What follows belongs to an exercise in optimizing a design on an open flow for small area, a short achievable clock period and few clock cycles; a production flow would make more cautious choices. RTL that was checked went through simulation tests only; none was proved equivalent to the original. Some runs may be left out. An edit can pass the tests and still lose a function that they never use. For runs 2, 3 and 8, only the layout was checked, not whether the RTL still works.

Figure 1. Metal 2 (run 1).
The bar under the picture is 100 um long.
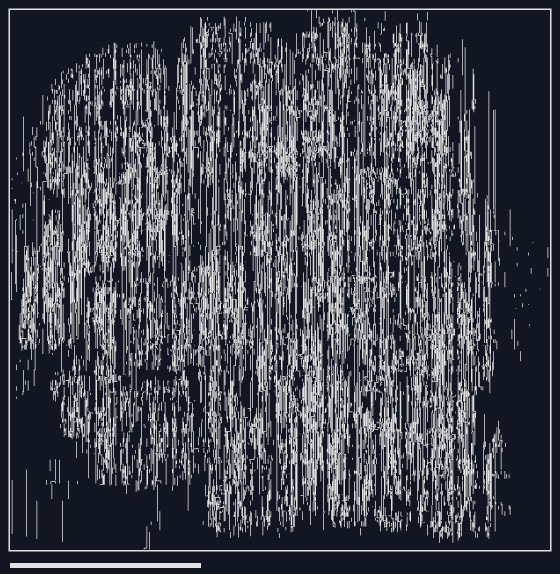
Figure 2. The clock tree on the layout (run 1).
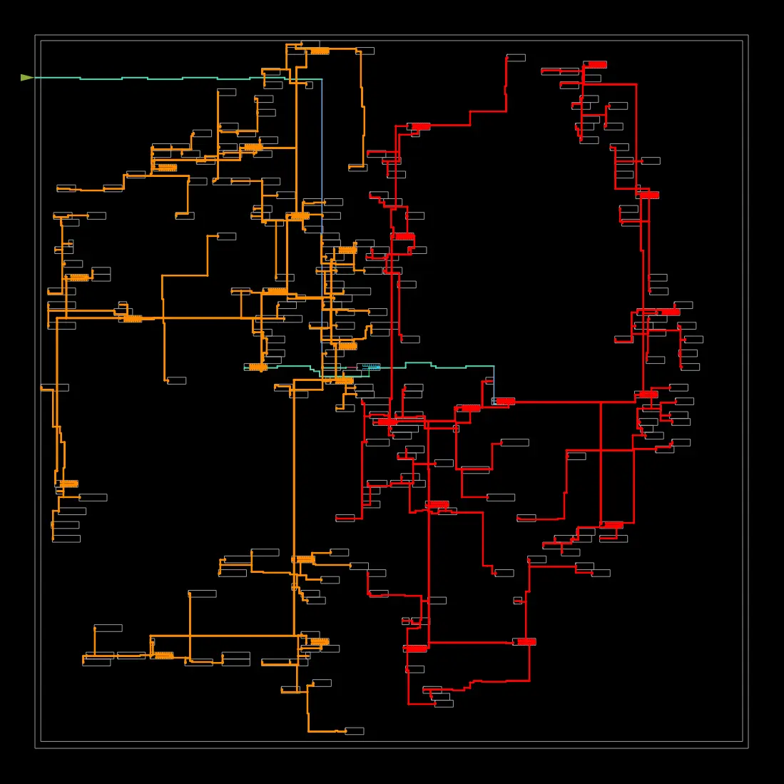
Figure 3. Cells colored by class (run 1).
The bar under the picture is 100 um long.
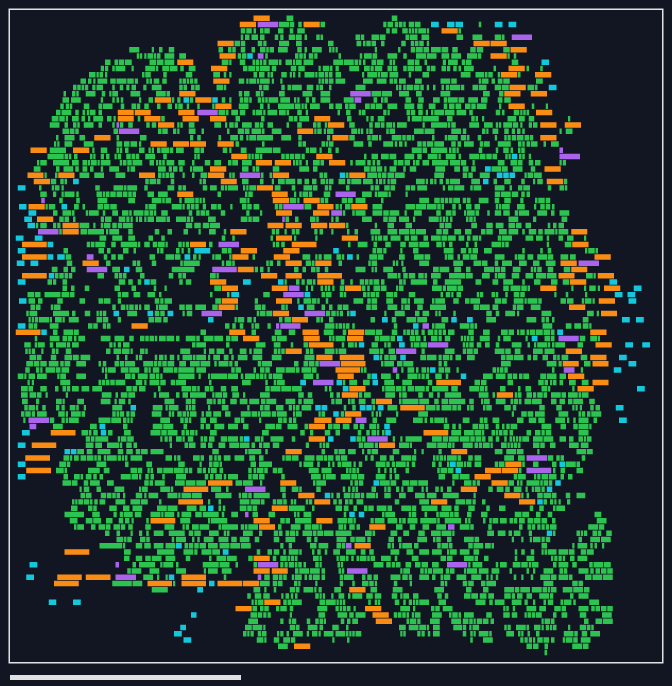
Figure 4. Zoomed window (run 1).
Window x 116 to 166, y 116 to 166 um. Cells in gray, sequential cells in the stronger gray; small squares are vias.
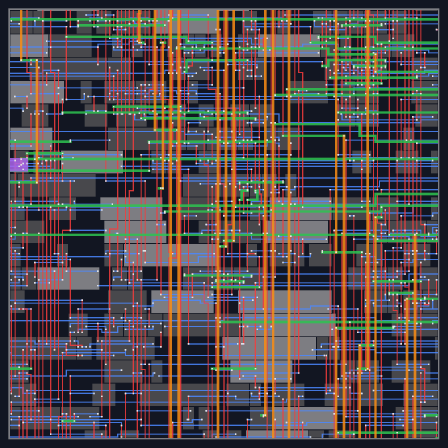
==> flow/design.v <==
module circle(input logic clk, input logic rst_n, input logic [2:0] colour,
              input logic [11:0] centre_x, input logic [11:0] centre_y, input logic [7:0] radius, input logic [11:0] x_min, 
              input logic start, input logic [11:0] y_max, input logic [11:0] y_min, input logic [11:0] x_max, 
              output logic done, output logic [7:0] vga_x, output logic [6:0] vga_y,
              output logic [2:0] vga_colour, output logic vga_plot);
     logic [7:0] offset_x,offset_y;  
     logic signed [11:0] crit;
     logic [2:0] octant;
     logic readvals;
     logic signed [7:0] offset_x_sign, offset_y_sign;  
     assign offset_x_sign = offset_x;  
     assign offset_y_sign = offset_y;
     logic on_axis, on_diag;  
     assign on_axis = (offset_y == 8'd0);
     assign on_diag = (offset_y == offset_x);
     always_ff @( posedge clk ) begin
          if (!rst_n) begin  
               vga_x<=8'd0;
               vga_y<=7'd0;
               offset_x<=8'd0;
               offset_y<=8'd0;
               crit<=12'd0;
               vga_plot<=1'd0;
               done<=1'd0;
               vga_colour<=3'd0;
               readvals<=1'b0;
               octant<=3'd0;
          end
          else if (!start) begin  
               vga_x<=8'd0;
               vga_y<=7'd0;
               offset_x<=8'd0;
               offset_y<=8'd0;
               crit<=12'd0;
               vga_plot<=1'd0;
               done<=1'd0;
               vga_colour<=3'd0;
               readvals<=1'b0;
               octant<=3'd0;
          end
          else if (!readvals) begin 
               offset_y <= 0;
               offset_x <= radius;
               crit <= 1 - radius;
               vga_colour<= colour;
               readvals<=1'b1;
          end
          else if (offset_y <= offset_x) begin  
               if (octant == 3'd0 && 
               centre_x + offset_x >= 0 && centre_x + offset_x < 160 && 
               centre_y + offset_y >= 0 && centre_y + offset_y < 120 &&
               centre_x + offset_x_sign < x_max && centre_x + offset_x_sign > x_min &&
               centre_y + offset_y_sign < y_max && centre_y + offset_y_sign > y_min ) begin
                    vga_x <= centre_x + offset_x;
                    vga_y <= centre_y + offset_y;
                    octant <= 3'd1;
                    vga_plot <= 1'b1;
               end
               else if (octant <= 3'd1 && !on_diag &&
               centre_x + offset_y >= 0 && centre_x + offset_y < 160 && 
               centre_y + offset_x >= 0 && centre_y + offset_x < 120 &&
               centre_x + offset_y_sign < x_max && centre_x + offset_y_sign > x_min &&
               centre_y + offset_x_sign < y_max && centre_y + offset_x_sign > y_min) begin
                    vga_x <= centre_x + offset_y;
                    vga_y <= centre_y + offset_x;
                    octant <= 3'd2;
                    vga_plot <= 1'b1;
               end
               else if (octant <= 3'd2 && !on_axis &&
               centre_x - offset_y >= 0 && centre_x - offset_y < 160 && 
               centre_y + offset_x >= 0 && centre_y + offset_x < 120 &&
               centre_x - offset_y_sign < x_max && centre_x - offset_y_sign > x_min &&
               centre_y + offset_x_sign < y_max && centre_y + offset_x_sign > y_min) begin
                    vga_x <= centre_x - offset_y;
                    vga_y <= centre_y + offset_x;
                    octant <= 3'd3;
                    vga_plot <= 1'b1;
               end
               else if (octant <= 3'd3 && !on_diag &&
               centre_x - offset_x >= 0 && centre_x - offset_x < 160 && 
               centre_y + offset_y >= 0 && centre_y + offset_y < 120 &&
               centre_x - offset_x_sign < x_max && centre_x - offset_x_sign > x_min &&
               centre_y + offset_y_sign < y_max && centre_y + offset_y_sign > y_min) begin
                    vga_x <= centre_x - offset_x;
                    vga_y <= centre_y + offset_y;
                    octant <= 3'd4;
                    vga_plot <= 1'b1;
               end
               else if (octant <= 3'd4 && !on_axis &&
               centre_x - offset_x >= 0 && centre_x - offset_x < 160 && 
               centre_y - offset_y >= 0 && centre_y - offset_y < 120 &&
               centre_x - offset_x_sign < x_max && centre_x - offset_x_sign > x_min &&
               centre_y - offset_y_sign < y_max && centre_y - offset_y_sign > y_min) begin
                    vga_x <= centre_x - offset_x;
                    vga_y <= centre_y - offset_y;
                    octant <= 3'd5;
                    vga_plot <= 1'b1;
               end
               else if (octant <= 3'd5 && !on_diag &&
               centre_x - offset_y >= 0 && centre_x - offset_y < 160 && 
               centre_y - offset_x >= 0 && centre_y - offset_x < 120 &&
               centre_x - offset_y_sign < x_max && centre_x - offset_y_sign > x_min &&
               centre_y - offset_x_sign < y_max && centre_y - offset_x_sign > y_min) begin
                    vga_x <= centre_x - offset_y;
                    vga_y <= centre_y - offset_x;
                    octant <= 3'd6;
                    vga_plot <= 1'b1;
               end
               else if (octant <= 3'd6 && !on_axis &&
               centre_x + offset_y >= 0 && centre_x + offset_y < 160 && 
               centre_y - offset_x >= 0 && centre_y - offset_x < 120 &&
               centre_x + offset_y_sign < x_max && centre_x + offset_y_sign > x_min &&
               centre_y - offset_x_sign < y_max && centre_y - offset_x_sign > y_min) begin
                    vga_x <= centre_x + offset_y;
                    vga_y <= centre_y - offset_x;
                    octant <= 3'd7;
                    vga_plot <= 1'b1;
               end
               else if (octant <= 3'd7 && !on_axis && !on_diag &&
               centre_x + offset_x >= 0 && centre_x + offset_x < 160 && 
               centre_y - offset_y >= 0 && centre_y - offset_y <  120 &&
               centre_x + offset_x_sign < x_max && centre_x + offset_x_sign > x_min &&
               centre_y - offset_y_sign < y_max && centre_y - offset_y_sign > y_min) begin
                    vga_x <= centre_x + offset_x;
                    vga_y <= centre_y - offset_y;
                    octant <= 3'd0;
                    vga_plot <= 1'b1;
                    offset_y<=offset_y+1;
                    if (crit<=0) begin  
                         crit<=crit+(2*offset_y)+1;
                    end 
                    else begin
                         offset_x<=offset_x-1;
                         crit<=crit+(2*(offset_y-offset_x))+1;
                    end
               end
               else begin
                    octant <= 3'd0;
                    vga_plot <= 1'b0;
                    offset_y<=offset_y+1;
                    if (crit<=0) begin
                         crit<=crit+(2*offset_y)+1;
                    end 
                    else begin
                         offset_x<=offset_x-1;
                         crit<=crit+(2*(offset_y-offset_x))+1;
                    end
               end 
          end else begin
               done<=1'b1;
               vga_x<=8'd0;
               vga_y<=7'd0;
               vga_plot<=1'b0;
               vga_colour<=3'd0;
          end
     end
endmodule
module reuleaux(input logic clk, input logic rst_n, input logic [2:0] colour,
                input logic [7:0] centre_x, input logic [6:0] centre_y, input logic [7:0] diameter,
                input logic start, output logic done,
                output logic [7:0] vga_x, output logic [6:0] vga_y,
                output logic [2:0] vga_colour, output logic vga_plot);
logic start_1;  
logic start_2;
logic start_3;
logic [2:0] colour_latch;  
logic [7:0] centre_x_latch, diameter_latch;
logic [6:0] centre_y_latch;
logic [23:0] c_x, c_y, c_x1, c_y1, c_x2, c_y2, c_x3, c_y3, sqrt_6, sqrt_3, diameter_cal, lowest,right,left;
logic done_1;  
logic [7:0] vga_x_1;
logic [6:0] vga_y_1;
logic [2:0] vga_colour_1;
logic vga_plot_1;
logic done_2;  
logic [7:0] vga_x_2;
logic [6:0] vga_y_2;
logic [2:0] vga_colour_2;
logic vga_plot_2;
logic [7:0] vga_x_3;  
logic [6:0] vga_y_3;
logic [2:0] vga_colour_3;
logic vga_plot_3;
logic [11:0] temp_c_x1, temp_c_y1, temp_c_x2, temp_c_y2, temp_c_x3, temp_c_y3;  
logic [11:0] temp_lowest, temp_right, temp_left; 
circle circle_1 (  
    .clk(clk),
    .rst_n(rst_n),
    .colour(colour),
    .centre_x(c_x1[23:12]),
    .centre_y(c_y1[23:12]),
    .radius(diameter),
    .x_min(0),
    .start(start_1),
    .y_max(c_y1[23:12]+1'b1),
    .y_min(0),
    .x_max(c_x3[23:12]),
    .done(done_1),
    .vga_x(vga_x_1),
    .vga_y(vga_y_1),
    .vga_colour(vga_colour_1),
    .vga_plot(vga_plot_1)
);
circle circle_2 (  
    .clk(clk),
    .rst_n(rst_n),
    .colour(colour),
    .centre_x(c_x2[23:12]),
    .centre_y(c_y2[23:12]),
    .radius(diameter),
    .x_min(c_x3[23:12]-1'b1),
    .start(start_2),
    .y_max(c_y2[23:12]+1'b1),
    .y_min(0),
    .x_max(160),
    .done(done_2),
    .vga_x(vga_x_2),
    .vga_y(vga_y_2),
    .vga_colour(vga_colour_2),
    .vga_plot(vga_plot_2)
);
circle circle_3 (  
    .clk(clk),
    .rst_n(rst_n),
    .colour(colour),
    .centre_x(c_x3[23:12]),
    .centre_y(c_y3[23:12]),
    .radius(diameter),
    .x_min(0),
    .start(start_3),
    .y_max(100),
    .y_min(c_y1[23:12]),
    .x_max(160),
    .done(done),
    .vga_x(vga_x_3),
    .vga_y(vga_y_3),
    .vga_colour(vga_colour_3),
    .vga_plot(vga_plot_3)
);
enum {starter, drawcirc1, drawcirc2, drawcirc3} state;  
always_ff @(posedge clk) begin  
    if (~rst_n) begin  
        vga_x <= 8'd0;
        vga_y <= 7'd0;
        colour_latch <= colour;
        vga_plot <= 1'd0;
        state <= starter;
        start_1<=1'b0;
        start_2<=1'b0;
        start_3<=1'b0;
    end else begin
        case (state)  
            starter: begin
                if (!start) begin   
                    vga_colour <= colour_latch;
                    centre_x_latch <= centre_x;
                    centre_y_latch <= centre_y;
                    diameter_latch <= diameter;   
                end else begin
                    state <= drawcirc1;  
                    start_1 <= 1'b1;
                end
            end
            drawcirc1: begin
                if (done_1) begin  
                    state <= drawcirc2;
                    start_1 <= 1'b0;
                    vga_plot <= 1'b0;  
                    start_2 <= 1'b1;
                end else begin  
                    vga_x <= vga_x_1;
                    vga_y <= vga_y_1;
                    vga_plot <= vga_plot_1;
                    vga_colour <= vga_colour_1;
                end
            end
            drawcirc2: begin
                if (done_2) begin  
                    state <= drawcirc3;
                    start_2 <= 1'b0;
                    vga_plot <= 1'b0;  
                    start_3 <= 1'b1;
                end else begin  
                    vga_x <= vga_x_2;
                    vga_y <= vga_y_2;
                    vga_plot <= vga_plot_2;
                    vga_colour <= vga_colour_2;
                end
            end
            drawcirc3: begin
                if (done) begin  
                    state <= starter;
                    start_3 <= 1'b0;
                    vga_plot <= 1'b0;  
                end else begin  
                    vga_x <= vga_x_3;
                    vga_y <= vga_y_3;
                    vga_plot <= vga_plot_3;
                    vga_colour <= vga_colour_3;
                end
            end
            default: begin
                state <= starter;  
            end
        endcase
    end
end
always_comb begin  
     if(diameter_latch % 2 == 0) begin  
          diameter_cal = {diameter_latch, 12'b0};
     end else begin
          diameter_cal = {diameter_latch+1'd1, 12'b0};
     end
          sqrt_6 = {13'b0, 11'd1188};  
          sqrt_3 = {12'b0, 12'd2370};
          c_x = {centre_x_latch, 12'b0};  
          c_y = {centre_y_latch, 12'b0};
          c_x1 = c_x + (diameter_cal >> 1)+12'b100000000000;  
          c_y1 = c_y + (diameter_latch * sqrt_6)+12'b100000000000;
          c_x2 = c_x - (diameter_cal >> 1)+12'b100000000000;
          c_y2 = c_y + (diameter_latch * sqrt_6)+12'b100000000000;
          c_x3 = c_x;
          c_y3 = c_y - (diameter_latch * sqrt_3)+12'b100000000000;
          lowest = c_y - diameter_latch +12'b100000000000;
          right = c_x + diameter_latch +12'b100000000000;
          left = c_x - diameter_latch +12'b100000000000;
    temp_c_x1 = c_x1[23:12];  
    temp_c_y1 = c_y1[23:12];
    temp_c_x2 = c_x2[23:12];
    temp_c_y2 = c_y2[23:12];
    temp_c_x3 = c_x3[23:12];
    temp_c_y3 = c_y3[23:12];
    temp_lowest = lowest[23:12];
    temp_right = right[23:12];
    temp_left = left[23:12];
end
endmodule
==> flow/run.sh <==
#!/bin/bash
# synth_recipe.tcl (not shown) runs the flow's synth.tcl, then flattens the netlist and writes it again
# the make line also repeats each setting of config.mk as NAME=value (left out here)
make -C /OpenROAD-flow-scripts/flow DESIGN_CONFIG=/design/flow/config.mk WORK_HOME=/design/flow/orfs CLKGATE_MAP_FILE= SYNTH_SCRIPT=/design/flow/synth_recipe.tcl finish
==> flow/config.mk <==
export PLATFORM = sky130hd
export DESIGN_NAME = reuleaux
export DESIGN_NICKNAME = reuleaux
export VERILOG_FILES = /design/flow/design.v
export SDC_FILE = /design/flow/constraint.sdc
export NUM_CORES = 4
export LEC_CHECK = 0
export CAP_MARGIN = 20
export CORE_MARGIN = 2
export CORE_UTILIZATION = 40
export SLEW_MARGIN = 20
==> flow/constraint.sdc <==
create_clock -name core_clock -period 10.0 [get_ports {clk}]
set_input_delay 2.0000 -clock core_clock [delete_from_list [all_inputs] [get_ports {clk}]]
set_output_delay 2.0000 -clock core_clock [all_outputs]
set_load 0.01 [all_outputs]
==> qor.csv, run 1 <==
stage;metric;value;unit
detailed_routing;wl_per_cell;23.5;um
synth;yosysTopAreaCell;ha_1;
grt;grtUsageTotal;0.296;
grt;top_usage_layer;met2;
timing;max_freq;105;MHz
grt;grt_pass1_vias;29100;
clock_tree;clockBufferDepth;3;
synth;yosysWarnings;9;
grt;grt_max_degree;51;
synth;mappedNetlistArea;31000;um^2
timing;period_share;0.954;
min_path;min_path_type;register to register;
floorplan;die_h;282;um
worst_setup_path;crit_type;register to register;
run_status;status;no timing/DRC/antenna violations;
detailed_routing;drc;0;
worst_setup_path;crit_top_cell;ha_1;
worst_setup_path;crit_path_end_kind;register;
worst_setup_path;ff2ff_path_depth;38;
synth;synth_edf_count;29;
timing;grt_setup_unrepaired;false;
synth;yosysSeqAreaShare;0.142;
synth;yosysMostFrequentCell;ha_1;
grt;grt_pass1_wl;181000;um
detailed_routing;first_iter_violations;2992;
clock_tree;clock_latency;610;ps
placed_design;place_congestion;1.01;
timing;drv_slew;0;
finish;final_nets;4699;
synth;synth_top_area_frac;0.222;
floorplan;pin_count;49;
detailed_routing;drtPass1Iterations;6;
floorplan;die_w;282;um
worst_setup_path;critPathMaxFanout;10;
worst_setup_path;path_delay_family;compound AO/OA/AOI/OAI gates;
worst_setup_path;slowest_stage;or4_4;
worst_setup_path;startpoint_type;register;
synth;synth-async-reset-ratio;0;
synth;synth_fp_nets;4659;
flow_run;drv_cap;0;
Testbench counts for the RTL of run 1, summed over its fixed seeds: cycles 34,028.
-- Figure 1 (at the start) --
main direction: vertical
wire length on this layer: 51.4 mm
longest straight run: 136 um
share of all routed wire: 43%
nets with wire on the layer: 3769
met2 Use GR: 0.464
final WL: 121000 um
Vias: 31300

-- Figure 2 (at the start) --
CTS buffer count: 29
H-tree depth: 1
Root Driver: clkbuf_16
Seq cells: 206
clock sinks: 206

-- Figure 3 (at the start) --
| color | class | cells | share of their area |
|---|---|---|---|
| green | combinational and other logic | 3709 | 80% |
| purple | clock drivers and dummy loads | 52 | 3.0% |
| cyan | remaining buffers and delay cells | 131 | 3.4% |
| orange | sequential cells | 206 | 13% |
Seq area share: 0.130
core area: 77100 um^2
post-layout instance area: 34000 um^2
# rows: 102
final core utilization: 0.442

-- Figure 4 (at the start) --
| color | layer |
|---|---|
| red | metal 2 |
| purple | metal 5 |
| green | metal 3 |
| orange | metal 4 |
| blue | metal 1 |
netlist names of flops here include: `circle_3.vga_y` (5), `vga_colour` (3), `state` (2)
sequential cells in the window: 18
cells with their middle in the window: 168
most frequent: ha_1 (19), inv_1 (17)

[run 1: stage by stage]
stage               utilization  area, um^2  setup WS, ps  std cells  hold slack, ps
floorplan                     -       31000          1290       4037             425
finish                    0.442       34000           456       5139             471
detailed placement        0.428       33000           292       5085             460
CTS                       0.440       33900           263       5137             471
global placement          0.428       33000           379       5085             452
global route              0.442       34000          2.43       5138             486
[run 1: final cells by class]
type | instances | area [um^2]
diodes | 1 | 2.50
clock buffers | 36 | 813
clock inverters | 16 | 155
well taps | 1040 | 1300
inverters | 380 | 1430
fillers | 7847 | 43000
multi-input cells | 3329 | 24800
repair buffers | 131 | 1120
flip-flops and latches | 206 | 4420
[run 1: final timing paths]
| kind | startpoint | end | slack, ps |
|---|---|---|---|
| worst min register to register | circle_1.vga_x[7]$_SDFFE_PN0P_ | circle_1.vga_x[7]$_SDFFE_PN0P_ | 470 |
| worst max register to register | diameter_latch[2]$_DFFE_PP_ | circle_3.offset_x[5]$_SDFFE_PN0P_ | 460 |
| worst min-delay path | circle_1.vga_x[7]$_SDFFE_PN0P_ | circle_1.vga_x[7]$_SDFFE_PN0P_ | 470 |
| worst max-delay path | diameter_latch[2]$_DFFE_PP_ | circle_3.offset_x[5]$_SDFFE_PN0P_ | 460 |
[run 1: logic make-up after synthesis]
logic type | share of synthesized area
AO/OA/AOI/OAI | 0.263
XOR/XNOR | 0.0675
adder cells (fa/ha/maj) | 0.250
buffers and inverters | 0.0621
flip-flops | 0.142
multiplexers | 0.0123
AND/OR/NAND/NOR | 0.203
[run 1: worst reg2reg max path: cells and delay by family (launching register included)]
kind | cells | cell delay [ps]
AO/OA/AOI/OAI | 11 | 2760
adder cells (fa/ha/maj) | 8 | 2690
AND/OR/NAND/NOR | 14 | 2590
flip-flops | 1 | 500
buffers and inverters | 3 | 490
XOR/XNOR | 2 | 390
[run 1: placed cells by master (no fill, tap or decap), types with 43 or more instances in the layout]
cell,n
ha_1,548
inv_1,377
nor2_1,340
a21oi_1,309
o21ai_0,245
nand2_1,235
xnor2_1,180
dfxtp_1,176
nor3_1,109
nand3_1,90
buf_4,82
nand4_1,74
a21o_1,72
nor2b_1,70
o21a_1,68
nand2b_1,57
xor2_1,53
clkdlybuf4s50_1,48
o21bai_1,44
fa_1,43
[run 1: routing by layer]
| layer | share of wire | up-vias |
|---|---|---|
| met5 | 0.00028 | - |
| li1 | - | 14900 |
| met2 | 0.43 | 1371 |
| met1 | 0.44 | 14800 |
| met4 | 0.046 | 6 |
| met3 | 0.084 | 235 |
[run 1: what timing repair did]
item	in CTS	in global routing
resized for setup	0	15
endpoints found under the setup margin	0	60
setup buffers	0	1
==> run 2: a larger rewrite; changed files in full <==
==> flow/design.v <==
module circle_control(input logic clk, input logic rst_n, input logic [2:0] colour,
                      input logic [7:0] centre_x, input logic [6:0] centre_y, input logic [7:0] diameter,
                      input logic start, output logic done,
                      output logic [7:0] vga_x, output logic [6:0] vga_y,
                      output logic [2:0] vga_colour, output logic vga_plot);
     function automatic logic [9:0] fadd(input logic [9:0] x, input logic [9:0] y, input logic c);
          logic [9:0] p, g, gg, pp;
          p = x ^ y;
          g = x & y;
          g[0] = g[0] | (p[0] & c);
          pp = p;
          for (int l = 0; l < 4; l++) begin
               for (int i = 9; i >= 0; i--) begin
                    if (((i >> l) & 1) == 1) begin
                         g[i]  = g[i] | (pp[i] & g[((i >> l) << l) - 1]);
                         pp[i] = pp[i] & pp[((i >> l) << l) - 1];
                    end
               end
          end
          fadd[0] = p[0] ^ c;
          for (int i = 1; i < 10; i++) fadd[i] = p[i] ^ g[i - 1];
     endfunction
     function automatic logic fcmp(input logic [7:0] x, input logic [7:0] y, input logic c);
          logic [9:0] s;
          s = fadd({2'b00, x}, {2'b00, ~y}, c);
          fcmp = s[8];
     endfunction
     function automatic logic [18:0] radd(input logic [18:0] x, input logic [18:0] y);
          logic k;
          k = 1'b0;
          for (int i = 0; i < 19; i++) begin
               radd[i] = x[i] ^ y[i] ^ k;
               k = (x[i] & y[i]) | (x[i] & k) | (y[i] & k);
          end
     endfunction
     logic start_r, start_rr;
     logic [7:0] d_r, cx_r;
     logic [6:0] cy_r;
     always_ff @(posedge clk) begin
          start_r    <= start;
          start_rr   <= start_r;
          d_r        <= diameter;
          cx_r       <= centre_x;
          cy_r       <= centre_y;
          vga_colour <= colour;
     end
     logic [18:0] dd, s, m6, m3;
     assign dd = {11'd0, d_r};
     assign s  = radd(dd << 8, radd(dd << 5, dd << 3));
     assign m6 = radd(s, radd(dd, 19'd510));
     assign m3 = radd(s << 2, radd(dd, 19'd1019));
     logic [6:0] dh_c;                                
     assign dh_c = d_r[7:1] + {6'd0, d_r[0]};
     logic [9:0] x1_c, x2_c;
     assign x1_c = fadd({2'b00, cx_r}, {3'b000, dh_c}, 1'b0);
     assign x2_c = fadd({2'b00, cx_r}, ~{3'b000, dh_c}, 1'b1);
     logic [6:0] k6;
     logic [7:0] k3;
     logic [6:0] dh;
     logic [8:0] x1;       
     logic [7:0] x2;       
     logic       en2;      
     always_ff @(posedge clk) begin
          k6  <= m6[16:10];
          k3  <= m3[18:11];
          dh  <= dh_c;
          x1  <= x1_c[8:0];
          x2  <= x2_c[7:0];
          en2 <= !x2_c[9] && (cx_r != 8'd0);
     end
     logic [9:0] y1_c, y3_c, kk_c;
     assign y1_c = fadd({3'b000, cy_r}, {3'b000, k6}, 1'b0);
     assign y3_c = fadd({3'b000, cy_r}, ~{2'b00, k3}, 1'b1);
     assign kk_c = fadd({3'b000, k6}, {2'b00, k3}, 1'b0);
     logic [7:0] y1;       
     logic [6:0] y3;       
     logic       en3;      
     logic [7:0] kk;       
     always_ff @(posedge clk) begin
          y1  <= y1_c[7:0];
          y3  <= y3_c[6:0];
          en3 <= !y3_c[9];
          kk  <= kk_c[7:0];
     end
     logic [7:0] ox, oy;
     logic [9:0] crit;      
     logic [9:0] cx10, y110, y310;
     assign cx10 = {2'b00, cx_r};
     assign y110 = {2'b00, y1};
     assign y310 = {3'b000, y3};
     logic [9:0] ox10, oy10;
     assign ox10 = {2'b00, ox};
     assign oy10 = {2'b00, oy};
     logic [9:0] xa1, xb1, xa2, xb2, x3a, x3b, x3c, ya, yb, y3x, y3y;
     assign xa1 = fadd({1'b0, x1}, ~ox10, 1'b1);
     assign xb1 = fadd({1'b0, x1}, ~oy10, 1'b1);
     assign xa2 = fadd({2'b00, x2}, ox10, 1'b0);
     assign xb2 = fadd({2'b00, x2}, oy10, 1'b0);
     assign x3a = fadd(cx10, oy10, 1'b0);
     assign x3b = fadd(cx10, ~oy10, 1'b1);
     assign x3c = fadd(cx10, ~ox10, 1'b1);
     assign ya  = fadd(y110, ~oy10, 1'b1);
     assign yb  = fadd(y110, ~ox10, 1'b1);
     assign y3x = fadd(y310, ox10, 1'b0);
     assign y3y = fadd(y310, oy10, 1'b0);
     function automatic logic in159(input logic [9:0] v);    
          in159 = !v[9] && (v[8:0] != 9'd0) && (v[8:0] <= 9'd159);
     endfunction
     function automatic logic in119(input logic [9:0] v);    
          in119 = !v[9] && (v[8:0] != 9'd0) && (v[8:0] <= 9'd119);
     endfunction
     logic eq, ax, oxgt, oxge, oygt, oyge, oxk, oyk;
     assign eq   = (ox == oy);
     assign ax   = (oy == 8'd0);
     assign oxgt = fcmp(ox, {1'b0, dh}, 1'b0);
     assign oxge = fcmp(ox, {1'b0, dh}, 1'b1);
     assign oygt = fcmp(oy, {1'b0, dh}, 1'b0);
     assign oyge = fcmp(oy, {1'b0, dh}, 1'b1);
     assign oxk  = fcmp(ox, kk, 1'b0);
     assign oyk  = fcmp(oy, kk, 1'b0);
     logic ya_ok, yb_ok, y3x_ok;
     assign ya_ok  = in119(ya);
     assign yb_ok  = in119(yb);
     assign y3x_ok = en3 && (y3x <= 10'd99) && oxk;
     logic [6:0] cand;
     assign cand[0] = in159(xa1) && oxgt && ya_ok;
     assign cand[1] = in159(xb1) && oygt && yb_ok && !eq;
     assign cand[2] = en2 && (xa2 <= 10'd159) && oxge && ya_ok && !(eq && !ax);
     assign cand[3] = en2 && (xb2 <= 10'd159) && oyge && yb_ok && !ax;
     assign cand[4] = (x3a <= 10'd159) && (x3a != 10'd0) && y3x_ok && !eq;
     assign cand[5] = in159(x3b) && y3x_ok && !ax;
     assign cand[6] = en3 && in159(x3c) && (y3y <= 10'd99) && oyk && !eq;
     logic cpos, lval;
     assign cpos = !crit[9] && (crit != 10'd0);
     assign lval = !fcmp(oy, ox, 1'b0);               
     logic [9:0] c1, c2;
     assign c1 = fadd(crit, {1'b0, oy, 1'b1}, 1'b0);                        
     assign c2 = fadd(crit, fadd({1'b0, oy, 1'b1}, ~{1'b0, ox, 1'b0}, 1'b1), 1'b0);  
     logic [6:0] cr;        
     logic [7:0] oxc, oyc;
     logic [2:0] ptr;
     logic busy;
     logic [6:0] rem;
     assign rem = cr & (7'h7f << ptr);
     logic [2:0] sidx;
     always_comb begin
          sidx = 3'd0;
          for (int i = 6; i >= 0; i--) if (rem[i]) sidx = i[2:0];
     end
     logic adv;
     assign adv = ((rem & ~(7'd1 << sidx)) == 7'd0);
     logic [7:0] xbase, xoff, ybase, yoff;
     logic xs, ys;
     always_comb begin
          case (sidx)
               3'd0: begin xbase = x1[7:0]; xoff = oxc; xs = 1'b1; ybase = y1;          yoff = oyc; ys = 1'b1; end
               3'd1: begin xbase = x1[7:0]; xoff = oyc; xs = 1'b1; ybase = y1;          yoff = oxc; ys = 1'b1; end
               3'd2: begin xbase = x2;      xoff = oxc; xs = 1'b0; ybase = y1;          yoff = oyc; ys = 1'b1; end
               3'd3: begin xbase = x2;      xoff = oyc; xs = 1'b0; ybase = y1;          yoff = oxc; ys = 1'b1; end
               3'd4: begin xbase = cx_r;    xoff = oyc; xs = 1'b0; ybase = {1'b0, y3};  yoff = oxc; ys = 1'b0; end
               3'd5: begin xbase = cx_r;    xoff = oyc; xs = 1'b1; ybase = {1'b0, y3};  yoff = oxc; ys = 1'b0; end
               default: begin xbase = cx_r; xoff = oxc; xs = 1'b1; ybase = {1'b0, y3};  yoff = oyc; ys = 1'b0; end
          endcase
     end
     logic [9:0] pxs, pys;
     assign pxs = fadd({2'b00, xbase ^ {8{xs}}}, {2'b00, xoff}, 1'b0);
     assign pys = fadd({2'b00, ybase ^ {8{ys}}}, {2'b00, yoff}, 1'b0);
     always_ff @(posedge clk) begin
          if (!start_r) begin
               ox   <= d_r;
               oy   <= 8'd0;
               crit <= 10'd1 - {2'b00, d_r};
          end else if (!start_rr || (busy && adv && lval)) begin
               ox   <= cpos ? ox - 8'd1 : ox;
               oy   <= oy + 8'd1;
               crit <= cpos ? c2 : c1;
          end
          if (!start_rr) begin
               cr   <= cand;
               oxc  <= ox;
               oyc  <= oy;
               ptr  <= 3'd0;
               busy <= 1'b1;
          end else if (busy) begin
               if (adv) begin
                    cr   <= cand;
                    oxc  <= ox;
                    oyc  <= oy;
                    ptr  <= 3'd0;
                    busy <= lval;
               end else begin
                    ptr <= sidx + 3'd1;
               end
          end
          vga_x    <= pxs[7:0] ^ {8{xs}};
          vga_y    <= pys[6:0] ^ {7{ys}};
          vga_plot <= rst_n && start && start_rr && busy && (rem != 7'd0);
          if (!rst_n || !start) done <= 1'b0;
          else if (start_rr && busy && adv && !lval) done <= 1'b1;
     end
endmodule
module reuleaux(input logic clk, input logic rst_n, input logic [2:0] colour,
                input logic [7:0] centre_x, input logic [6:0] centre_y, input logic [7:0] diameter,
                input logic start, output logic done,
                output logic [7:0] vga_x, output logic [6:0] vga_y,
                output logic [2:0] vga_colour, output logic vga_plot);
     circle_control u_ctl(.clk(clk), .rst_n(rst_n), .colour(colour), .centre_x(centre_x),
                          .centre_y(centre_y), .diameter(diameter), .start(start), .done(done),
                          .vga_x(vga_x), .vga_y(vga_y), .vga_colour(vga_colour), .vga_plot(vga_plot));
endmodule
==> flow/config.mk <==
export PLATFORM = sky130hd
export DESIGN_NAME = reuleaux
export DESIGN_NICKNAME = reuleaux
export VERILOG_FILES = /design/flow/design.v
export SDC_FILE = /design/flow/constraint.sdc
export NUM_CORES = 4
export LEC_CHECK = 0
export CAP_MARGIN = 20
export CORE_MARGIN = 2
export CORE_UTILIZATION = 40
export SETUP_SLACK_MARGIN = 5
export SLEW_MARGIN = 20
Figure 5. Port wiring (run 2).
The bar under the picture is 50 um long.
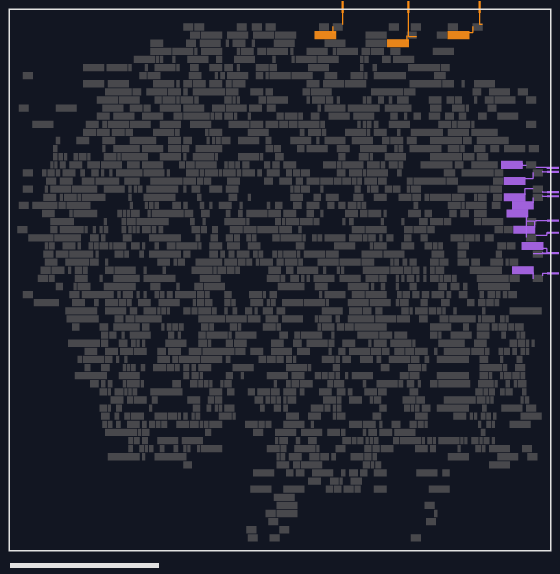
| color | port | direction | edge | end cells | buffers | wire |
|---|---|---|---|---|---|---|
| orange | `vga_colour` | output | north | 3 | 3 | 30.1 um |
| purple | `vga_x` | output | east | 8 | 8 | 61.7 um |
IO Port Bufs: 48
I/O pins: 49

Figure 6. Zoomed window (run 2).
Window x 66 to 116, y 66 to 116 um. Cells in gray, sequential cells in the stronger gray; small squares are vias.
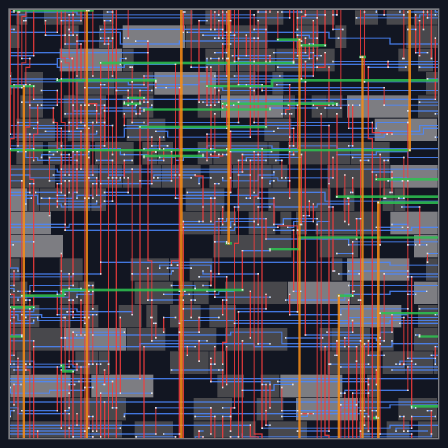
| color | layer |
|---|---|
| blue | metal 1 |
| red | metal 2 |
| green | metal 3 |
| orange | metal 4 |
sequential cells in the window: 18
most frequent: ha_1 (36), inv_1 (26), dfxtp_1 (18)
cells with their middle in the window: 158
netlist names of flops here include: `u_ctl.x1` (6), `u_ctl.dh` (5), `u_ctl.oy` (4)

==> run 2 against run 1 <==
Still clean; register-to-register slack improved by 4600 ps; non-clock buffer count shrank 62; wire length down 73%; first-iteration DRC count down 82%; synthesized cell count down 69%; cell count decreased by 66%.
==> qor.csv, run 2 <==
stage;metric;value;unit;change
min_path;min_path_type;register to register;;
synth;yosysWarnings;1;;-8
flow_run;drv_cap;0;;unchanged
run_status;status;no timing/DRC/antenna violations;;
grt;grt_pass1_vias;9244;;-68%
clock_tree;cts.sinks;161;;-22%
finish;diodes;0;;-1
detailed_routing;drtPass1Iterations;5;;-1
synth;synth-async-reset-ratio;0;;unchanged
worst_setup_path;crit_type;register to register;;
finish;nFillCells;2883;;-63%
floorplan;die_w;181;um;-36%
grt;grtUsageTotal;0.206;;-0.0900
finish;final_nets;1627;;-65%
worst_setup_path;path_delay_family;adder cells;;
timing;drv_slew;0;;unchanged
placed_design;place_congestion;0.847;;-16%
worst_setup_path;slowest_stage;fa_2;;
timing;max_freq;201;MHz;+92%
finish;mostFrequentLayoutCells;ha_1 (203), inv_1 (136), dfxtp_1 (116);;
clock_tree;cts_made_buffers;17;;-41%
worst_setup_path;rrSetupSlack;5020;ps;+4560 ps
detailed_routing;first_iter_violations;549;;-82%
timing;grt_setup_unrepaired;true;;
detailed_routing;wl_per_cell;18.9;um;-20%
worst_setup_path;startpoint_type;register;;
synth;yosysTopAreaCell;ha_1;;
worst_setup_path;r2r-start;u_ctl.d_r[0]$_DFF_P_;;
worst_setup_path;crit_top_cell;fa_2;;
worst_setup_path;critPathMaxFanout;2;;-8
floorplan;rows;64;;-37%
Figure 7. Metal 2 (run 2).
The bar under the picture is 50 um long.
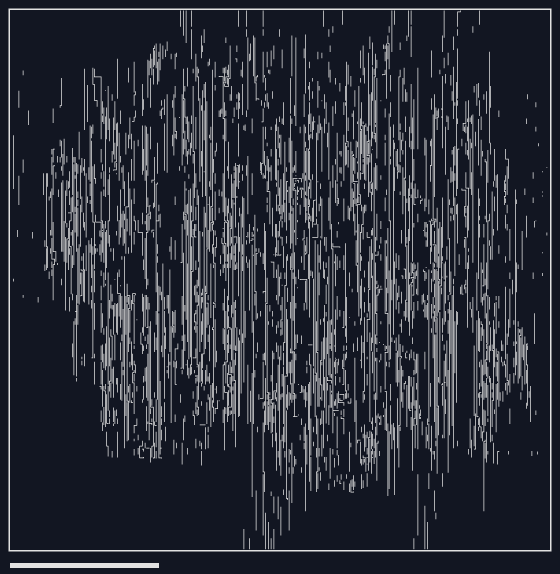
share of all routed wire: 46%
longest straight run: 75.1 um
nets with wire on the layer: 1302
wire length on this layer: 15000 um
main direction: vertical
met2 Use GR: 0.331
final WL: 32600 um

Figure 8. Cells colored by class (run 2).
The bar under the picture is 50 um long.
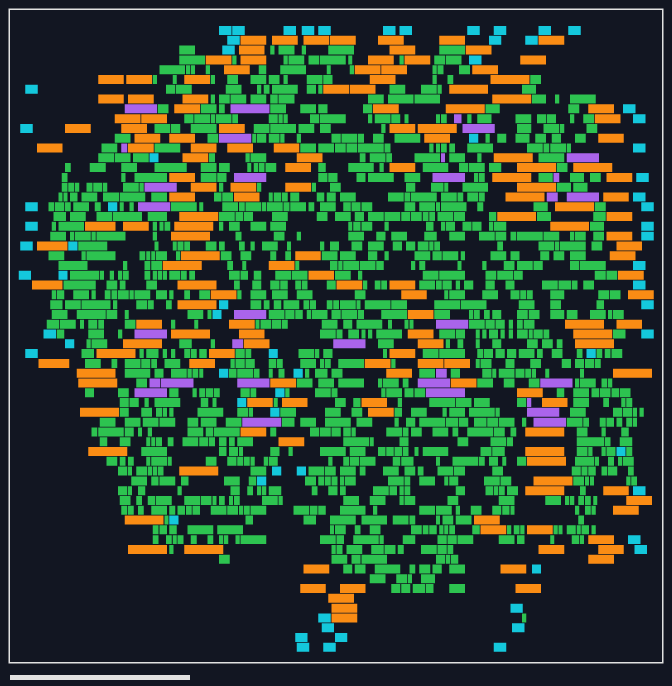
| color | class | cells | share of their area |
|---|---|---|---|
| cyan | remaining buffers and delay cells | 69 | 4.6% |
| green | combinational and other logic | 1069 | 64% |
| purple | clock drivers and dummy loads | 32 | 4.7% |
| orange | sequential cells | 161 | 26% |

==> run 2: cell types whose count changed after synthesis, moves of 57 or more <==
cell	before	now
ha_1	550	207
nor2_1	342	55
inv_1	377	143
a21oi_1	309	77
o21ai_0	245	42
nand2_1	236	46
xnor2_1	184	63
clkbuf_1	102	16
nor3_1	113	31
nand3_1	90	24
nand4_1	74	10
o21a_1	68	6
dfxtp_1	177	120
==> run 2: worst reg2reg max path, delay by kind of cell (launching register included) <==
kind	cells	cell delay, ps
DFF	1	370
adders and majority gates	13	4180
buffers and inverters	5	310
==> run 2: how the worst min path moves through the flow <==
stage                              to  slack, ps  cells after the start
3_3_place_gp        u_ctl.en3$_DFF_P_        450                      1
2_1_floorplan  u_ctl.start_rr$_DFF_P_        330                      0
5_1_grt             u_ctl.en3$_DFF_P_        510                      1
4_1_cts             u_ctl.en3$_DFF_P_        460                      1
3_5_place_dp        u_ctl.en3$_DFF_P_        450                      1
6_report            u_ctl.en3$_DFF_P_        450                      1
==> run 2: metal layers <==
layer	vias up	wire length [um]	GRT usage	share of wire
met5	-	0	0	0
met4	0	1050	0.0810	0.032
met3	52	1420	0.0310	0.043
met2	216	15000	0.331	0.46
met1	4389	15100	0.280	0.46
li1	4527	-	-	-
==> run 2: timing repair <==
action,4_1_cts,5_1_grt
setup endpoints to repair,4,7
hold endpoints to repair,0,0
resized for setup,8,14
pin swaps,2,7
setup buffers,4,1
gates cloned,0,0
==> run 2: layout make-up <==
| type | count | area (um^2) | area share |
|---|---|---|---|
| clock buffer | 22 | 508 | 0.0354 |
| clock inverter | 10 | 141 | 0.00987 |
| inverter | 144 | 541 | 0.0377 |
| multi-input combinational | 925 | 8360 | 0.583 |
| sequential | 161 | 3650 | 0.255 |
| tap | 396 | 495 | 0.0346 |
| timing repair buffer | 69 | 638 | 0.0445 |
==> run 2: kinds of logic (layout without fill, tap and decap cells) <==
logic type                 after synthesis  after routing  share of synthesized area
DFF                                    161            161                      0.289
muxes                                   28             28                     0.0237
xor gates and xnor gates                96             96                     0.0670
buffers and inverters                  165            245                     0.0495
adders and majority gates              283            283                      0.325
AOI/OAI and AO/OA                      272            272                      0.142
and+or+nand+nor                        246            246                      0.103
==> run 2: metrics by stage <==
step	area (um^2)	utilization	hold WS (ps)	setup WS (ps)
after floorplan	12600	-	329	5040
after global placement	13600	0.442	450	4870
after detailed placement	13600	0.442	453	4770
after CTS	14300	0.464	461	4950
after global routing	14300	0.466	509	4890
final	14300	0.466	455	5020
==> run 2 -> run 3 <==
--- a/flow/config.mk
+++ b/flow/config.mk
@@ -9,4 +9,3 @@
 export CORE_MARGIN = 2
 export CORE_UTILIZATION = 40
-export SETUP_SLACK_MARGIN = 5
 export SLEW_MARGIN = 20
Figure 9. Cells colored by class (run 3).
The bar under the picture is 50 um long.
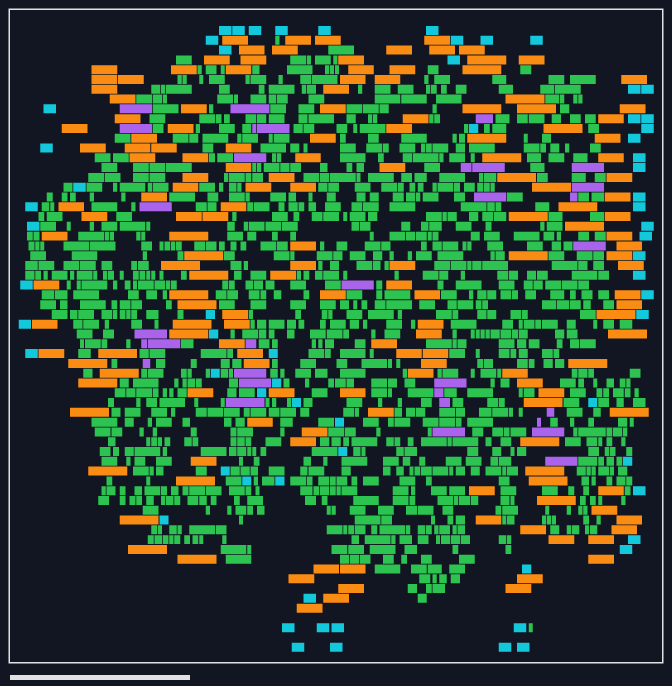
| color | class | cells | share of their area |
|---|---|---|---|
| green | combinational and other logic | 1069 | 65% |
| orange | sequential cells | 161 | 27% |
| purple | clock drivers and dummy loads | 32 | 4.5% |
| cyan | remaining buffers and delay cells | 65 | 4.4% |
core area: 30700 um^2
# rows: 64
Seq area share: 0.256

Figure 10. Port wiring (run 3).
The bar under the picture is 50 um long.
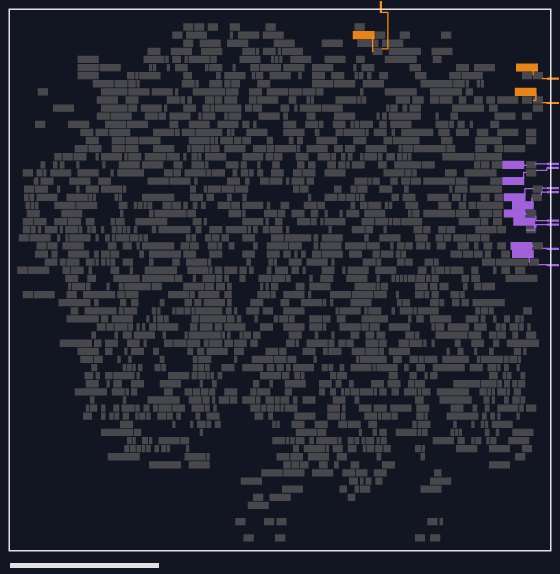
| color | port | direction | edge | end cells | buffers | wire |
|---|---|---|---|---|---|---|
| purple | `vga_x` | output | east | 8 | 8 | 54.4 um |
| orange | `vga_colour` | output | 2 east, 1 north | 3 | 3 | 32.6 um |

==> run 3 against run 2 <==
Still clean on timing, DRC and antenna; clock skew shrank 5.6 ps; synthesized cell count is the same; global-route usage is essentially flat; cell count shrank 0.23%; sequential cell count is the same; maximum frequency shrank 10%; first-iteration DRC count grew 0.18%; wire length shrank 0.11%; die area is the same; via count is essentially flat; highest routed layer unchanged.
==> qor.csv, run 3 <==
stage;metric;value;unit;change
finish;final_nets;1623;;-0.25%
worst_setup_path;rrSetupSlack;4470;ps;-550 ps
placed_design;io_buffers;48;;unchanged
synth;yosysTopAreaCell;ha_1;;
worst_setup_path;crit_type;register to register;;
clock_tree;cts_made_buffers;17;;unchanged
grt;grt_pass1_vias;9436;;+2.1%
finish;nFillCells;2928;;+1.6%
floorplan;pin_count;49;;unchanged
detailed_routing;wirelength;32600;um;-0.11%
synth;synth-async-reset-ratio;0;;unchanged
timing;drv_slew;0;;unchanged
finish;diodes;0;;unchanged
detailed_routing;drtPass1Iterations;5;;unchanged
min_path;min_path_type;register to register;;
grt;grtUsageTotal;0.206;;about the same
synth;yosysWarnings;1;;unchanged
min_path;min_to;u_ctl.en3$_DFF_P_;;
run_status;status;no timing/DRC/antenna violations;;
clock_tree;post_cts_resized;0;;-8
timing;max_freq;181;MHz;-10%
detailed_routing;first_iter_violations;550;;+0.18%
clock_tree;cts.sinks;161;;unchanged
finish;finalInstanceArea;14200;um^2;-0.98%
floorplan;die_w;181;um;unchanged
detailed_routing;wl_per_cell;18.9;um;+0.12%
flow_run;drv_cap;0;;unchanged
worst_setup_path;startpoint_type;register;;
min_path;whs_path_depth;1;;unchanged
placed_design;place_congestion;0.849;;+0.15%
Figure 11. Zoomed window (run 3).
Window x 66 to 116, y 66 to 116 um. Cells in gray, sequential cells in the stronger gray; small squares are vias.
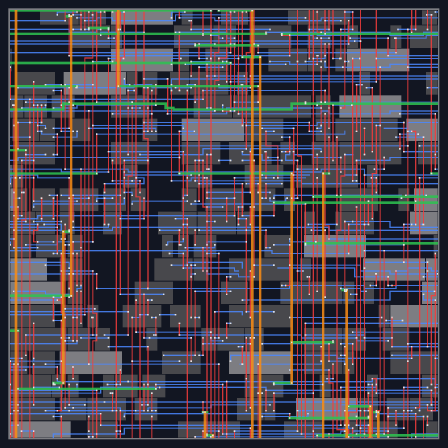
| color | layer |
|---|---|
| blue | metal 1 |
| red | metal 2 |
| green | metal 3 |
| orange | metal 4 |
cells with their middle in the window: 158
sequential cells in the window: 16
netlist names of flops here include: `u_ctl.x1` (5), `u_ctl.dh` (4), `u_ctl.oy` (4)
most frequent: ha_1 (36), inv_1 (28), dfxtp_1 (16)

Figure 12. Metal 2 (run 3).
The bar under the picture is 50 um long.
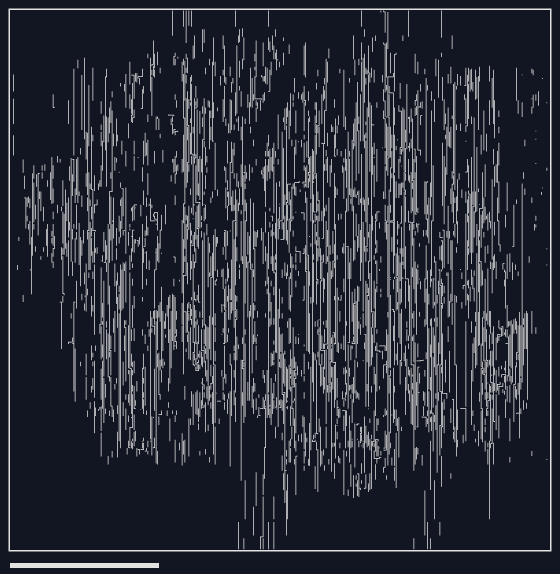
nets with wire on the layer: 1283
main direction: vertical
share of all routed wire: 46%
longest straight run: 78.2 um

-- run 3: logic make-up after synthesis --
kind of cell,Yosys count,share of synthesized area
fa+ha+maj,283,0.325
buf+inv,165,0.0495
simple gates,246,0.103
compound gates,272,0.142
xor+xnor,96,0.0670
mux,28,0.0237
flops,161,0.289
-- run 3: routing by layer --
layer	global-route usage	routed length (um)
met5	0	0
met4	0.0852	1210
met3	0.0312	1420
met2	0.335	14900
met1	0.276	15100
-- run 3: worst max path at each step --
stage | start | slack (ps) | endpoint
detailed placement | u_ctl.d_r[3]$_DFF_P_ | 4470 | u_ctl.k3[6]$_DFF_P_
global placement | u_ctl.d_r[3]$_DFF_P_ | 4560 | u_ctl.k3[6]$_DFF_P_
global route | u_ctl.d_r[3]$_DFF_P_ | 4160 | u_ctl.k6[5]$_DFF_P_
floorplan | u_ctl.d_r[3]$_DFF_P_ | 4660 | u_ctl.k3[6]$_DFF_P_
CTS | u_ctl.d_r[3]$_DFF_P_ | 4460 | u_ctl.k3[6]$_DFF_P_
finish | u_ctl.d_r[3]$_DFF_P_ | 4470 | u_ctl.k3[6]$_DFF_P_
-- run 3: per-stage QoR --
stage	hold slack (ps)	utilization	instances	setup slack (ps)
finish	449	0.461	1723	4470
global route	478	0.461	1723	4160
CTS	454	0.461	1723	4460
detailed placement	438	0.441	1691	4470
global placement	438	0.441	1691	4560
floorplan	329	-	1251	4660
-- run 3: layout make-up --
class                      count  area (um^2)  area share
sequential                   161         3630       0.256
timing repair buffer          65          608      0.0429
clock inverter                10          118     0.00829
inverter                     144          541      0.0381
clock buffer                  22          497      0.0350
multi-input combinational    925         8300       0.585
tap                          396          495      0.0349
-- run 3: worst max-delay path: stages, from the launching register on --
cell and delay (ps):
dfxtp_1 570, inv_1 210, fa_1 450, fa_1 400
fa_1 400, fa_1 490, inv_1 50, fa_1 400
fa_1 400, fa_1 410, fa_1 380, inv_1 80
fa_1 400, inv_1 80, ha_1 140, ha_1 160
fa_1 400
--- run 4 (changed files replaced; the others as in run 3) ---
==> flow/design.v <==
module circle_control(input logic clk, input logic rst_n, input logic [2:0] colour,
                      input logic [7:0] centre_x, input logic [6:0] centre_y, input logic [7:0] diameter,
                      input logic start, output logic done,
                      output logic [7:0] vga_x, output logic [6:0] vga_y,
                      output logic [2:0] vga_colour, output logic vga_plot);
     function automatic logic [9:0] fadd(input logic [9:0] x, input logic [9:0] y, input logic c);
          logic [9:0] p, g, gg, pp;
          p = x ^ y;
          g = x & y;
          g[0] = g[0] | (p[0] & c);
          pp = p;
          for (int l = 0; l < 4; l++) begin
               for (int i = 9; i >= 0; i--) begin
                    if (((i >> l) & 1) == 1) begin
                         g[i]  = g[i] | (pp[i] & g[((i >> l) << l) - 1]);
                         pp[i] = pp[i] & pp[((i >> l) << l) - 1];
                    end
               end
          end
          fadd[0] = p[0] ^ c;
          for (int i = 1; i < 10; i++) fadd[i] = p[i] ^ g[i - 1];
     endfunction
     function automatic logic fcmp(input logic [7:0] x, input logic [7:0] y, input logic c);
          logic [9:0] s;
          s = fadd({2'b00, x}, {2'b00, ~y}, c);
          fcmp = s[8];
     endfunction
     function automatic logic [18:0] fadd19(input logic [18:0] x, input logic [18:0] y);
          logic [18:0] p, g, pp;
          p = x ^ y;
          g = x & y;
          pp = p;
          for (int l = 0; l < 5; l++) begin
               for (int i = 18; i >= 0; i--) begin
                    if (((i >> l) & 1) == 1) begin
                         g[i]  = g[i] | (pp[i] & g[((i >> l) << l) - 1]);
                         pp[i] = pp[i] & pp[((i >> l) << l) - 1];
                    end
               end
          end
          fadd19[0] = p[0];
          for (int i = 1; i < 19; i++) fadd19[i] = p[i] ^ g[i - 1];
     endfunction
     function automatic logic [37:0] csa19(input logic [18:0] x, input logic [18:0] y, input logic [18:0] z);
          logic [18:0] sm, cy;
          sm = x ^ y ^ z;
          cy = ((x & y) | (x & z) | (y & z)) << 1;
          csa19 = {cy, sm};
     endfunction
     logic start_r, start_rr;
     logic [7:0] d_r, cx_r;
     logic [6:0] cy_r;
     always_ff @(posedge clk) begin
          start_r    <= start;
          start_rr   <= start_r;
          d_r        <= diameter;
          cx_r       <= centre_x;
          cy_r       <= centre_y;
          vga_colour <= colour;
     end
     logic [18:0] dd, m6, m3;
     logic [37:0] a6, b6, a3, b3;
     assign dd = {11'd0, d_r};
     assign a6 = csa19(dd << 8, dd << 5, dd << 3);
     assign b6 = csa19(a6[18:0], a6[37:19], dd + 19'd510);
     assign m6 = fadd19(b6[18:0], b6[37:19]);
     assign a3 = csa19(dd << 10, dd << 7, dd << 5);
     assign b3 = csa19(a3[18:0], a3[37:19], dd + 19'd1019);
     assign m3 = fadd19(b3[18:0], b3[37:19]);
     logic [6:0] dh_c;                                
     assign dh_c = d_r[7:1] + {6'd0, d_r[0]};
     logic [9:0] x1_c, x2_c;
     assign x1_c = fadd({2'b00, cx_r}, {3'b000, dh_c}, 1'b0);
     assign x2_c = fadd({2'b00, cx_r}, ~{3'b000, dh_c}, 1'b1);
     logic [6:0] k6;
     logic [7:0] k3;
     logic [6:0] dh;
     logic       d0;       
     logic [8:0] x1;       
     logic [7:0] x2;       
     logic       en2;      
     always_ff @(posedge clk) begin
          k6  <= m6[16:10];
          k3  <= m3[18:11];
          dh  <= dh_c;
          d0  <= (d_r == 8'd0);
          x1  <= x1_c[8:0];
          x2  <= x2_c[7:0];
          en2 <= !x2_c[9] && (cx_r != 8'd0);
     end
     logic [9:0] y1_c, y3_c, kk_c;
     assign y1_c = fadd({3'b000, cy_r}, {3'b000, k6}, 1'b0);
     assign y3_c = fadd({3'b000, cy_r}, ~{2'b00, k3}, 1'b1);
     assign kk_c = fadd({3'b000, k6}, {2'b00, k3}, 1'b0);
     logic [7:0] y1;       
     logic [6:0] y3;       
     logic       en3;      
     logic [7:0] kk;       
     always_ff @(posedge clk) begin
          y1  <= y1_c[7:0];
          y3  <= y3_c[6:0];
          en3 <= !y3_c[9];
          kk  <= kk_c[7:0];
     end
     logic [7:0] ox, oy;
     logic [9:0] crit;      
     logic [9:0] cx10, y110, y310;
     assign cx10 = {2'b00, cx_r};
     assign y110 = {2'b00, y1};
     assign y310 = {3'b000, y3};
     logic [9:0] ox10, oy10;
     assign ox10 = {2'b00, ox};
     assign oy10 = {2'b00, oy};
     logic [9:0] xa1, xb1, xa2, xb2, x3a, x3b, ya, yb, y3x;
     assign xa1 = fadd({1'b0, x1}, ~ox10, 1'b1);
     assign xb1 = fadd({1'b0, x1}, ~oy10, 1'b1);
     assign xa2 = fadd({2'b00, x2}, ox10, 1'b0);
     assign xb2 = fadd({2'b00, x2}, oy10, 1'b0);
     assign x3a = fadd(d0 ? {3'b000, cy_r} : cx10, oy10, 1'b0);
     assign x3b = fadd(cx10, ~oy10, 1'b1);
     assign ya  = fadd(y110, ~oy10, 1'b1);
     assign yb  = fadd(y110, ~ox10, 1'b1);
     assign y3x = fadd(y310, ox10, 1'b0);
     function automatic logic in159(input logic [9:0] v);    
          in159 = !v[9] && (v[8:0] != 9'd0) && (v[8:0] <= 9'd159);
     endfunction
     function automatic logic in119(input logic [9:0] v);    
          in119 = !v[9] && (v[8:0] != 9'd0) && (v[8:0] <= 9'd119);
     endfunction
     logic eq, ax, oxgt, oxge, oygt, oyge, oxk;
     assign eq   = (ox == oy);
     assign ax   = (oy == 8'd0);
     assign oxgt = fcmp(ox, {1'b0, dh}, 1'b0);
     assign oxge = fcmp(ox, {1'b0, dh}, 1'b1);
     assign oygt = fcmp(oy, {1'b0, dh}, 1'b0);
     assign oyge = fcmp(oy, {1'b0, dh}, 1'b1);
     assign oxk  = fcmp(ox, kk, 1'b0);
     logic ya_ok, yb_ok, y3x_ok;
     assign ya_ok  = in119(ya);
     assign yb_ok  = in119(yb);
     assign y3x_ok = en3 && (y3x <= 10'd99) && oxk;
     logic [6:0] cand;
     assign cand[0] = in159(xa1) && oxgt && ya_ok;
     assign cand[1] = in159(xb1) && oygt && yb_ok && !eq;
     assign cand[2] = en2 && (xa2 <= 10'd159) && oxge && ya_ok && !(eq && !ax);
     assign cand[3] = en2 && (xb2 <= 10'd159) && oyge && yb_ok && !ax;
     assign cand[4] = !d0 && (x3a <= 10'd159) && (x3a != 10'd0) && y3x_ok && !eq;
     assign cand[5] = in159(x3b) && y3x_ok && !ax;
     assign cand[6] = d0 && in159(xa1) && (x3a <= 10'd99) && !ax && !eq;
     logic cpos, lval;
     assign cpos = !crit[9] && (crit != 10'd0);
     assign lval = !fcmp(oy, ox, 1'b0);               
     logic [9:0] c1, c2;
     assign c1 = fadd(crit, {1'b0, oy, 1'b1}, 1'b0);                        
     logic [9:0] c2s, c2c;                                                 
     assign c2s = crit ^ {1'b0, oy, 1'b1} ^ ~{1'b0, ox, 1'b0};
     assign c2c = ((crit & {1'b0, oy, 1'b1}) | (crit & ~{1'b0, ox, 1'b0}) | ({1'b0, oy, 1'b1} & ~{1'b0, ox, 1'b0})) << 1;
     assign c2 = fadd(c2s, c2c, 1'b1);
     logic [6:0] cr;        
     logic [7:0] oxc, oyc;
     logic busy;
     logic [6:0] sel;       
     assign sel = cr & ~{cr[5:0] | {cr[4:0], 1'b0} | {cr[3:0], 2'b0} | {cr[2:0], 3'b0} |
                         {cr[1:0], 4'b0} | {cr[0], 5'b0}, 1'b0};
     logic adv;
     assign adv = ((cr & ~sel) == 7'd0);
     logic [7:0] xbase, xoff, ybase, yoff;
     logic xs, ys, uox;
     assign uox   = sel[0] | sel[2] | sel[6];           
     assign xs    = sel[0] | sel[1] | sel[5] | sel[6];
     assign ys    = sel[0] | sel[1] | sel[2] | sel[3];
     assign xbase = ({8{sel[0] | sel[1]}} & x1[7:0]) | ({8{sel[2] | sel[3]}} & x2) |
                    ({8{sel[4] | sel[5] | sel[6]}} & cx_r);
     assign ybase = ys ? y1 : {1'b0, y3};
     assign xoff  = uox ? oxc : oyc;
     assign yoff  = uox ? oyc : oxc;
     logic [9:0] pxs, pys;
     assign pxs = fadd({2'b00, xbase ^ {8{xs}}}, {2'b00, xoff}, 1'b0);
     assign pys = fadd({2'b00, ybase ^ {8{ys}}}, {2'b00, yoff}, 1'b0);
     always_ff @(posedge clk) begin
          if (!start_r) begin
               ox   <= d_r;
               oy   <= 8'd0;
               crit <= 10'd1 - {2'b00, d_r};
          end else if (!start_rr || (busy && adv && lval)) begin
               ox   <= cpos ? ox - 8'd1 : ox;
               oy   <= oy + 8'd1;
               crit <= cpos ? c2 : c1;
          end
          if (!start_rr) begin
               cr   <= cand;
               oxc  <= ox;
               oyc  <= oy;
               busy <= 1'b1;
          end else if (busy) begin
               if (adv) begin
                    cr   <= cand;
                    oxc  <= ox;
                    oyc  <= oy;
                    busy <= lval;
               end else begin
                    cr <= cr & ~sel;
               end
          end
          vga_x    <= pxs[7:0] ^ {8{xs}};
          vga_y    <= pys[6:0] ^ {7{ys}};
          vga_plot <= rst_n && start && start_rr && busy && (cr != 7'd0);
          if (!rst_n || !start) done <= 1'b0;
          else if (start_rr && busy && adv && !lval) done <= 1'b1;
     end
endmodule
module reuleaux(input logic clk, input logic rst_n, input logic [2:0] colour,
                input logic [7:0] centre_x, input logic [6:0] centre_y, input logic [7:0] diameter,
                input logic start, output logic done,
                output logic [7:0] vga_x, output logic [6:0] vga_y,
                output logic [2:0] vga_colour, output logic vga_plot);
     circle_control u_ctl(.clk(clk), .rst_n(rst_n), .colour(colour), .centre_x(centre_x),
                          .centre_y(centre_y), .diameter(diameter), .start(start), .done(done),
                          .vga_x(vga_x), .vga_y(vga_y), .vga_colour(vga_colour), .vga_plot(vga_plot));
endmodule
==> flow/config.mk <==
export PLATFORM = sky130hd
export DESIGN_NAME = reuleaux
export DESIGN_NICKNAME = reuleaux
export VERILOG_FILES = /design/flow/design.v
export SDC_FILE = /design/flow/constraint.sdc
export NUM_CORES = 4
export LEC_CHECK = 0
export CAP_MARGIN = 20
export CORE_MARGIN = 2
export CORE_UTILIZATION = 40
export SETUP_SLACK_MARGIN = 5
export SLEW_MARGIN = 20
Figure 13. Metal 2 (run 4).
The bar under the picture is 50 um long.
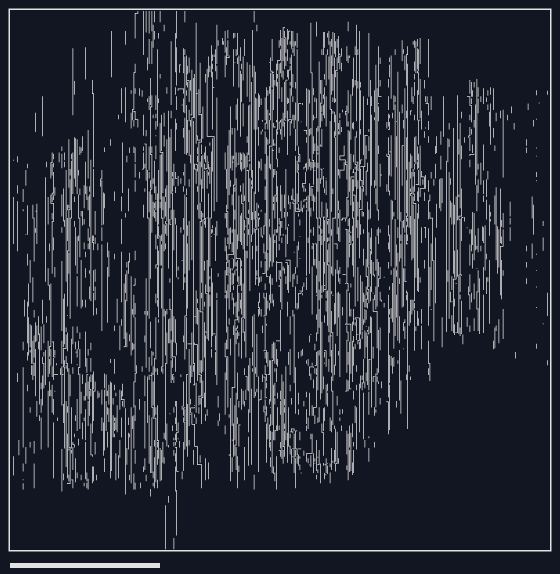
share of all routed wire: 46%
longest straight run: 80.5 um
main direction: vertical
wire length on this layer: 14600 um
met2 Use GR: 0.330
Vias: 9057
final WL: 31700 um

Figure 14. Port wiring (run 4).
The bar under the picture is 50 um long.
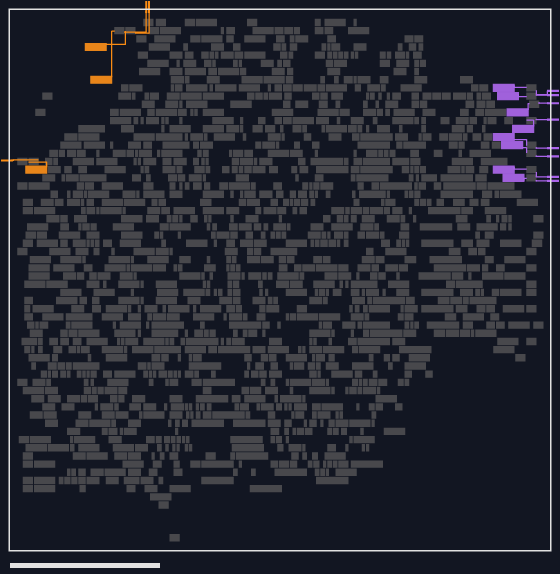
| color | port | direction | edge | end cells | buffers | wire |
|---|---|---|---|---|---|---|
| orange | `vga_colour` | output | 2 north, 1 west | 3 | 3 | 70.1 um |
| purple | `vga_x` | output | east | 8 | 8 | 66.2 um |

==> run 4 against run 3 <==
Cell count fell by 2.0%; still clean; critical path type unchanged; worst hold slack improved by 43 ps.
==> qor.csv, run 4 <==
stage;metric;value;unit;change
synth;synth-seq-cells;159;;
floorplan;rows;64;;unchanged
worst_setup_path;r2r-start;u_ctl.oy[2]$_SDFFE_PN0P_;;
run_status;status;no timing/DRC/antenna violations;;
placed_design;io_buffers;48;;unchanged
flow_run;drv_cap;0;;unchanged
floorplan;die_w;180;um;-0.86%
placed_design;place_congestion;0.949;;+12%
grt;grt_pass1_vias;9101;;-3.6%
worst_setup_path;rrSetupSlack;5890;ps;+1420 ps
timing;setup_slack;5890;ps;+1420 ps
floorplan;die_h;180;um;
floorplan;core_area;30500;um^2;-0.78%
synth;synth-async-reset-ratio;0;;unchanged
timing;hold_slack;492;ps;+43.3 ps
finish;final_cells;1689;;-2.0%
timing;drv_slew;0;;unchanged
finish;nFillCells;2884;;-1.5%
detailed_routing;wl_per_cell;18.8;um;-0.82%
timing;max_freq;243;MHz;+35%
placed_design;dp_cells;1657;;-2.0%
worst_setup_path;startpoint_type;register;;
grt;grtUsageTotal;0.203;;-0.00303
worst_setup_path;crit_path_end;u_ctl.crit[9]$_DFFE_PP_;;
finish;regArea;3590;um^2;-1.1%
detailed_routing;first_iter_violations;545;;-0.91%
detailed_routing;drtPass1Iterations;5;;unchanged
clock_tree;post_cts_resized;0;;unchanged
placed_design;dpl_worst_slack;5890;ps;+1420 ps
synth;yosysWarnings;1;;unchanged
min_path;min_path_type;register to register;;
finish;multi_input_area;8140;um^2;-1.9%
timing;grt_setup_unrepaired;false;;
clock_tree;cts_made_buffers;17;;unchanged
floorplan;pin_count;49;;unchanged
Testbench counts for the RTL of run 4, summed over its fixed seeds: cycles 17,484.
Figure 15. Zoomed window (run 4).
Window x 65 to 115, y 65 to 115 um. Cells in gray, sequential cells in the stronger gray; small squares are vias.
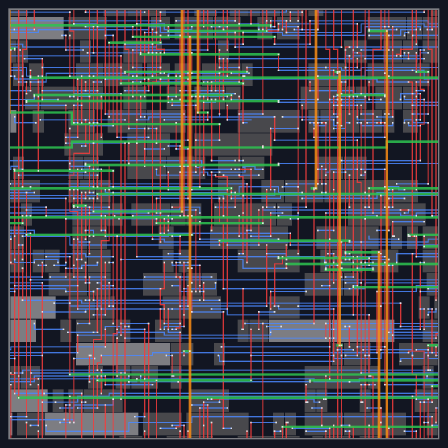
| color | layer |
|---|---|
| green | metal 3 |
| blue | metal 1 |
| red | metal 2 |
| orange | metal 4 |
cells with their middle in the window: 160
most frequent: ha_1 (31), inv_1 (20), a21oi_1 (15)
netlist names of flops here include: `u_ctl.dh` (2), `u_ctl.ox` (2), `u_ctl.oy` (2)
sequential cells in the window: 6

Figure 16. Cells colored by class (run 4).
The bar under the picture is 50 um long.
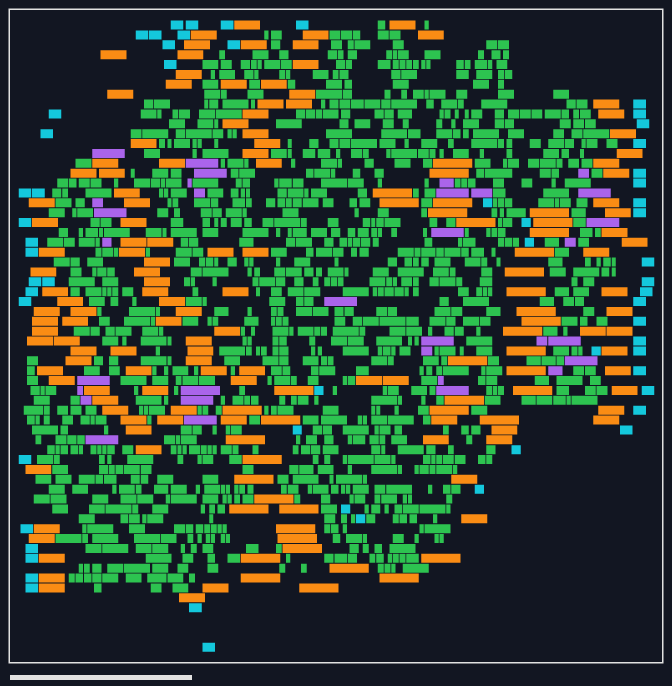
| color | class | cells | share of their area |
|---|---|---|---|
| green | combinational and other logic | 1044 | 65% |
| purple | clock drivers and dummy loads | 32 | 4.3% |
| cyan | remaining buffers and delay cells | 58 | 4.2% |
| orange | sequential cells | 159 | 27% |

## run 4: cell types whose count changed after synthesis, moves of 13 or more
cell     previous run  this run
ha_1              207       188
inv_1             143       130
o21ai_0            42        55
a21o_1             53        36
a21oi_1            77        60
## run 4: cell families (layout without fill, tap and decap cells)
kind of cell	Yosys count	after routing	share of synthesized area
adder cells (fa/ha/maj)	260	260	0.307
XOR/XNOR	106	106	0.0753
multiplexers	34	34	0.0294
AND/OR/NAND/NOR	252	252	0.106
buffers and inverters	154	220	0.0487
AO/OA/AOI/OAI	262	262	0.142
flip-flops	159	159	0.291
## run 4: cell type report
cell class / count / share of cell area
multi-input combinational: 914 / 0.588
tap: 396 / 0.0358
clock inverter: 14 / 0.0107
clock buffer: 18 / 0.0310
timing repair buffer: 58 / 0.0401
inverter: 130 / 0.0352
sequential: 159 / 0.260
## run 4: critical path: stages (launching register included)
cell	delay, ps
dfxtp_1	720
inv_1	410
fa_1	600
inv_1	40
ha_1	320
a21oi_1	160
a21boi_0	130
o31a_1	290
o21ai_0	200
nand2b_1	110
fa_1	390
xnor2_1	150
a21oi_1	80
o21ai_0	140
a21oi_1	80
## run 4: metrics by stage
stage               area [um^2]   util
global route              13800  0.454
global placement          13300  0.435
detailed placement        13300  0.435
finish                    13800  0.454
floorplan                 12300      -
CTS                       13800  0.454
## run 4: layer usage
layer  up-vias  routed length (um)  track usage
met5         -                   0            0
met4         0                 796       0.0637
met3        42                1960       0.0456
met2       254               14600        0.330
met1      4317               14400        0.270
li1       4444                   -            -
## run 4: worst min-delay path by stage
stage | end | startpoint | cells past startpoint | slack, ps
2_1_floorplan | u_ctl.start_rr$_DFF_P_ | u_ctl.start_r$_DFF_P_ | 0 | 330
3_3_place_gp | u_ctl.done$_SDFFE_PP0P_ | u_ctl.done$_SDFFE_PP0P_ | 2 | 460
3_5_place_dp | u_ctl.kk[7]$_DFF_P_ | u_ctl.k3[7]$_DFF_P_ | 1 | 490
4_1_cts | u_ctl.kk[7]$_DFF_P_ | u_ctl.k3[7]$_DFF_P_ | 1 | 500
5_1_grt | u_ctl.kk[7]$_DFF_P_ | u_ctl.k3[7]$_DFF_P_ | 1 | 530
6_report | u_ctl.kk[7]$_DFF_P_ | u_ctl.k3[7]$_DFF_P_ | 1 | 490
==> run 4 -> run 5 <==
--- a/flow/config.mk
+++ b/flow/config.mk
@@ -9,4 +9,3 @@
 export CORE_MARGIN = 2
 export CORE_UTILIZATION = 40
-export SETUP_SLACK_MARGIN = 5
 export SLEW_MARGIN = 20
Figure 17. The clock tree on the layout (run 5).
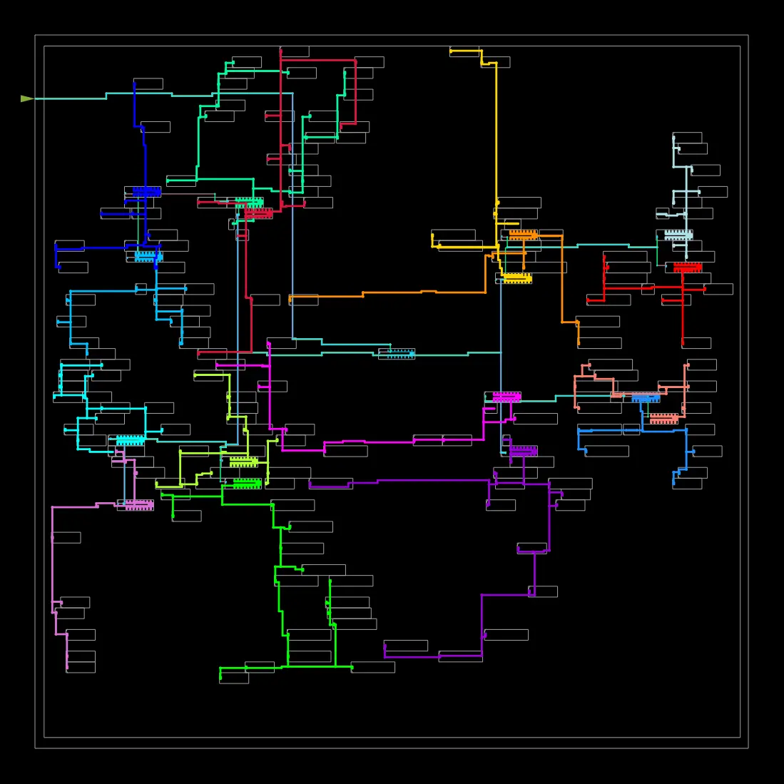
Seq cells: 159
H-tree depth: 4
CTS buffer count: 17

==> run 5 against run 4 <==
Highest routed layer unchanged; still clean on timing, DRC and antenna; final area is the same; critical path depth is the same; critical path type unchanged; via count stayed put; worst hold slack stayed put; worst setup slack stayed put; area after synthesis is the same; non-clock buffer count did not move; first-iteration DRC count did not move.
==> qor.csv, run 5 <==
stage;metric;value;unit;change
run_status;status;no timing/DRC/antenna violations;;
synth;synth-seq-cells;159;;unchanged
worst_setup_path;r2r-start;u_ctl.oy[2]$_SDFFE_PN0P_;;
placed_design;dpl_worst_slack;5890;ps;unchanged
finish;final_cells;1689;;unchanged
detailed_routing;wl_met3;1960;um;unchanged
finish;finalInstanceArea;13800;um^2;unchanged
placed_design;place_congestion;0.949;;unchanged
detailed_routing;drtPass1Iterations;5;;unchanged
clock_tree;cts.sinks;159;;
placed_design;dp_cells;1657;;unchanged
detailed_routing;wirelength;31700;um;unchanged
worst_setup_path;crit_top_cell;a21oi_1;;
timing;setup_slack;5890;ps;unchanged
worst_setup_path;critical-path-max-stage-delay;720;ps;about the same
timing;drv_slew;0;;unchanged
min_path;hp-start;u_ctl.k3[7]$_DFF_P_;;
worst_setup_path;critPathArrivalTime;4280;ps;
worst_setup_path;critical_path.cell_chain;inv_1 -> fa_1 -> inv_1 -> ha_1 -> a21oi_1 -> a21boi_0 -> o31a_1 -> o21ai_0 -> nand2b_1 -> fa_1 -> xnor2_1 -> a21oi_1 -> o21ai_0 -> a21oi_1;;
detailed_routing;vias;9057;;unchanged
placed_design;place_area;13300;um^2;unchanged
synth;mappedNetlistArea;12300;um^2;
worst_setup_path;rrSetupSlack;5890;ps;about the same
synth;yosysWarnings;1;;unchanged
detailed_routing;first_iter_violations;545;;unchanged
min_path;min_path_type;register to register;;
finish;finish.utilization;0.454;;unchanged
floorplan;pin_count;49;;unchanged
clock_tree;post_cts_resized;0;;unchanged
worst_setup_path;crit_path_end;u_ctl.crit[9]$_DFFE_PP_;;
detailed_routing;top_layer;met4;;
grt;grt_pass1_vias;9101;;unchanged
worst_setup_path;startpoint_type;register;;
detailed_routing;wl_met1;14400;um;unchanged
flow_run;drv_cap;0;;unchanged
timing;max_freq;243;MHz;unchanged
timing;grt_setup_unrepaired;false;;
floorplan;core_area;30500;um^2;unchanged
floorplan;die_w;180;um;unchanged
floorplan;die_h;180;um;unchanged
synth;synth-async-reset-ratio;0;;unchanged
floorplan;rows;64;;unchanged
worst_setup_path;path_delay_family;adder cells;;
worst_setup_path;path_buf_inv;2;;unchanged
worst_setup_path;slowest_stage;dfxtp_1;;
grt;grtUsageTotal;0.203;;unchanged
detailed_routing;wl_met2;14600;um;unchanged
==> run 5: layout make-up <==
type / instances / area (um^2)
inverter: 130 / 488
timing repair buffer: 58 / 556
tap: 396 / 495
clock inverter: 14 / 148
multi-input combinational: 914 / 8140
clock buffer: 18 / 429
sequential: 159 / 3590
fill: 2884 / 16700
==> run 5: logic make-up after synthesis <==
group	after synthesis	share of synthesized area
compound gates	262	0.142
xor+xnor	106	0.0753
flops	159	0.291
mux	34	0.0294
simple gates	252	0.106
buf+inv	154	0.0487
fa+ha+maj	260	0.307
==> run 5: routing by layer <==
| metal | GRT usage | vias up |
|---|---|---|
| met5 | 0 | - |
| met3 | 0.0456 | 42 |
| met2 | 0.330 | 254 |
| li1 | - | 4444 |
| met4 | 0.0637 | 0 |
| met1 | 0.270 | 4317 |
==> run 5: worst register-to-register path, cell delays in order (launching register included) <==
cell      delay (ps)
dfxtp_1          720
inv_1            420
fa_1             600
inv_1             40
ha_1             320
a21oi_1          160
a21boi_0         130
o31a_1           290
o21ai_0          200
nand2b_1         110
fa_1             390
xnor2_1          150
a21oi_1           80
o21ai_0          140
a21oi_1           80
==> run 5: through the flow <==
step / hold slack (ps)
finish: 492
global route: 528
CTS: 501
detailed placement: 492
global placement: 457
floorplan: 329
==> run 5: worst min path at each step <==
stage,endpoint,slack [ps],cells after the start
2_1_floorplan,u_ctl.start_rr$_DFF_P_,330,0
3_3_place_gp,u_ctl.done$_SDFFE_PP0P_,460,2
3_5_place_dp,u_ctl.kk[7]$_DFF_P_,490,1
4_1_cts,u_ctl.kk[7]$_DFF_P_,500,1
5_1_grt,u_ctl.kk[7]$_DFF_P_,530,1
6_report,u_ctl.kk[7]$_DFF_P_,490,1
==> run 5 -> run 6 <==
--- a/flow/config.mk
+++ b/flow/config.mk
@@ -6,4 +6,5 @@
 export NUM_CORES = 4
 export LEC_CHECK = 0
+export ABC_CLOCK_PERIOD_IN_PS = 3000
 export CAP_MARGIN = 20
 export CORE_MARGIN = 2
==> run 6 against run 5 <==
Wire length unchanged; via count unchanged; worst hold slack unchanged; synthesized cell count unchanged; cell count unchanged; area after synthesis unchanged; register-to-register slack about the same; global-route usage unchanged; largest cell class unchanged; first-iteration DRC count unchanged; critical path depth unchanged.
==> qor.csv, run 6 <==
stage;metric;value;unit;change
run_status;status;no timing/DRC/antenna violations;;
grt;grtUsageTotal;0.203;;unchanged
min_path;hp-start;u_ctl.k3[7]$_DFF_P_;;
placed_design;dp_cells;1657;;unchanged
synth;synth-seq-cells;159;;unchanged
clock_tree;htree_levels;4;;unchanged
placed_design;place_area;13300;um^2;unchanged
finish;finish.utilization;0.454;;unchanged
finish;finalInstanceArea;13800;um^2;unchanged
clock_tree;cts_made_buffers;17;;unchanged
flow_run;drv_cap;0;;unchanged
floorplan;core_area;30500;um^2;unchanged
floorplan;pin_count;49;;unchanged
placed_design;dpl_worst_slack;5890;ps;unchanged
timing;setup_slack;5890;ps;unchanged
worst_setup_path;r2r-start;u_ctl.oy[2]$_SDFFE_PN0P_;;
min_path;min_path_type;register to register;;
min_path;whs_path_depth;1;;unchanged
timing;grt_setup_unrepaired;false;;
grt;grt_pass1_vias;9101;;unchanged
detailed_routing;vias;9057;;unchanged
floorplan;die_h;180;um;unchanged
min_path;min_to;u_ctl.kk[7]$_DFF_P_;;
synth;synth-async-reset-ratio;0;;unchanged
detailed_routing;first_iter_violations;545;;unchanged
worst_setup_path;critPathArrivalTime;4280;ps;about the same
finish;nFillCells;2884;;unchanged
floorplan;rows;64;;unchanged
synth;yosysWarnings;1;;unchanged
synth;mappedNetlistArea;12300;um^2;unchanged
detailed_routing;drtPass1Iterations;5;;unchanged
timing;max_freq;243;MHz;unchanged
==> run 6: cell counts after synthesis <==
Identical to the previous run, type by type.
==> run 6: how the worst max path moves through the flow <==
| stage | startpoint | end |
|---|---|---|
| 2_1_floorplan | u_ctl.d_r[5]$_DFF_P_ | u_ctl.k3[6]$_DFF_P_ |
| 3_3_place_gp | u_ctl.oy[2]$_SDFFE_PN0P_ | u_ctl.crit[9]$_DFFE_PP_ |
| 3_5_place_dp | u_ctl.oy[2]$_SDFFE_PN0P_ | u_ctl.crit[9]$_DFFE_PP_ |
| 4_1_cts | u_ctl.oy[2]$_SDFFE_PN0P_ | u_ctl.crit[9]$_DFFE_PP_ |
| 5_1_grt | u_ctl.oy[2]$_SDFFE_PN0P_ | u_ctl.crit[9]$_DFFE_PP_ |
| 6_report | u_ctl.oy[2]$_SDFFE_PN0P_ | u_ctl.crit[9]$_DFFE_PP_ |
==> run 6: cell type report <==
cell class / instances / area, um^2 / share of cell area
clock inverters: 14 / 148 / 0.0107
clock buffers: 18 / 429 / 0.0310
inverters: 130 / 488 / 0.0352
multi-input cells: 914 / 8140 / 0.588
repair buffers: 58 / 556 / 0.0401
flip-flops and latches: 159 / 3590 / 0.260
well taps: 396 / 495 / 0.0358
==> run 6: kinds of logic (layout without fill, tap and decap cells) <==
group | count (synthesis) | after routing | share of synthesized area
buf+inv | 154 | 220 | 0.0487
flops | 159 | 159 | 0.291
xor+xnor | 106 | 106 | 0.0753
fa+ha+maj | 260 | 260 | 0.307
compound gates | 262 | 262 | 0.142
simple gates | 252 | 252 | 0.106
mux | 34 | 34 | 0.0294
==> run 6: worst max-delay path, cell delays in order (launching register included) <==
cell and delay [ps]:
dfxtp_1 720, inv_1 410, fa_1 600, inv_1 40, ha_1 320, a21oi_1 160
a21boi_0 130, o31a_1 290, o21ai_0 200, nand2b_1 110, fa_1 390, xnor2_1 150
a21oi_1 80, o21ai_0 140, a21oi_1 80
==> run 6: per-stage QoR <==
step | hold slack, ps
global placement | 457
detailed placement | 492
floorplan | 329
CTS | 501
global route | 528
finish | 492
==> run 6: per-layer routing <==
layer  vias up  wire (um)  global-route usage
li1       4444          -                   -
met1      4317      14400               0.270
met2       254      14600               0.330
met3        42       1960              0.0456
met4         0        796              0.0637
met5         -          0                   0
==> run 6 -> run 7 <==
--- a/flow/config.mk
+++ b/flow/config.mk
@@ -9,4 +9,4 @@
 export CAP_MARGIN = 20
 export CORE_MARGIN = 2
-export CORE_UTILIZATION = 40
+export CORE_UTILIZATION = 65
 export SLEW_MARGIN = 20
Figure 18. Zoomed window (run 7).
Window x 46 to 96, y 46 to 96 um. Cells in gray, sequential cells in the stronger gray; small squares are vias.
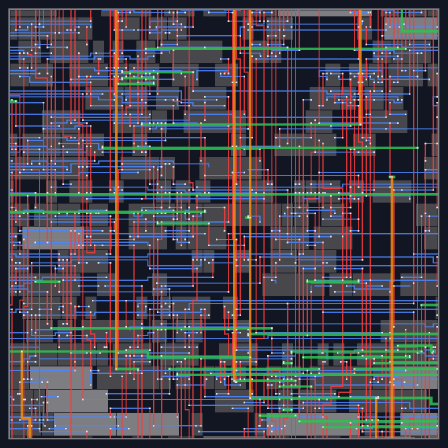
| color | layer |
|---|---|
| red | metal 2 |
| blue | metal 1 |
| green | metal 3 |
| orange | metal 4 |
netlist names of flops here include: `u_ctl.oy` (2), `u_ctl.y1` (2), `u_ctl.y3` (2)
sequential cells in the window: 9
most frequent: ha_1 (32), inv_1 (15), a21oi_1 (15)
cells with their middle in the window: 165

Figure 19. The clock tree on the layout (run 7).
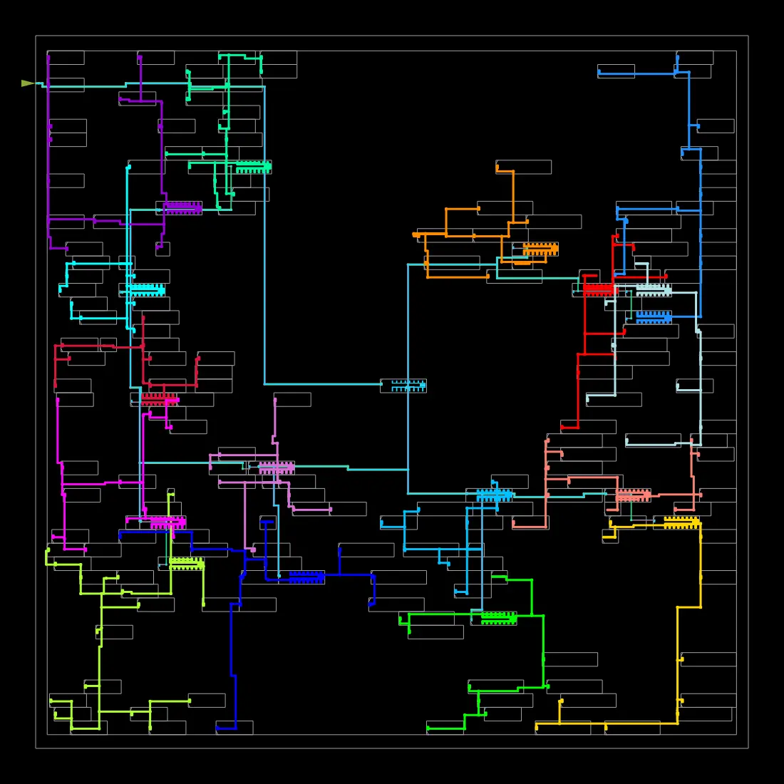
clock sinks: 159

==> run 7 against run 6 <==
Still clean; maximum frequency fell by 1.8%; final area fell by 1.6%; core utilization rose by 28 points; global-route usage rose by 12 points.
==> qor.csv, run 7 <==
stage;metric;value;unit;change
run_status;status;no timing/DRC/antenna violations;;
clock_tree;cts_made_buffers;17;;unchanged
synth;synth_mux_area_frac;0.0294;;unchanged
synth;mappedNetlistArea;12300;um^2;unchanged
floorplan;core_area;18600;um^2;-39%
floorplan;die_h;142;um;-21%
grt;grtUsageTotal;0.324;;+0.120
timing;max_freq;239;MHz;-1.8%
floorplan;rows;50;;-22%
timing;grt_setup_unrepaired;false;;
synth;synth_compound_area_frac;0.142;;unchanged
synth;yosys.area_share.simple;0.106;;unchanged
floorplan;pin_count;49;;unchanged
synth;yosysWarnings;1;;unchanged
placed_design;dp_cells;1494;;-9.8%
synth;synth-seq-cells;159;;unchanged
worst_setup_path;critPathArrivalTime;4350;ps;+70 ps
flow_run;drv_cap;0;;unchanged
detailed_routing;drtPass1Iterations;7;;+2
synth;synth-async-reset-ratio;0;;unchanged
clock_tree;htree_levels;4;;unchanged
grt;grt_pass1_vias;8970;;-1.4%
synth;synth-xor-area-share;0.0753;;unchanged
synth;synth_top_family_by_area;adder cells;;
Figure 20. Port wiring (run 7).
The bar under the picture is 50 um long.
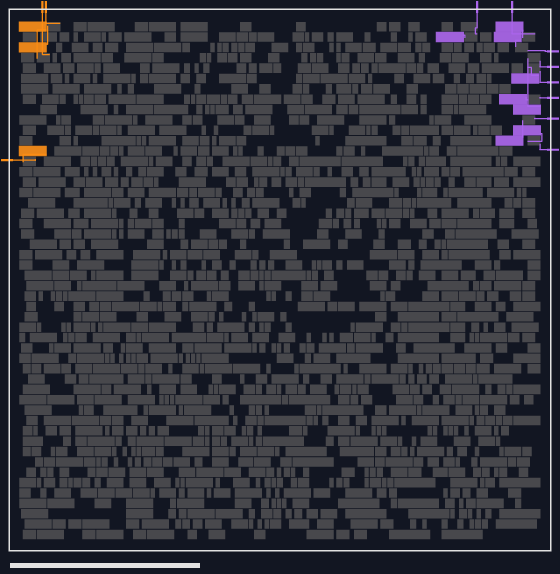
| color | port | direction | edge | end cells | buffers | wire |
|---|---|---|---|---|---|---|
| orange | `vga_colour` | output | 2 north, 1 west | 3 | 3 | 49.6 um |
| purple | `vga_x` | output | 6 east, 2 north | 8 | 8 | 81.0 um |

Figure 21. Metal 2 (run 7).
The bar under the picture is 50 um long.
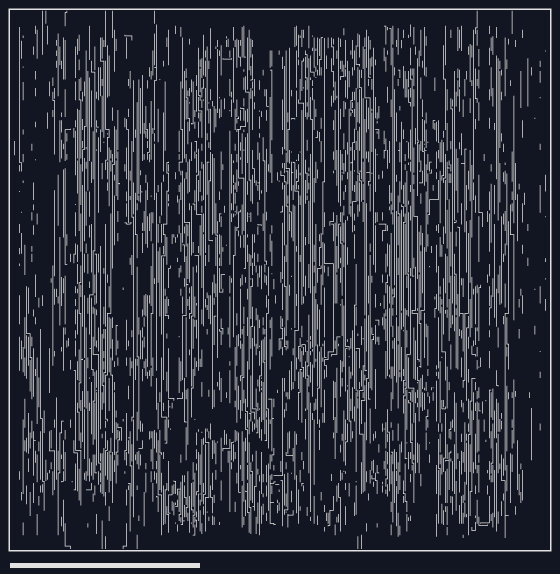
wire length on this layer: 14000 um
nets with wire on the layer: 1309
main direction: vertical
longest straight run: 59.8 um
Vias: 9268
met2 Use GR: 0.509

-- run 7: cell types whose count changed in the layout (fill, tap and decap cells not counted), sizes merged --
cell / before / now
clkbuf: 18 / 19
inv: 137 / 139
clkinv: 5 / 2
clkinvlp: 1 / 2
buf: 10 / 9
bufinv: 1 / 0
-- run 7: area by class of cell --
cell class              instances  area [um^2]
multi-input cells             914         8140
fillers                      1392         5010
flip-flops and latches        159         3590
repair buffers                 57          548
inverters                     130          488
clock buffers                  19          454
well taps                     234          293
clock inverters                13          116
-- run 7: path summary, 6_finish.rpt --
check,cells after the start,to,slack (ps),from
worst max-delay path,14,u_ctl.crit[9]$_DFFE_PP_,5810,u_ctl.oy[2]$_SDFFE_PN0P_
worst min-delay path,2,u_ctl.done$_SDFFE_PP0P_,480,u_ctl.done$_SDFFE_PP0P_
worst max register to register,14,u_ctl.crit[9]$_DFFE_PP_,5810,u_ctl.oy[2]$_SDFFE_PN0P_
worst min register to register,2,u_ctl.done$_SDFFE_PP0P_,480,u_ctl.done$_SDFFE_PP0P_
-- run 7: per-layer routing --
metal | GRT usage | part of all wire | vias up
met5 | 0 | 0 | -
met4 | 0.117 | 0.029 | 0
met3 | 0.0682 | 0.077 | 57
met2 | 0.509 | 0.45 | 346
met1 | 0.444 | 0.44 | 4419
li1 | - | - | 4446
-- run 7: cells by family (layout without fill, tap and decap cells) --
| logic type | after synthesis | count (layout) |
|---|---|---|
| DFF | 159 | 159 |
| muxes | 34 | 34 |
| AOI/OAI and AO/OA | 262 | 262 |
| and+or+nand+nor | 252 | 252 |
| adders and majority gates | 260 | 260 |
| buffers and inverters | 154 | 219 |
| xor gates and xnor gates | 106 | 106 |
-- run 7: through the flow --
| step | setup WS, ps | utilization | instance area (um^2) | hold WS (ps) |
|---|---|---|---|---|
| CTS | 5880 | 0.731 | 13600 | 487 |
| floorplan | 6370 | - | 12300 | 329 |
| finish | 5810 | 0.731 | 13600 | 476 |
| global placement | 6000 | 0.701 | 13100 | 456 |
| global route | 5480 | 0.731 | 13600 | 507 |
| detailed placement | 5890 | 0.701 | 13100 | 467 |
-- run 7: critical path, cell delays in order (launching register included) --
cell and delay, ps:
dfxtp_1 730, inv_1 420, fa_1 610, inv_1 40, ha_1 320, a21oi_1 180
a21boi_0 140, o31a_1 280, o21ai_0 230, nand2b_1 100, fa_1 380, xnor2_1 160
a21oi_1 80, o21ai_0 140, a21oi_1 80
==> run 7 -> run 8 <==
--- a/flow/design.v
+++ b/flow/design.v
@@ -59,12 +59,12 @@
           vga_colour <= colour;
      end
-     logic [18:0] dd, m6, m3;
+     logic [18:0] dz, m6, m3;
      logic [37:0] a6, b6, a3, b3;
-     assign dd = {11'd0, d_r};
-     assign a6 = csa19(dd << 8, dd << 5, dd << 3);
-     assign b6 = csa19(a6[18:0], a6[37:19], dd + 19'd510);
+     assign dz = {11'd0, d_r};
+     assign a6 = csa19(dz << 8, dz << 5, dz << 3);
+     assign b6 = csa19(a6[18:0], a6[37:19], dz + 19'd510);
      assign m6 = fadd19(b6[18:0], b6[37:19]);
-     assign a3 = csa19(dd << 10, dd << 7, dd << 5);
-     assign b3 = csa19(a3[18:0], a3[37:19], dd + 19'd1019);
+     assign a3 = csa19(dz << 10, dz << 7, dz << 5);
+     assign b3 = csa19(a3[18:0], a3[37:19], dz + 19'd1019);
      assign m3 = fadd19(b3[18:0], b3[37:19]);
      logic [6:0] dh_c;                                
@@ -105,4 +105,5 @@
      logic [7:0] ox, oy;
      logic [9:0] crit;      
+     logic [8:0] dd;        
      logic [9:0] cx10, y110, y310;
      assign cx10 = {2'b00, cx_r};
@@ -129,5 +130,5 @@
      endfunction
      logic eq, ax, oxgt, oxge, oygt, oyge, oxk;
-     assign eq   = (ox == oy);
+     assign eq   = (dd == 9'd0);
      assign ax   = (oy == 8'd0);
      assign oxgt = fcmp(ox, {1'b0, dh}, 1'b0);
@@ -149,12 +150,9 @@
      assign cand[6] = d0 && in159(xa1) && (x3a <= 10'd99) && !ax && !eq;
      logic cpos, lval;
-     assign cpos = !crit[9] && (crit != 10'd0);
-     assign lval = !fcmp(oy, ox, 1'b0);               
+     assign cpos = !crit[9];
+     assign lval = dd[8] || eq;                       
      logic [9:0] c1, c2;
      assign c1 = fadd(crit, {1'b0, oy, 1'b1}, 1'b0);                        
-     logic [9:0] c2s, c2c;                                                 
-     assign c2s = crit ^ {1'b0, oy, 1'b1} ^ ~{1'b0, ox, 1'b0};
-     assign c2c = ((crit & {1'b0, oy, 1'b1}) | (crit & ~{1'b0, ox, 1'b0}) | ({1'b0, oy, 1'b1} & ~{1'b0, ox, 1'b0})) << 1;
-     assign c2 = fadd(c2s, c2c, 1'b1);
+     assign c2 = fadd(crit, {dd, 1'b1}, 1'b0);                             
      logic [6:0] cr;        
      logic [7:0] oxc, oyc;
@@ -182,9 +180,11 @@
                ox   <= d_r;
                oy   <= 8'd0;
-               crit <= 10'd1 - {2'b00, d_r};
+               crit <= 10'd0 - {2'b00, d_r};
+               dd   <= 9'd0 - {1'b0, d_r};
           end else if (!start_rr || (busy && adv && lval)) begin
                ox   <= cpos ? ox - 8'd1 : ox;
                oy   <= oy + 8'd1;
                crit <= cpos ? c2 : c1;
+               dd   <= (d0 && ax) ? 9'h102 : dd + (cpos ? 9'd2 : 9'd1);
           end
           if (!start_rr) begin
--- a/flow/config.mk
+++ b/flow/config.mk
@@ -6,7 +6,6 @@
 export NUM_CORES = 4
 export LEC_CHECK = 0
-export ABC_CLOCK_PERIOD_IN_PS = 3000
 export CAP_MARGIN = 20
 export CORE_MARGIN = 2
-export CORE_UTILIZATION = 65
+export CORE_UTILIZATION = 40
 export SLEW_MARGIN = 20
Figure 22. Port wiring (run 8).
The bar under the picture is 50 um long.
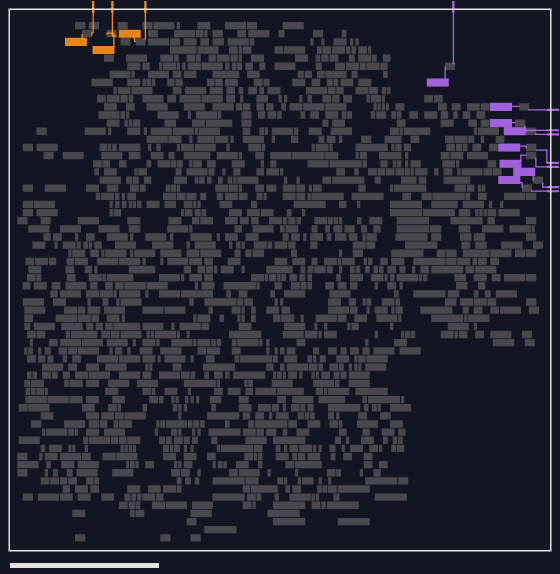
| color | port | direction | edge | end cells | buffers | wire |
|---|---|---|---|---|---|---|
| orange | `vga_colour` | output | north | 3 | 3 | 42.6 um |
| purple | `vga_x` | output | 7 east, 1 north | 8 | 8 | 85.3 um |

Figure 23. The clock tree on the layout (run 8).
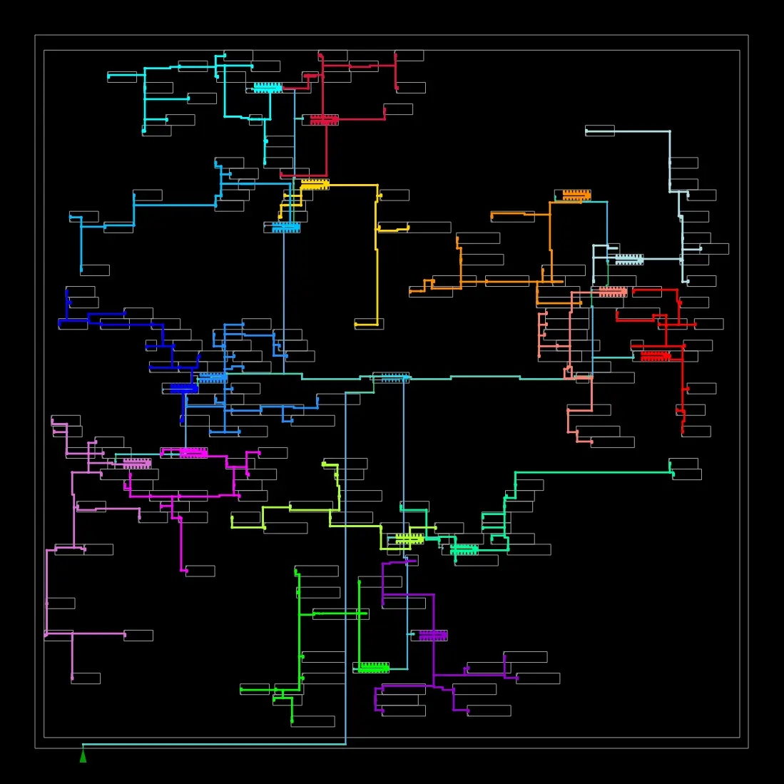
Seq cells: 168
clock sinks: 168

==> run 8 against run 7 <==
Core utilization is 28 points lower; cell count is 11% higher; first-iteration DRC count is 16% lower; critical path type unchanged; critical endpoint is now u_ctl.k3[6]$_DFF_P_.
==> qor.csv, run 8 <==
stage;metric;value;unit;change
min_path;whs_path_depth;2;;unchanged
finish;multi_input_area;8040;um^2;-1.2%
placed_design;dp_hpwl;26100;um;
finish;largest_reg_flops;10;;
synth;synth_mux_area_frac;0.0285;;-0.000955
synth;synth_top_area_frac;0.189;;
flow_run;drv_cap;0;;unchanged
run_status;status;no timing/DRC/antenna violations;;
synth;synth-async-reset-ratio;0;;unchanged
finish;regArea;3860;um^2;+7.5%
worst_setup_path;startpoint_type;register;;
worst_setup_path;critPathArrivalTime;4770;ps;+420 ps
synth;synth-seq-cells;168;;+5.7%
placed_design;io_buffers;48;;
synth;synthTopCellsByArea;dfxtp_1 (19%), ha_1 (18%), edfxtp_1 (12%);;
clock_tree;htree_levels;4;;unchanged
synth;synth_compound_area_frac;0.139;;-0.00271
worst_setup_path;ff2ff_path_depth;14;;unchanged
worst_setup_path;regToRegEndpoint;u_ctl.k3[6]$_DFF_P_;;
timing;max_freq;224;MHz;-6.0%
clock_tree;post_cts_resized;0;;
grt;grtUsageTotal;0.205;;-0.119
floorplan;die_h;181;um;+27%
floorplan;rows;64;;+28%
worst_setup_path;r2r-start;u_ctl.d_r[5]$_DFF_P_;;
finish;regMostFlops;u_ctl.crit;;
synth;yosysWarnings;1;;unchanged
timing;slew_headroom;0.369;;
grt;grt_overflow;0;;
detailed_routing;ant_nets;0;;
clock_tree;cts_tree;done;;
synth;yosysMostFrequentCell;ha_1;;
min_path;hp-start;u_ctl.busy$_SDFF_PN1_;;
clock_tree;clkTransAtPathRegs;70;ps;
floorplan;pin_count;49;;unchanged
synth;mappedNetlistArea;12500;um^2;+1.2%
finish;nFillCells;2937;;+110%
synth;synth_fp_nets;1517;;
grt;grt_pass1_vias;8997;;+0.30%
synth;yosys.area_share.simple;0.107;;+0.000525
synth;synth-xor-area-share;0.0856;;+0.0103
clock_tree;cts_made_buffers;17;;unchanged
timing;grt_setup_unrepaired;false;;
synth;synth_top_family_by_area;adder cells;;
synth;syn_area_per_cell;10.0;um^2;
min_path;min_to;u_ctl.busy$_SDFF_PN1_;;
clock_tree;cts-root-buf;clkbuf_16;;
detailed_routing;vias;9155;;-1.2%
worst_setup_path;rrSetupSlack;5550;ps;-270 ps
detailed_routing;drtPass1Iterations;4;;-3
Figure 24. Zoomed window (run 8).
Window x 65 to 115, y 65 to 115 um. Cells in gray, sequential cells in the stronger gray; small squares are vias.
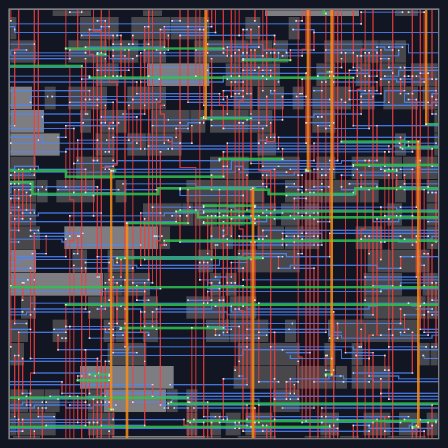
| color | layer |
|---|---|
| blue | metal 1 |
| green | metal 3 |
| red | metal 2 |
| orange | metal 4 |
netlist names of flops here include: `u_ctl.dh` (3), `u_ctl.ox` (3)
sequential cells in the window: 7
most frequent: ha_1 (28), inv_1 (19), a21oi_1 (11)
cells with their middle in the window: 143

Figure 25. Cells colored by class (run 8).
The bar under the picture is 50 um long.
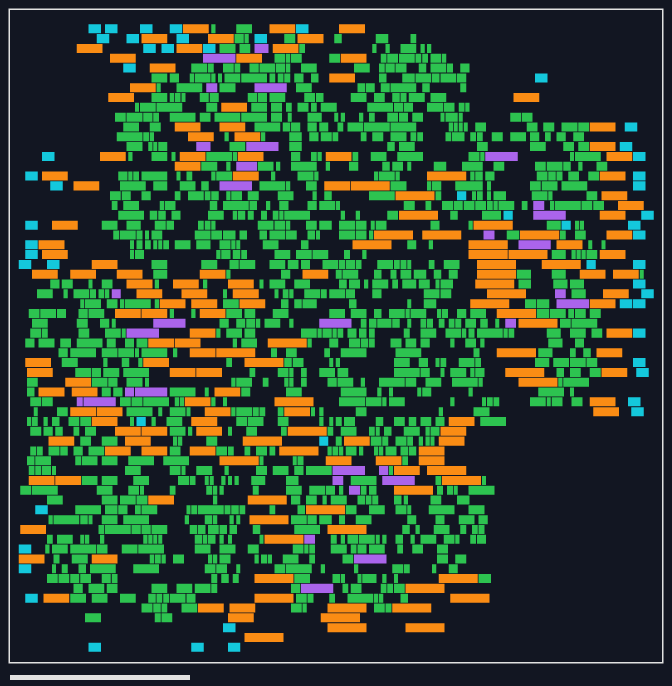
| color | class | cells | share of their area |
|---|---|---|---|
| purple | clock drivers and dummy loads | 32 | 4.2% |
| cyan | remaining buffers and delay cells | 54 | 3.9% |
| green | combinational and other logic | 1050 | 63% |
| orange | sequential cells | 168 | 29% |
core area: 30700 um^2
Seq area share: 0.277
final core utilization: 0.455

==> run 8: changes by cell type in the layout (fill, tap and decap cells not counted), moves of 6 or more <==
cell / delta
or3_1: -7
fa_1: -7
a2111oi_0: +6
xnor2_1: +14
nor2_1: +10
ha_1: -9
nand2_1: +13
edfxtp_1: +9
==> run 8: how the worst max path moves through the flow <==
stage                          from                  end  slack, ps
3_3_place_gp   u_ctl.d_r[5]$_DFF_P_  u_ctl.k3[6]$_DFF_P_       5760
2_1_floorplan  u_ctl.d_r[5]$_DFF_P_  u_ctl.k3[6]$_DFF_P_       6070
4_1_cts        u_ctl.d_r[5]$_DFF_P_  u_ctl.k3[6]$_DFF_P_       5560
5_1_grt        u_ctl.d_r[5]$_DFF_P_  u_ctl.k3[6]$_DFF_P_       5270
6_report       u_ctl.d_r[5]$_DFF_P_  u_ctl.k3[6]$_DFF_P_       5550
3_5_place_dp   u_ctl.d_r[5]$_DFF_P_  u_ctl.k3[6]$_DFF_P_       5580
==> run 8: critical path: stages, from the launching register on <==
cell      delay (ps)
dfxtp_1          520
nor4_1           710
nand2b_1         190
or2_2            360
inv_1             80
fa_1             420
ha_1             340
a21o_1           170
a21oi_1          130
nand3_1          130
a41o_1           310
a31oi_1          310
o21bai_1         120
fa_1             380
xor2_1           140
==> run 8: area by class of cell <==
class | instances | share of cell area
clock inverter | 15 | 0.00977
inverter | 125 | 0.0336
clock buffer | 17 | 0.0305
tap | 396 | 0.0355
sequential | 168 | 0.277
timing repair buffer | 54 | 0.0377
multi-input combinational | 925 | 0.576
==> run 8: per-stage QoR <==
step / cells / setup WS, ps / area, um^2 / hold slack [ps]
6_report: 1700 / 5550 / 14000 / 466
5_1_grt: 1700 / 5270 / 14000 / 482
4_1_cts: 1700 / 5560 / 14000 / 465
3_5_place_dp: 1668 / 5580 / 13400 / 454
3_3_place_gp: 1668 / 5760 / 13400 / 447
2_1_floorplan: 1245 / 6070 / 12500 / 329
==> run 8: cell families (layout without fill, tap and decap cells) <==
kind of cell / after synthesis / in the layout
flops: 168 / 168
compound gates: 260 / 260
xor+xnor: 122 / 122
fa+ha+maj: 245 / 245
buf+inv: 152 / 211
mux: 33 / 33
simple gates: 265 / 265
==> run 8: layer usage <==
metal / vias up / GRT usage / wire, um
li1: 4489 / - / -
met3: 47 / 0.0362 / 1810
met4: 0 / 0.0735 / 882
met1: 4374 / 0.288 / 15500
met5: - / 0 / 0
met2: 245 / 0.317 / 14500
==> run 8 -> run 9 <==
--- a/flow/design.v
+++ b/flow/design.v
@@ -60,12 +60,9 @@
      end
      logic [18:0] dz, m6, m3;
-     logic [37:0] a6, b6, a3, b3;
-     assign dz = {11'd0, d_r};
-     assign a6 = csa19(dz << 8, dz << 5, dz << 3);
-     assign b6 = csa19(a6[18:0], a6[37:19], dz + 19'd510);
-     assign m6 = fadd19(b6[18:0], b6[37:19]);
-     assign a3 = csa19(dz << 10, dz << 7, dz << 5);
-     assign b3 = csa19(a3[18:0], a3[37:19], dz + 19'd1019);
-     assign m3 = fadd19(b3[18:0], b3[37:19]);
+     logic [18:0] s296;
+     assign dz   = {11'd0, d_r};
+     assign s296 = (dz << 8) + (dz << 5) + (dz << 3);
+     assign m6   = s296 + dz + 19'd510;
+     assign m3   = (s296 << 2) + dz + 19'd1019;
      logic [6:0] dh_c;                                
      assign dh_c = d_r[7:1] + {6'd0, d_r[0]};
Figure 26. Metal 2 (run 9).
The bar under the picture is 50 um long.
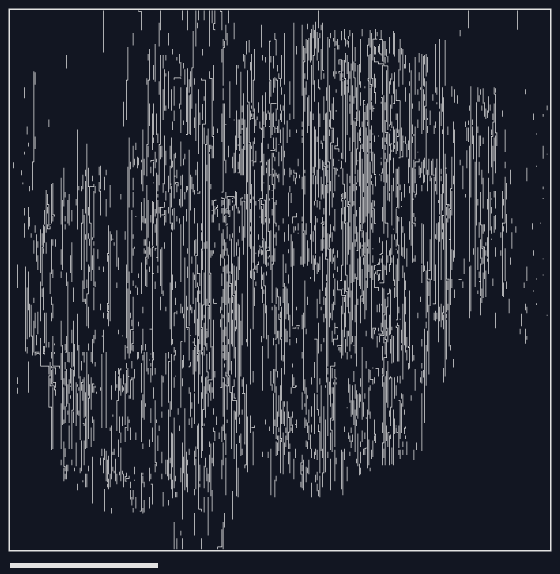
nets with wire on the layer: 1289
share of all routed wire: 45%
Vias: 9516
final WL: 32700 um
met2 Use GR: 0.326

Figure 27. Cells colored by class (run 9).
The bar under the picture is 50 um long.
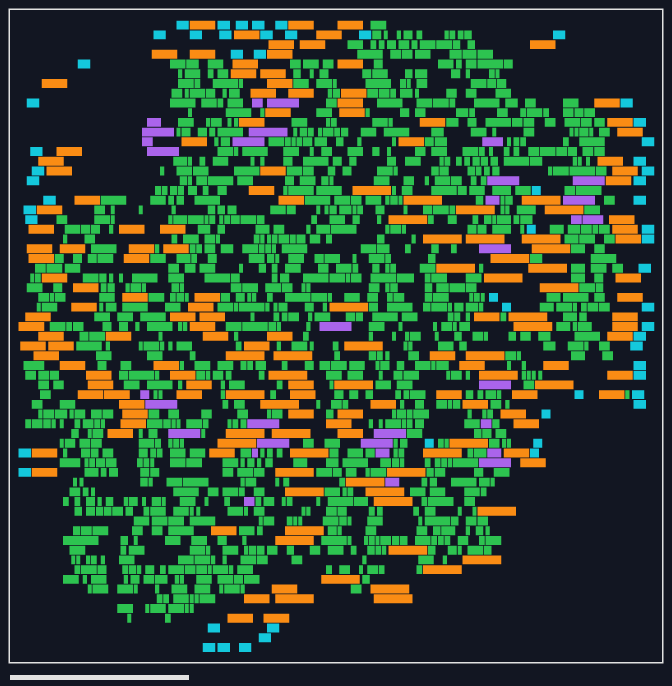
| color | class | cells | share of their area |
|---|---|---|---|
| purple | clock drivers and dummy loads | 32 | 4.4% |
| cyan | remaining buffers and delay cells | 57 | 4.0% |
| green | combinational and other logic | 1093 | 64% |
| orange | sequential cells | 168 | 28% |
Seq area share: 0.270
post-layout instance area: 14300 um^2
core area: 31500 um^2
# rows: 65
final core utilization: 0.454

==> run 9 against run 8 <==
Non-clock buffer count is 3 higher; cell count is 3.1% higher; wire length is 0.15% lower; still clean; maximum frequency is 15% higher; worst setup slack better by 570 ps; critical endpoint is now u_ctl.k3[2]$_DFF_P_.
==> qor.csv, run 9 <==
stage;metric;value;unit;change
clock_tree;cts-root-buf;clkbuf_16;;
detailed_routing;wl_met1;15300;um;-1.5%
flow_run;drv_cap;0;;unchanged
timing;max_freq;257;MHz;+15%
detailed_routing;top_layer;met4;;
floorplan;die_h;182;um;+0.97%
grt;grt_pass1_vias;9430;;+4.8%
detailed_routing;ant_nets;0;;unchanged
finish;regMostFlops;u_ctl.crit;;
timing;slew_headroom;0.422;;+0.0526
detailed_routing;wl_met2;14800;um;+1.9%
worst_setup_path;critPathArrivalTime;4250;ps;-520 ps
clock_tree;post_cts_resized;0;;unchanged
synth;yosysMostFrequentCell;ha_1;;
worst_setup_path;startpoint_type;register;;
synth;synth-seq-cells;168;;unchanged
detailed_routing;drtPass1Iterations;6;;+2
synth;yosysWarnings;1;;unchanged
detailed_routing;wl_met3;1690;um;-6.4%
synth;synth_top_area_frac;0.188;;-0.00154
placed_design;io_buffers;48;;unchanged
grt;grt_overflow;0;;unchanged
run_status;status;no timing/DRC/antenna violations;;
grt;grtUsageTotal;0.204;;-0.00114
floorplan;pin_count;49;;unchanged
clock_tree;clkTransAtPathRegs;80;ps;about the same
placed_design;dp_hpwl;25800;um;-0.96%
finish;largest_reg_flops;10;;unchanged
timing;grt_setup_unrepaired;false;;
synth;synth_fp_nets;1558;;+2.7%
synth;synth-async-reset-ratio;0;;unchanged
clock_tree;cts.sinks;168;;unchanged
clock_tree;cts_made_buffers;17;;unchanged
clock_tree;cts_tree;done;;
Testbench counts for the RTL of run 9, summed over its fixed seeds: cycles 17,484.
Figure 28. Port wiring (run 9).
The bar under the picture is 50 um long.
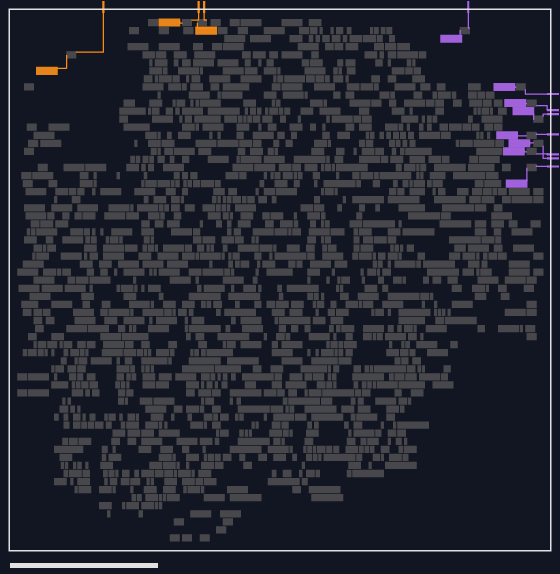
| color | port | direction | edge | end cells | buffers | wire |
|---|---|---|---|---|---|---|
| orange | `vga_colour` | output | north | 3 | 3 | 50.1 um |
| purple | `vga_x` | output | 7 east, 1 north | 8 | 8 | 60.2 um |

Figure 29. Zoomed window (run 9).
Window x 66 to 116, y 66 to 116 um. Cells in gray, sequential cells in the stronger gray; small squares are vias.
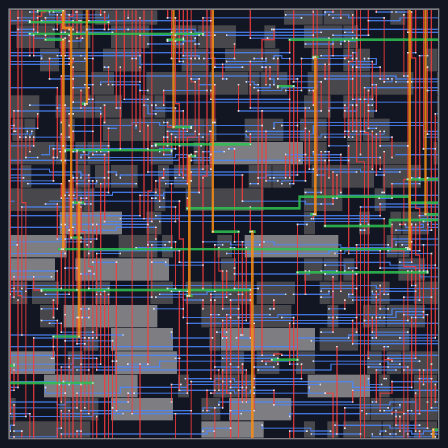
| color | layer |
|---|---|
| green | metal 3 |
| orange | metal 4 |
| red | metal 2 |
| blue | metal 1 |
netlist names of flops here include: `u_ctl.dh` (6), `u_ctl.ox` (3), `u_ctl.oxc` (3)
cells with their middle in the window: 154
sequential cells in the window: 14
most frequent: ha_1 (28), inv_1 (23), a21oi_1 (12)

[run 9: layout make-up]
cell class / count / area [um^2]
fillers: 2993 / 17200
multi-input cells: 946 / 8230
flip-flops and latches: 168 / 3860
inverters: 147 / 552
repair buffers: 57 / 548
well taps: 402 / 503
clock buffers: 17 / 425
clock inverters: 15 / 175
[run 9: kinds of logic (layout without fill, tap and decap cells)]
| group | after synthesis | after routing | synth area share |
|---|---|---|---|
| and+or+nand+nor | 290 | 290 | 0.119 |
| AOI/OAI and AO/OA | 254 | 254 | 0.138 |
| adders and majority gates | 251 | 251 | 0.280 |
| DFF | 168 | 168 | 0.303 |
| buffers and inverters | 167 | 236 | 0.0499 |
| xor gates and xnor gates | 118 | 118 | 0.0818 |
| muxes | 33 | 33 | 0.0277 |
[run 9: layer usage]
layer / up-vias / track usage
met2: 260 / 0.326
met5: - / 0
met4: 0 / 0.0777
li1: 4634 / -
met3: 56 / 0.0289
met1: 4566 / 0.280
[run 9: stage by stage]
step	instance area, um^2	std cells	setup WS, ps	hold WS [ps]
after global placement	13700	1720	6180	428
after CTS	14300	1752	6100	466
after detailed placement	13700	1720	6130	444
after global routing	14300	1752	5810	494
after floorplan	12700	1281	6430	329
final	14300	1752	6110	457
[run 9: critical path, cell delays in order (launching register included)]
cell and delay [ps]:
dfxtp_1 560, inv_1 210, fa_1 540, inv_1 40, ha_1 360, xor2_1 200, ha_1 250, or3_1 330
o31ai_1 440, nand2b_1 240, o21ai_0 110, a311oi_1 360, xnor2_1 170
[run 9: path summary, 6_finish.rpt]
kind / startpoint / end / slack (ps) / depth (start not counted)
max: u_ctl.d_r[3]$_DFF_P_ / u_ctl.k3[2]$_DFF_P_ / 6110 / 12
min: u_ctl.k3[7]$_DFF_P_ / u_ctl.en3$_DFF_P_ / 460 / 1
max reg2reg: u_ctl.d_r[3]$_DFF_P_ / u_ctl.k3[2]$_DFF_P_ / 6110 / 12
min reg2reg: u_ctl.k3[7]$_DFF_P_ / u_ctl.en3$_DFF_P_ / 460 / 1
==> run 9 -> run 10 <==
--- a/flow/config.mk
+++ b/flow/config.mk
@@ -9,3 +9,5 @@
 export CORE_MARGIN = 2
 export CORE_UTILIZATION = 40
+export GPL_ROUTABILITY_DRIVEN = 0
+export PLACE_DENSITY = 0.8
 export SLEW_MARGIN = 20
Figure 30. Zoomed window (run 10).
Window x 66 to 116, y 66 to 116 um. Cells in gray, sequential cells in the stronger gray; small squares are vias.
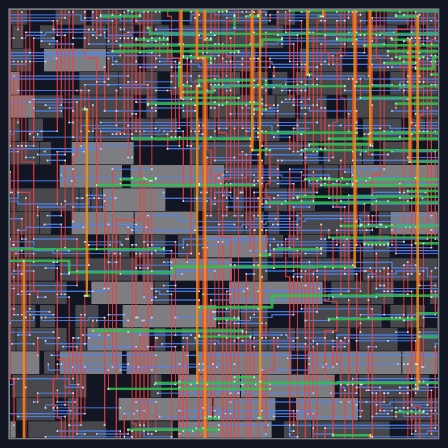
| color | layer |
|---|---|
| blue | metal 1 |
| red | metal 2 |
| orange | metal 4 |
| green | metal 3 |
sequential cells in the window: 25
cells with their middle in the window: 199
netlist names of flops here include: `u_ctl.ox` (8), `u_ctl.y3` (5), `u_ctl.dh` (4)
most frequent: ha_1 (32), inv_1 (29), a21oi_1 (19)

Figure 31. Metal 2 (run 10).
The bar under the picture is 50 um long.
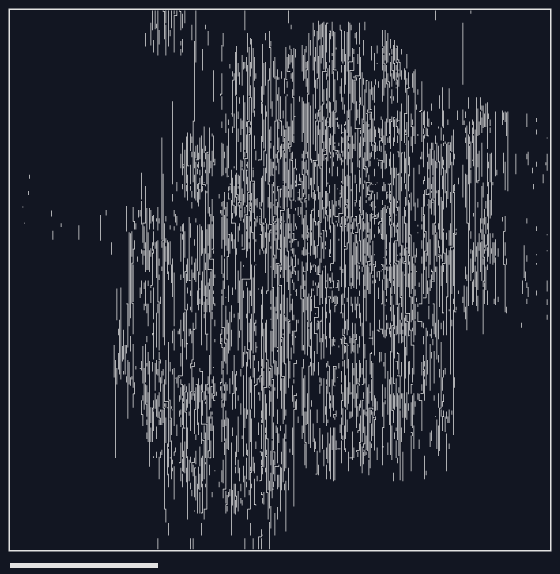
longest straight run: 45.2 um
wire length on this layer: 15300 um
main direction: vertical
Vias: 9851
met2 Use GR: 0.338
final WL: 32900 um

==> run 10 against run 9 <==
Critical path depth rose by 2; worst setup slack worse by 140 ps; area after synthesis is the same; sequential cell count did not move; wire length up 0.64%; critical path type unchanged; sequential share of layout area up 0.12 points; non-clock buffer count is 3 lower; synthesized cell count did not move.
==> qor.csv, run 10 <==
stage;metric;value;unit;change
grt;grt_pass1_vias;10100;;+6.8%
timing;grt_setup_unrepaired;false;;
synth;synth-async-reset-ratio;0;;unchanged
worst_setup_path;slowest_stage;nor3_1;;
timing;hold_slack;460;ps;+2.64 ps
floorplan;core_area;31500;um^2;unchanged
detailed_routing;ant_nets;0;;unchanged
run_status;status;no timing/DRC/antenna violations;;
synth;yosysWarnings;1;;unchanged
floorplan;rows;65;;unchanged
worst_setup_path;critPathArrivalTime;4360;ps;+110 ps
finish;finish.utilization;0.452;;-0.00199
synth;synth-seq-cells;168;;unchanged
placed_design;place_area;13700;um^2;-0.16%
detailed_routing;drtPass1Iterations;5;;-1
flow_run;drv_cap;0;;unchanged
clock_tree;clkTransAtPathRegs;70;ps;about the same
timing;max_freq;248;MHz;-3.5%
timing;slew_headroom;0.410;;-0.0119
floorplan;pin_count;49;;unchanged
placed_design;io_buffers;48;;unchanged
grt;met1_usage;0.248;;-0.0319
worst_setup_path;startpoint_type;register;;
finish;final_cells;1749;;-0.17%
grt;grtUsageTotal;0.204;;-0.000221
clock_tree;cts_made_buffers;17;;unchanged
finish;regMostFlops;u_ctl.crit;;
timing;setup_slack;5970;ps;-139 ps
Figure 32. Cells colored by class (run 10).
The bar under the picture is 50 um long.
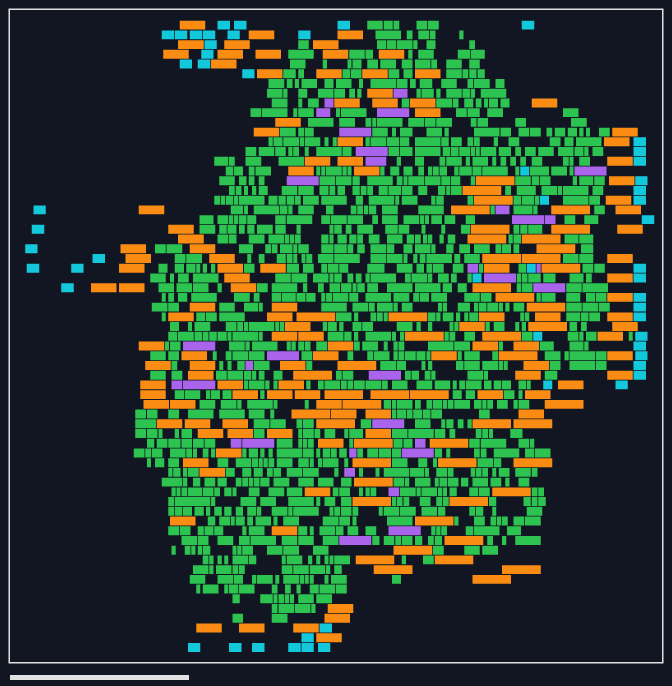
| color | class | cells | share of their area |
|---|---|---|---|
| cyan | remaining buffers and delay cells | 54 | 3.8% |
| purple | clock drivers and dummy loads | 32 | 4.1% |
| orange | sequential cells | 168 | 28% |
| green | combinational and other logic | 1093 | 64% |

Figure 33. Port wiring (run 10).
The bar under the picture is 50 um long.
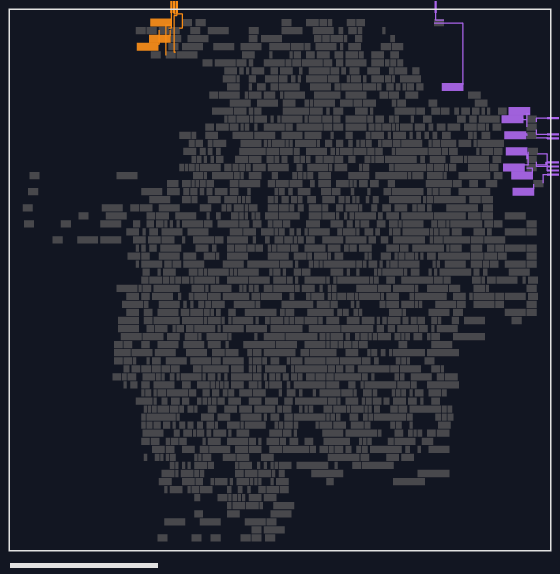
| color | port | direction | edge | end cells | buffers | wire |
|---|---|---|---|---|---|---|
| purple | `vga_x` | output | 7 east, 1 north | 8 | 8 | 96.0 um |
| orange | `vga_colour` | output | north | 3 | 3 | 51.0 um |

==> run 10: cell count changes in the layout (fill, tap and decap cells not counted) <==
cell / before / now
o21ai_1: 3 / 4
clkinv_4: 1 / 3
buf_4: 9 / 6
inv_4: 0 / 2
inv_8: 5 / 3
o21ai_0: 44 / 43
clkbuf_1: 0 / 1
clkinv_8: 2 / 1
bufinv_16: 1 / 0
clkinv_2: 1 / 0
==> run 10: logic make-up after synthesis <==
| group | count (synthesis) |
|---|---|
| adder cells (fa/ha/maj) | 251 |
| AO/OA/AOI/OAI | 254 |
| flip-flops | 168 |
| XOR/XNOR | 118 |
| AND/OR/NAND/NOR | 290 |
| multiplexers | 33 |
| buffers and inverters | 167 |
==> run 10: layer usage <==
metal,part of all wire,routed length (um),vias to the layer above
met5,0,0,-
met4,0.050,1650,0
met3,0.079,2610,114
met2,0.47,15300,452
met1,0.40,13300,4674
li1,-,-,4611
==> run 10: final cells by class <==
cell class / instances / area (um^2) / area share
clock inverters: 14 / 131 / 0.00923
well taps: 402 / 503 / 0.0353
flip-flops and latches: 168 / 3860 / 0.271
clock buffers: 18 / 429 / 0.0301
multi-input cells: 946 / 8230 / 0.578
inverters: 147 / 552 / 0.0388
repair buffers: 54 / 526 / 0.0369
==> run 10: final timing paths <==
kind,startpoint,end,slack [ps],cells past startpoint
min reg2reg,u_ctl.k3[7]$_DFF_P_,u_ctl.en3$_DFF_P_,460,1
max reg2reg,u_ctl.cr[2]$_DFFE_PP_,u_ctl.vga_x[4]$_DFF_P_,5970,14
max,u_ctl.cr[2]$_DFFE_PP_,u_ctl.vga_x[4]$_DFF_P_,5970,14
min,u_ctl.k3[7]$_DFF_P_,u_ctl.en3$_DFF_P_,460,1

## separate check: timing with driven ports
No port has a modelled driver above. Below, the same layouts with a new extraction and two added sets of constraints.
Step 1 sets driving cells, clkbuf_16 on the clock port and buf_2 on the other inputs (assumed; they add their load-dependent delay and slew).
Step 2 adds t to the input delays and takes it off the output delays; t is the mean of the earliest and latest rising clock arrival at the registers after step 1. Input paths then give back, and output paths get back, about the clock's delay inside the block.
a / b / c = ideal / step 1 / step 2; a / b = the first two.
run | t, ns | setup slack, ns | hold slack, ns | worst setup path at the end | worst slew at a driven data input, ns
run 1 | 0.668 | 0.456 / 0.456 / 0.456 | 0.471 / 0.471 / 0.471 | register to register | 0.11
run 2 | 0.493 | 5.017 / 5.017 / 5.017 | 0.455 / 0.455 / 0.455 | register to register | 0.03
run 3 | 0.486 | 4.465 / 4.465 / 4.465 | 0.449 / 0.449 / 0.449 | register to register | 0.04
run 4 | 0.484 | 5.889 / 5.889 / 5.889 | 0.492 / 0.492 / 0.492 | register to register | 0.04
run 5 | 0.484 | 5.889 / 5.889 / 5.889 | 0.492 / 0.492 / 0.492 | register to register | 0.04
run 6 | 0.484 | 5.889 / 5.889 / 5.889 | 0.492 / 0.492 / 0.492 | register to register | 0.04
run 7 | 0.485 | 5.812 / 5.812 / 5.812 | 0.476 / 0.476 / 0.476 | register to register | 0.04
run 8 | 0.491 | 5.545 / 5.545 / 5.545 | 0.466 / 0.466 / 0.466 | register to register | 0.04
run 9 | 0.491 | 6.114 / 6.114 / 6.114 | 0.457 / 0.457 / 0.457 | register to register | 0.03
run 10 | 0.489 | 5.974 / 5.974 / 5.974 | 0.460 / 0.460 / 0.460 | register to register | 0.04
After both steps every run listed still meets setup and hold.
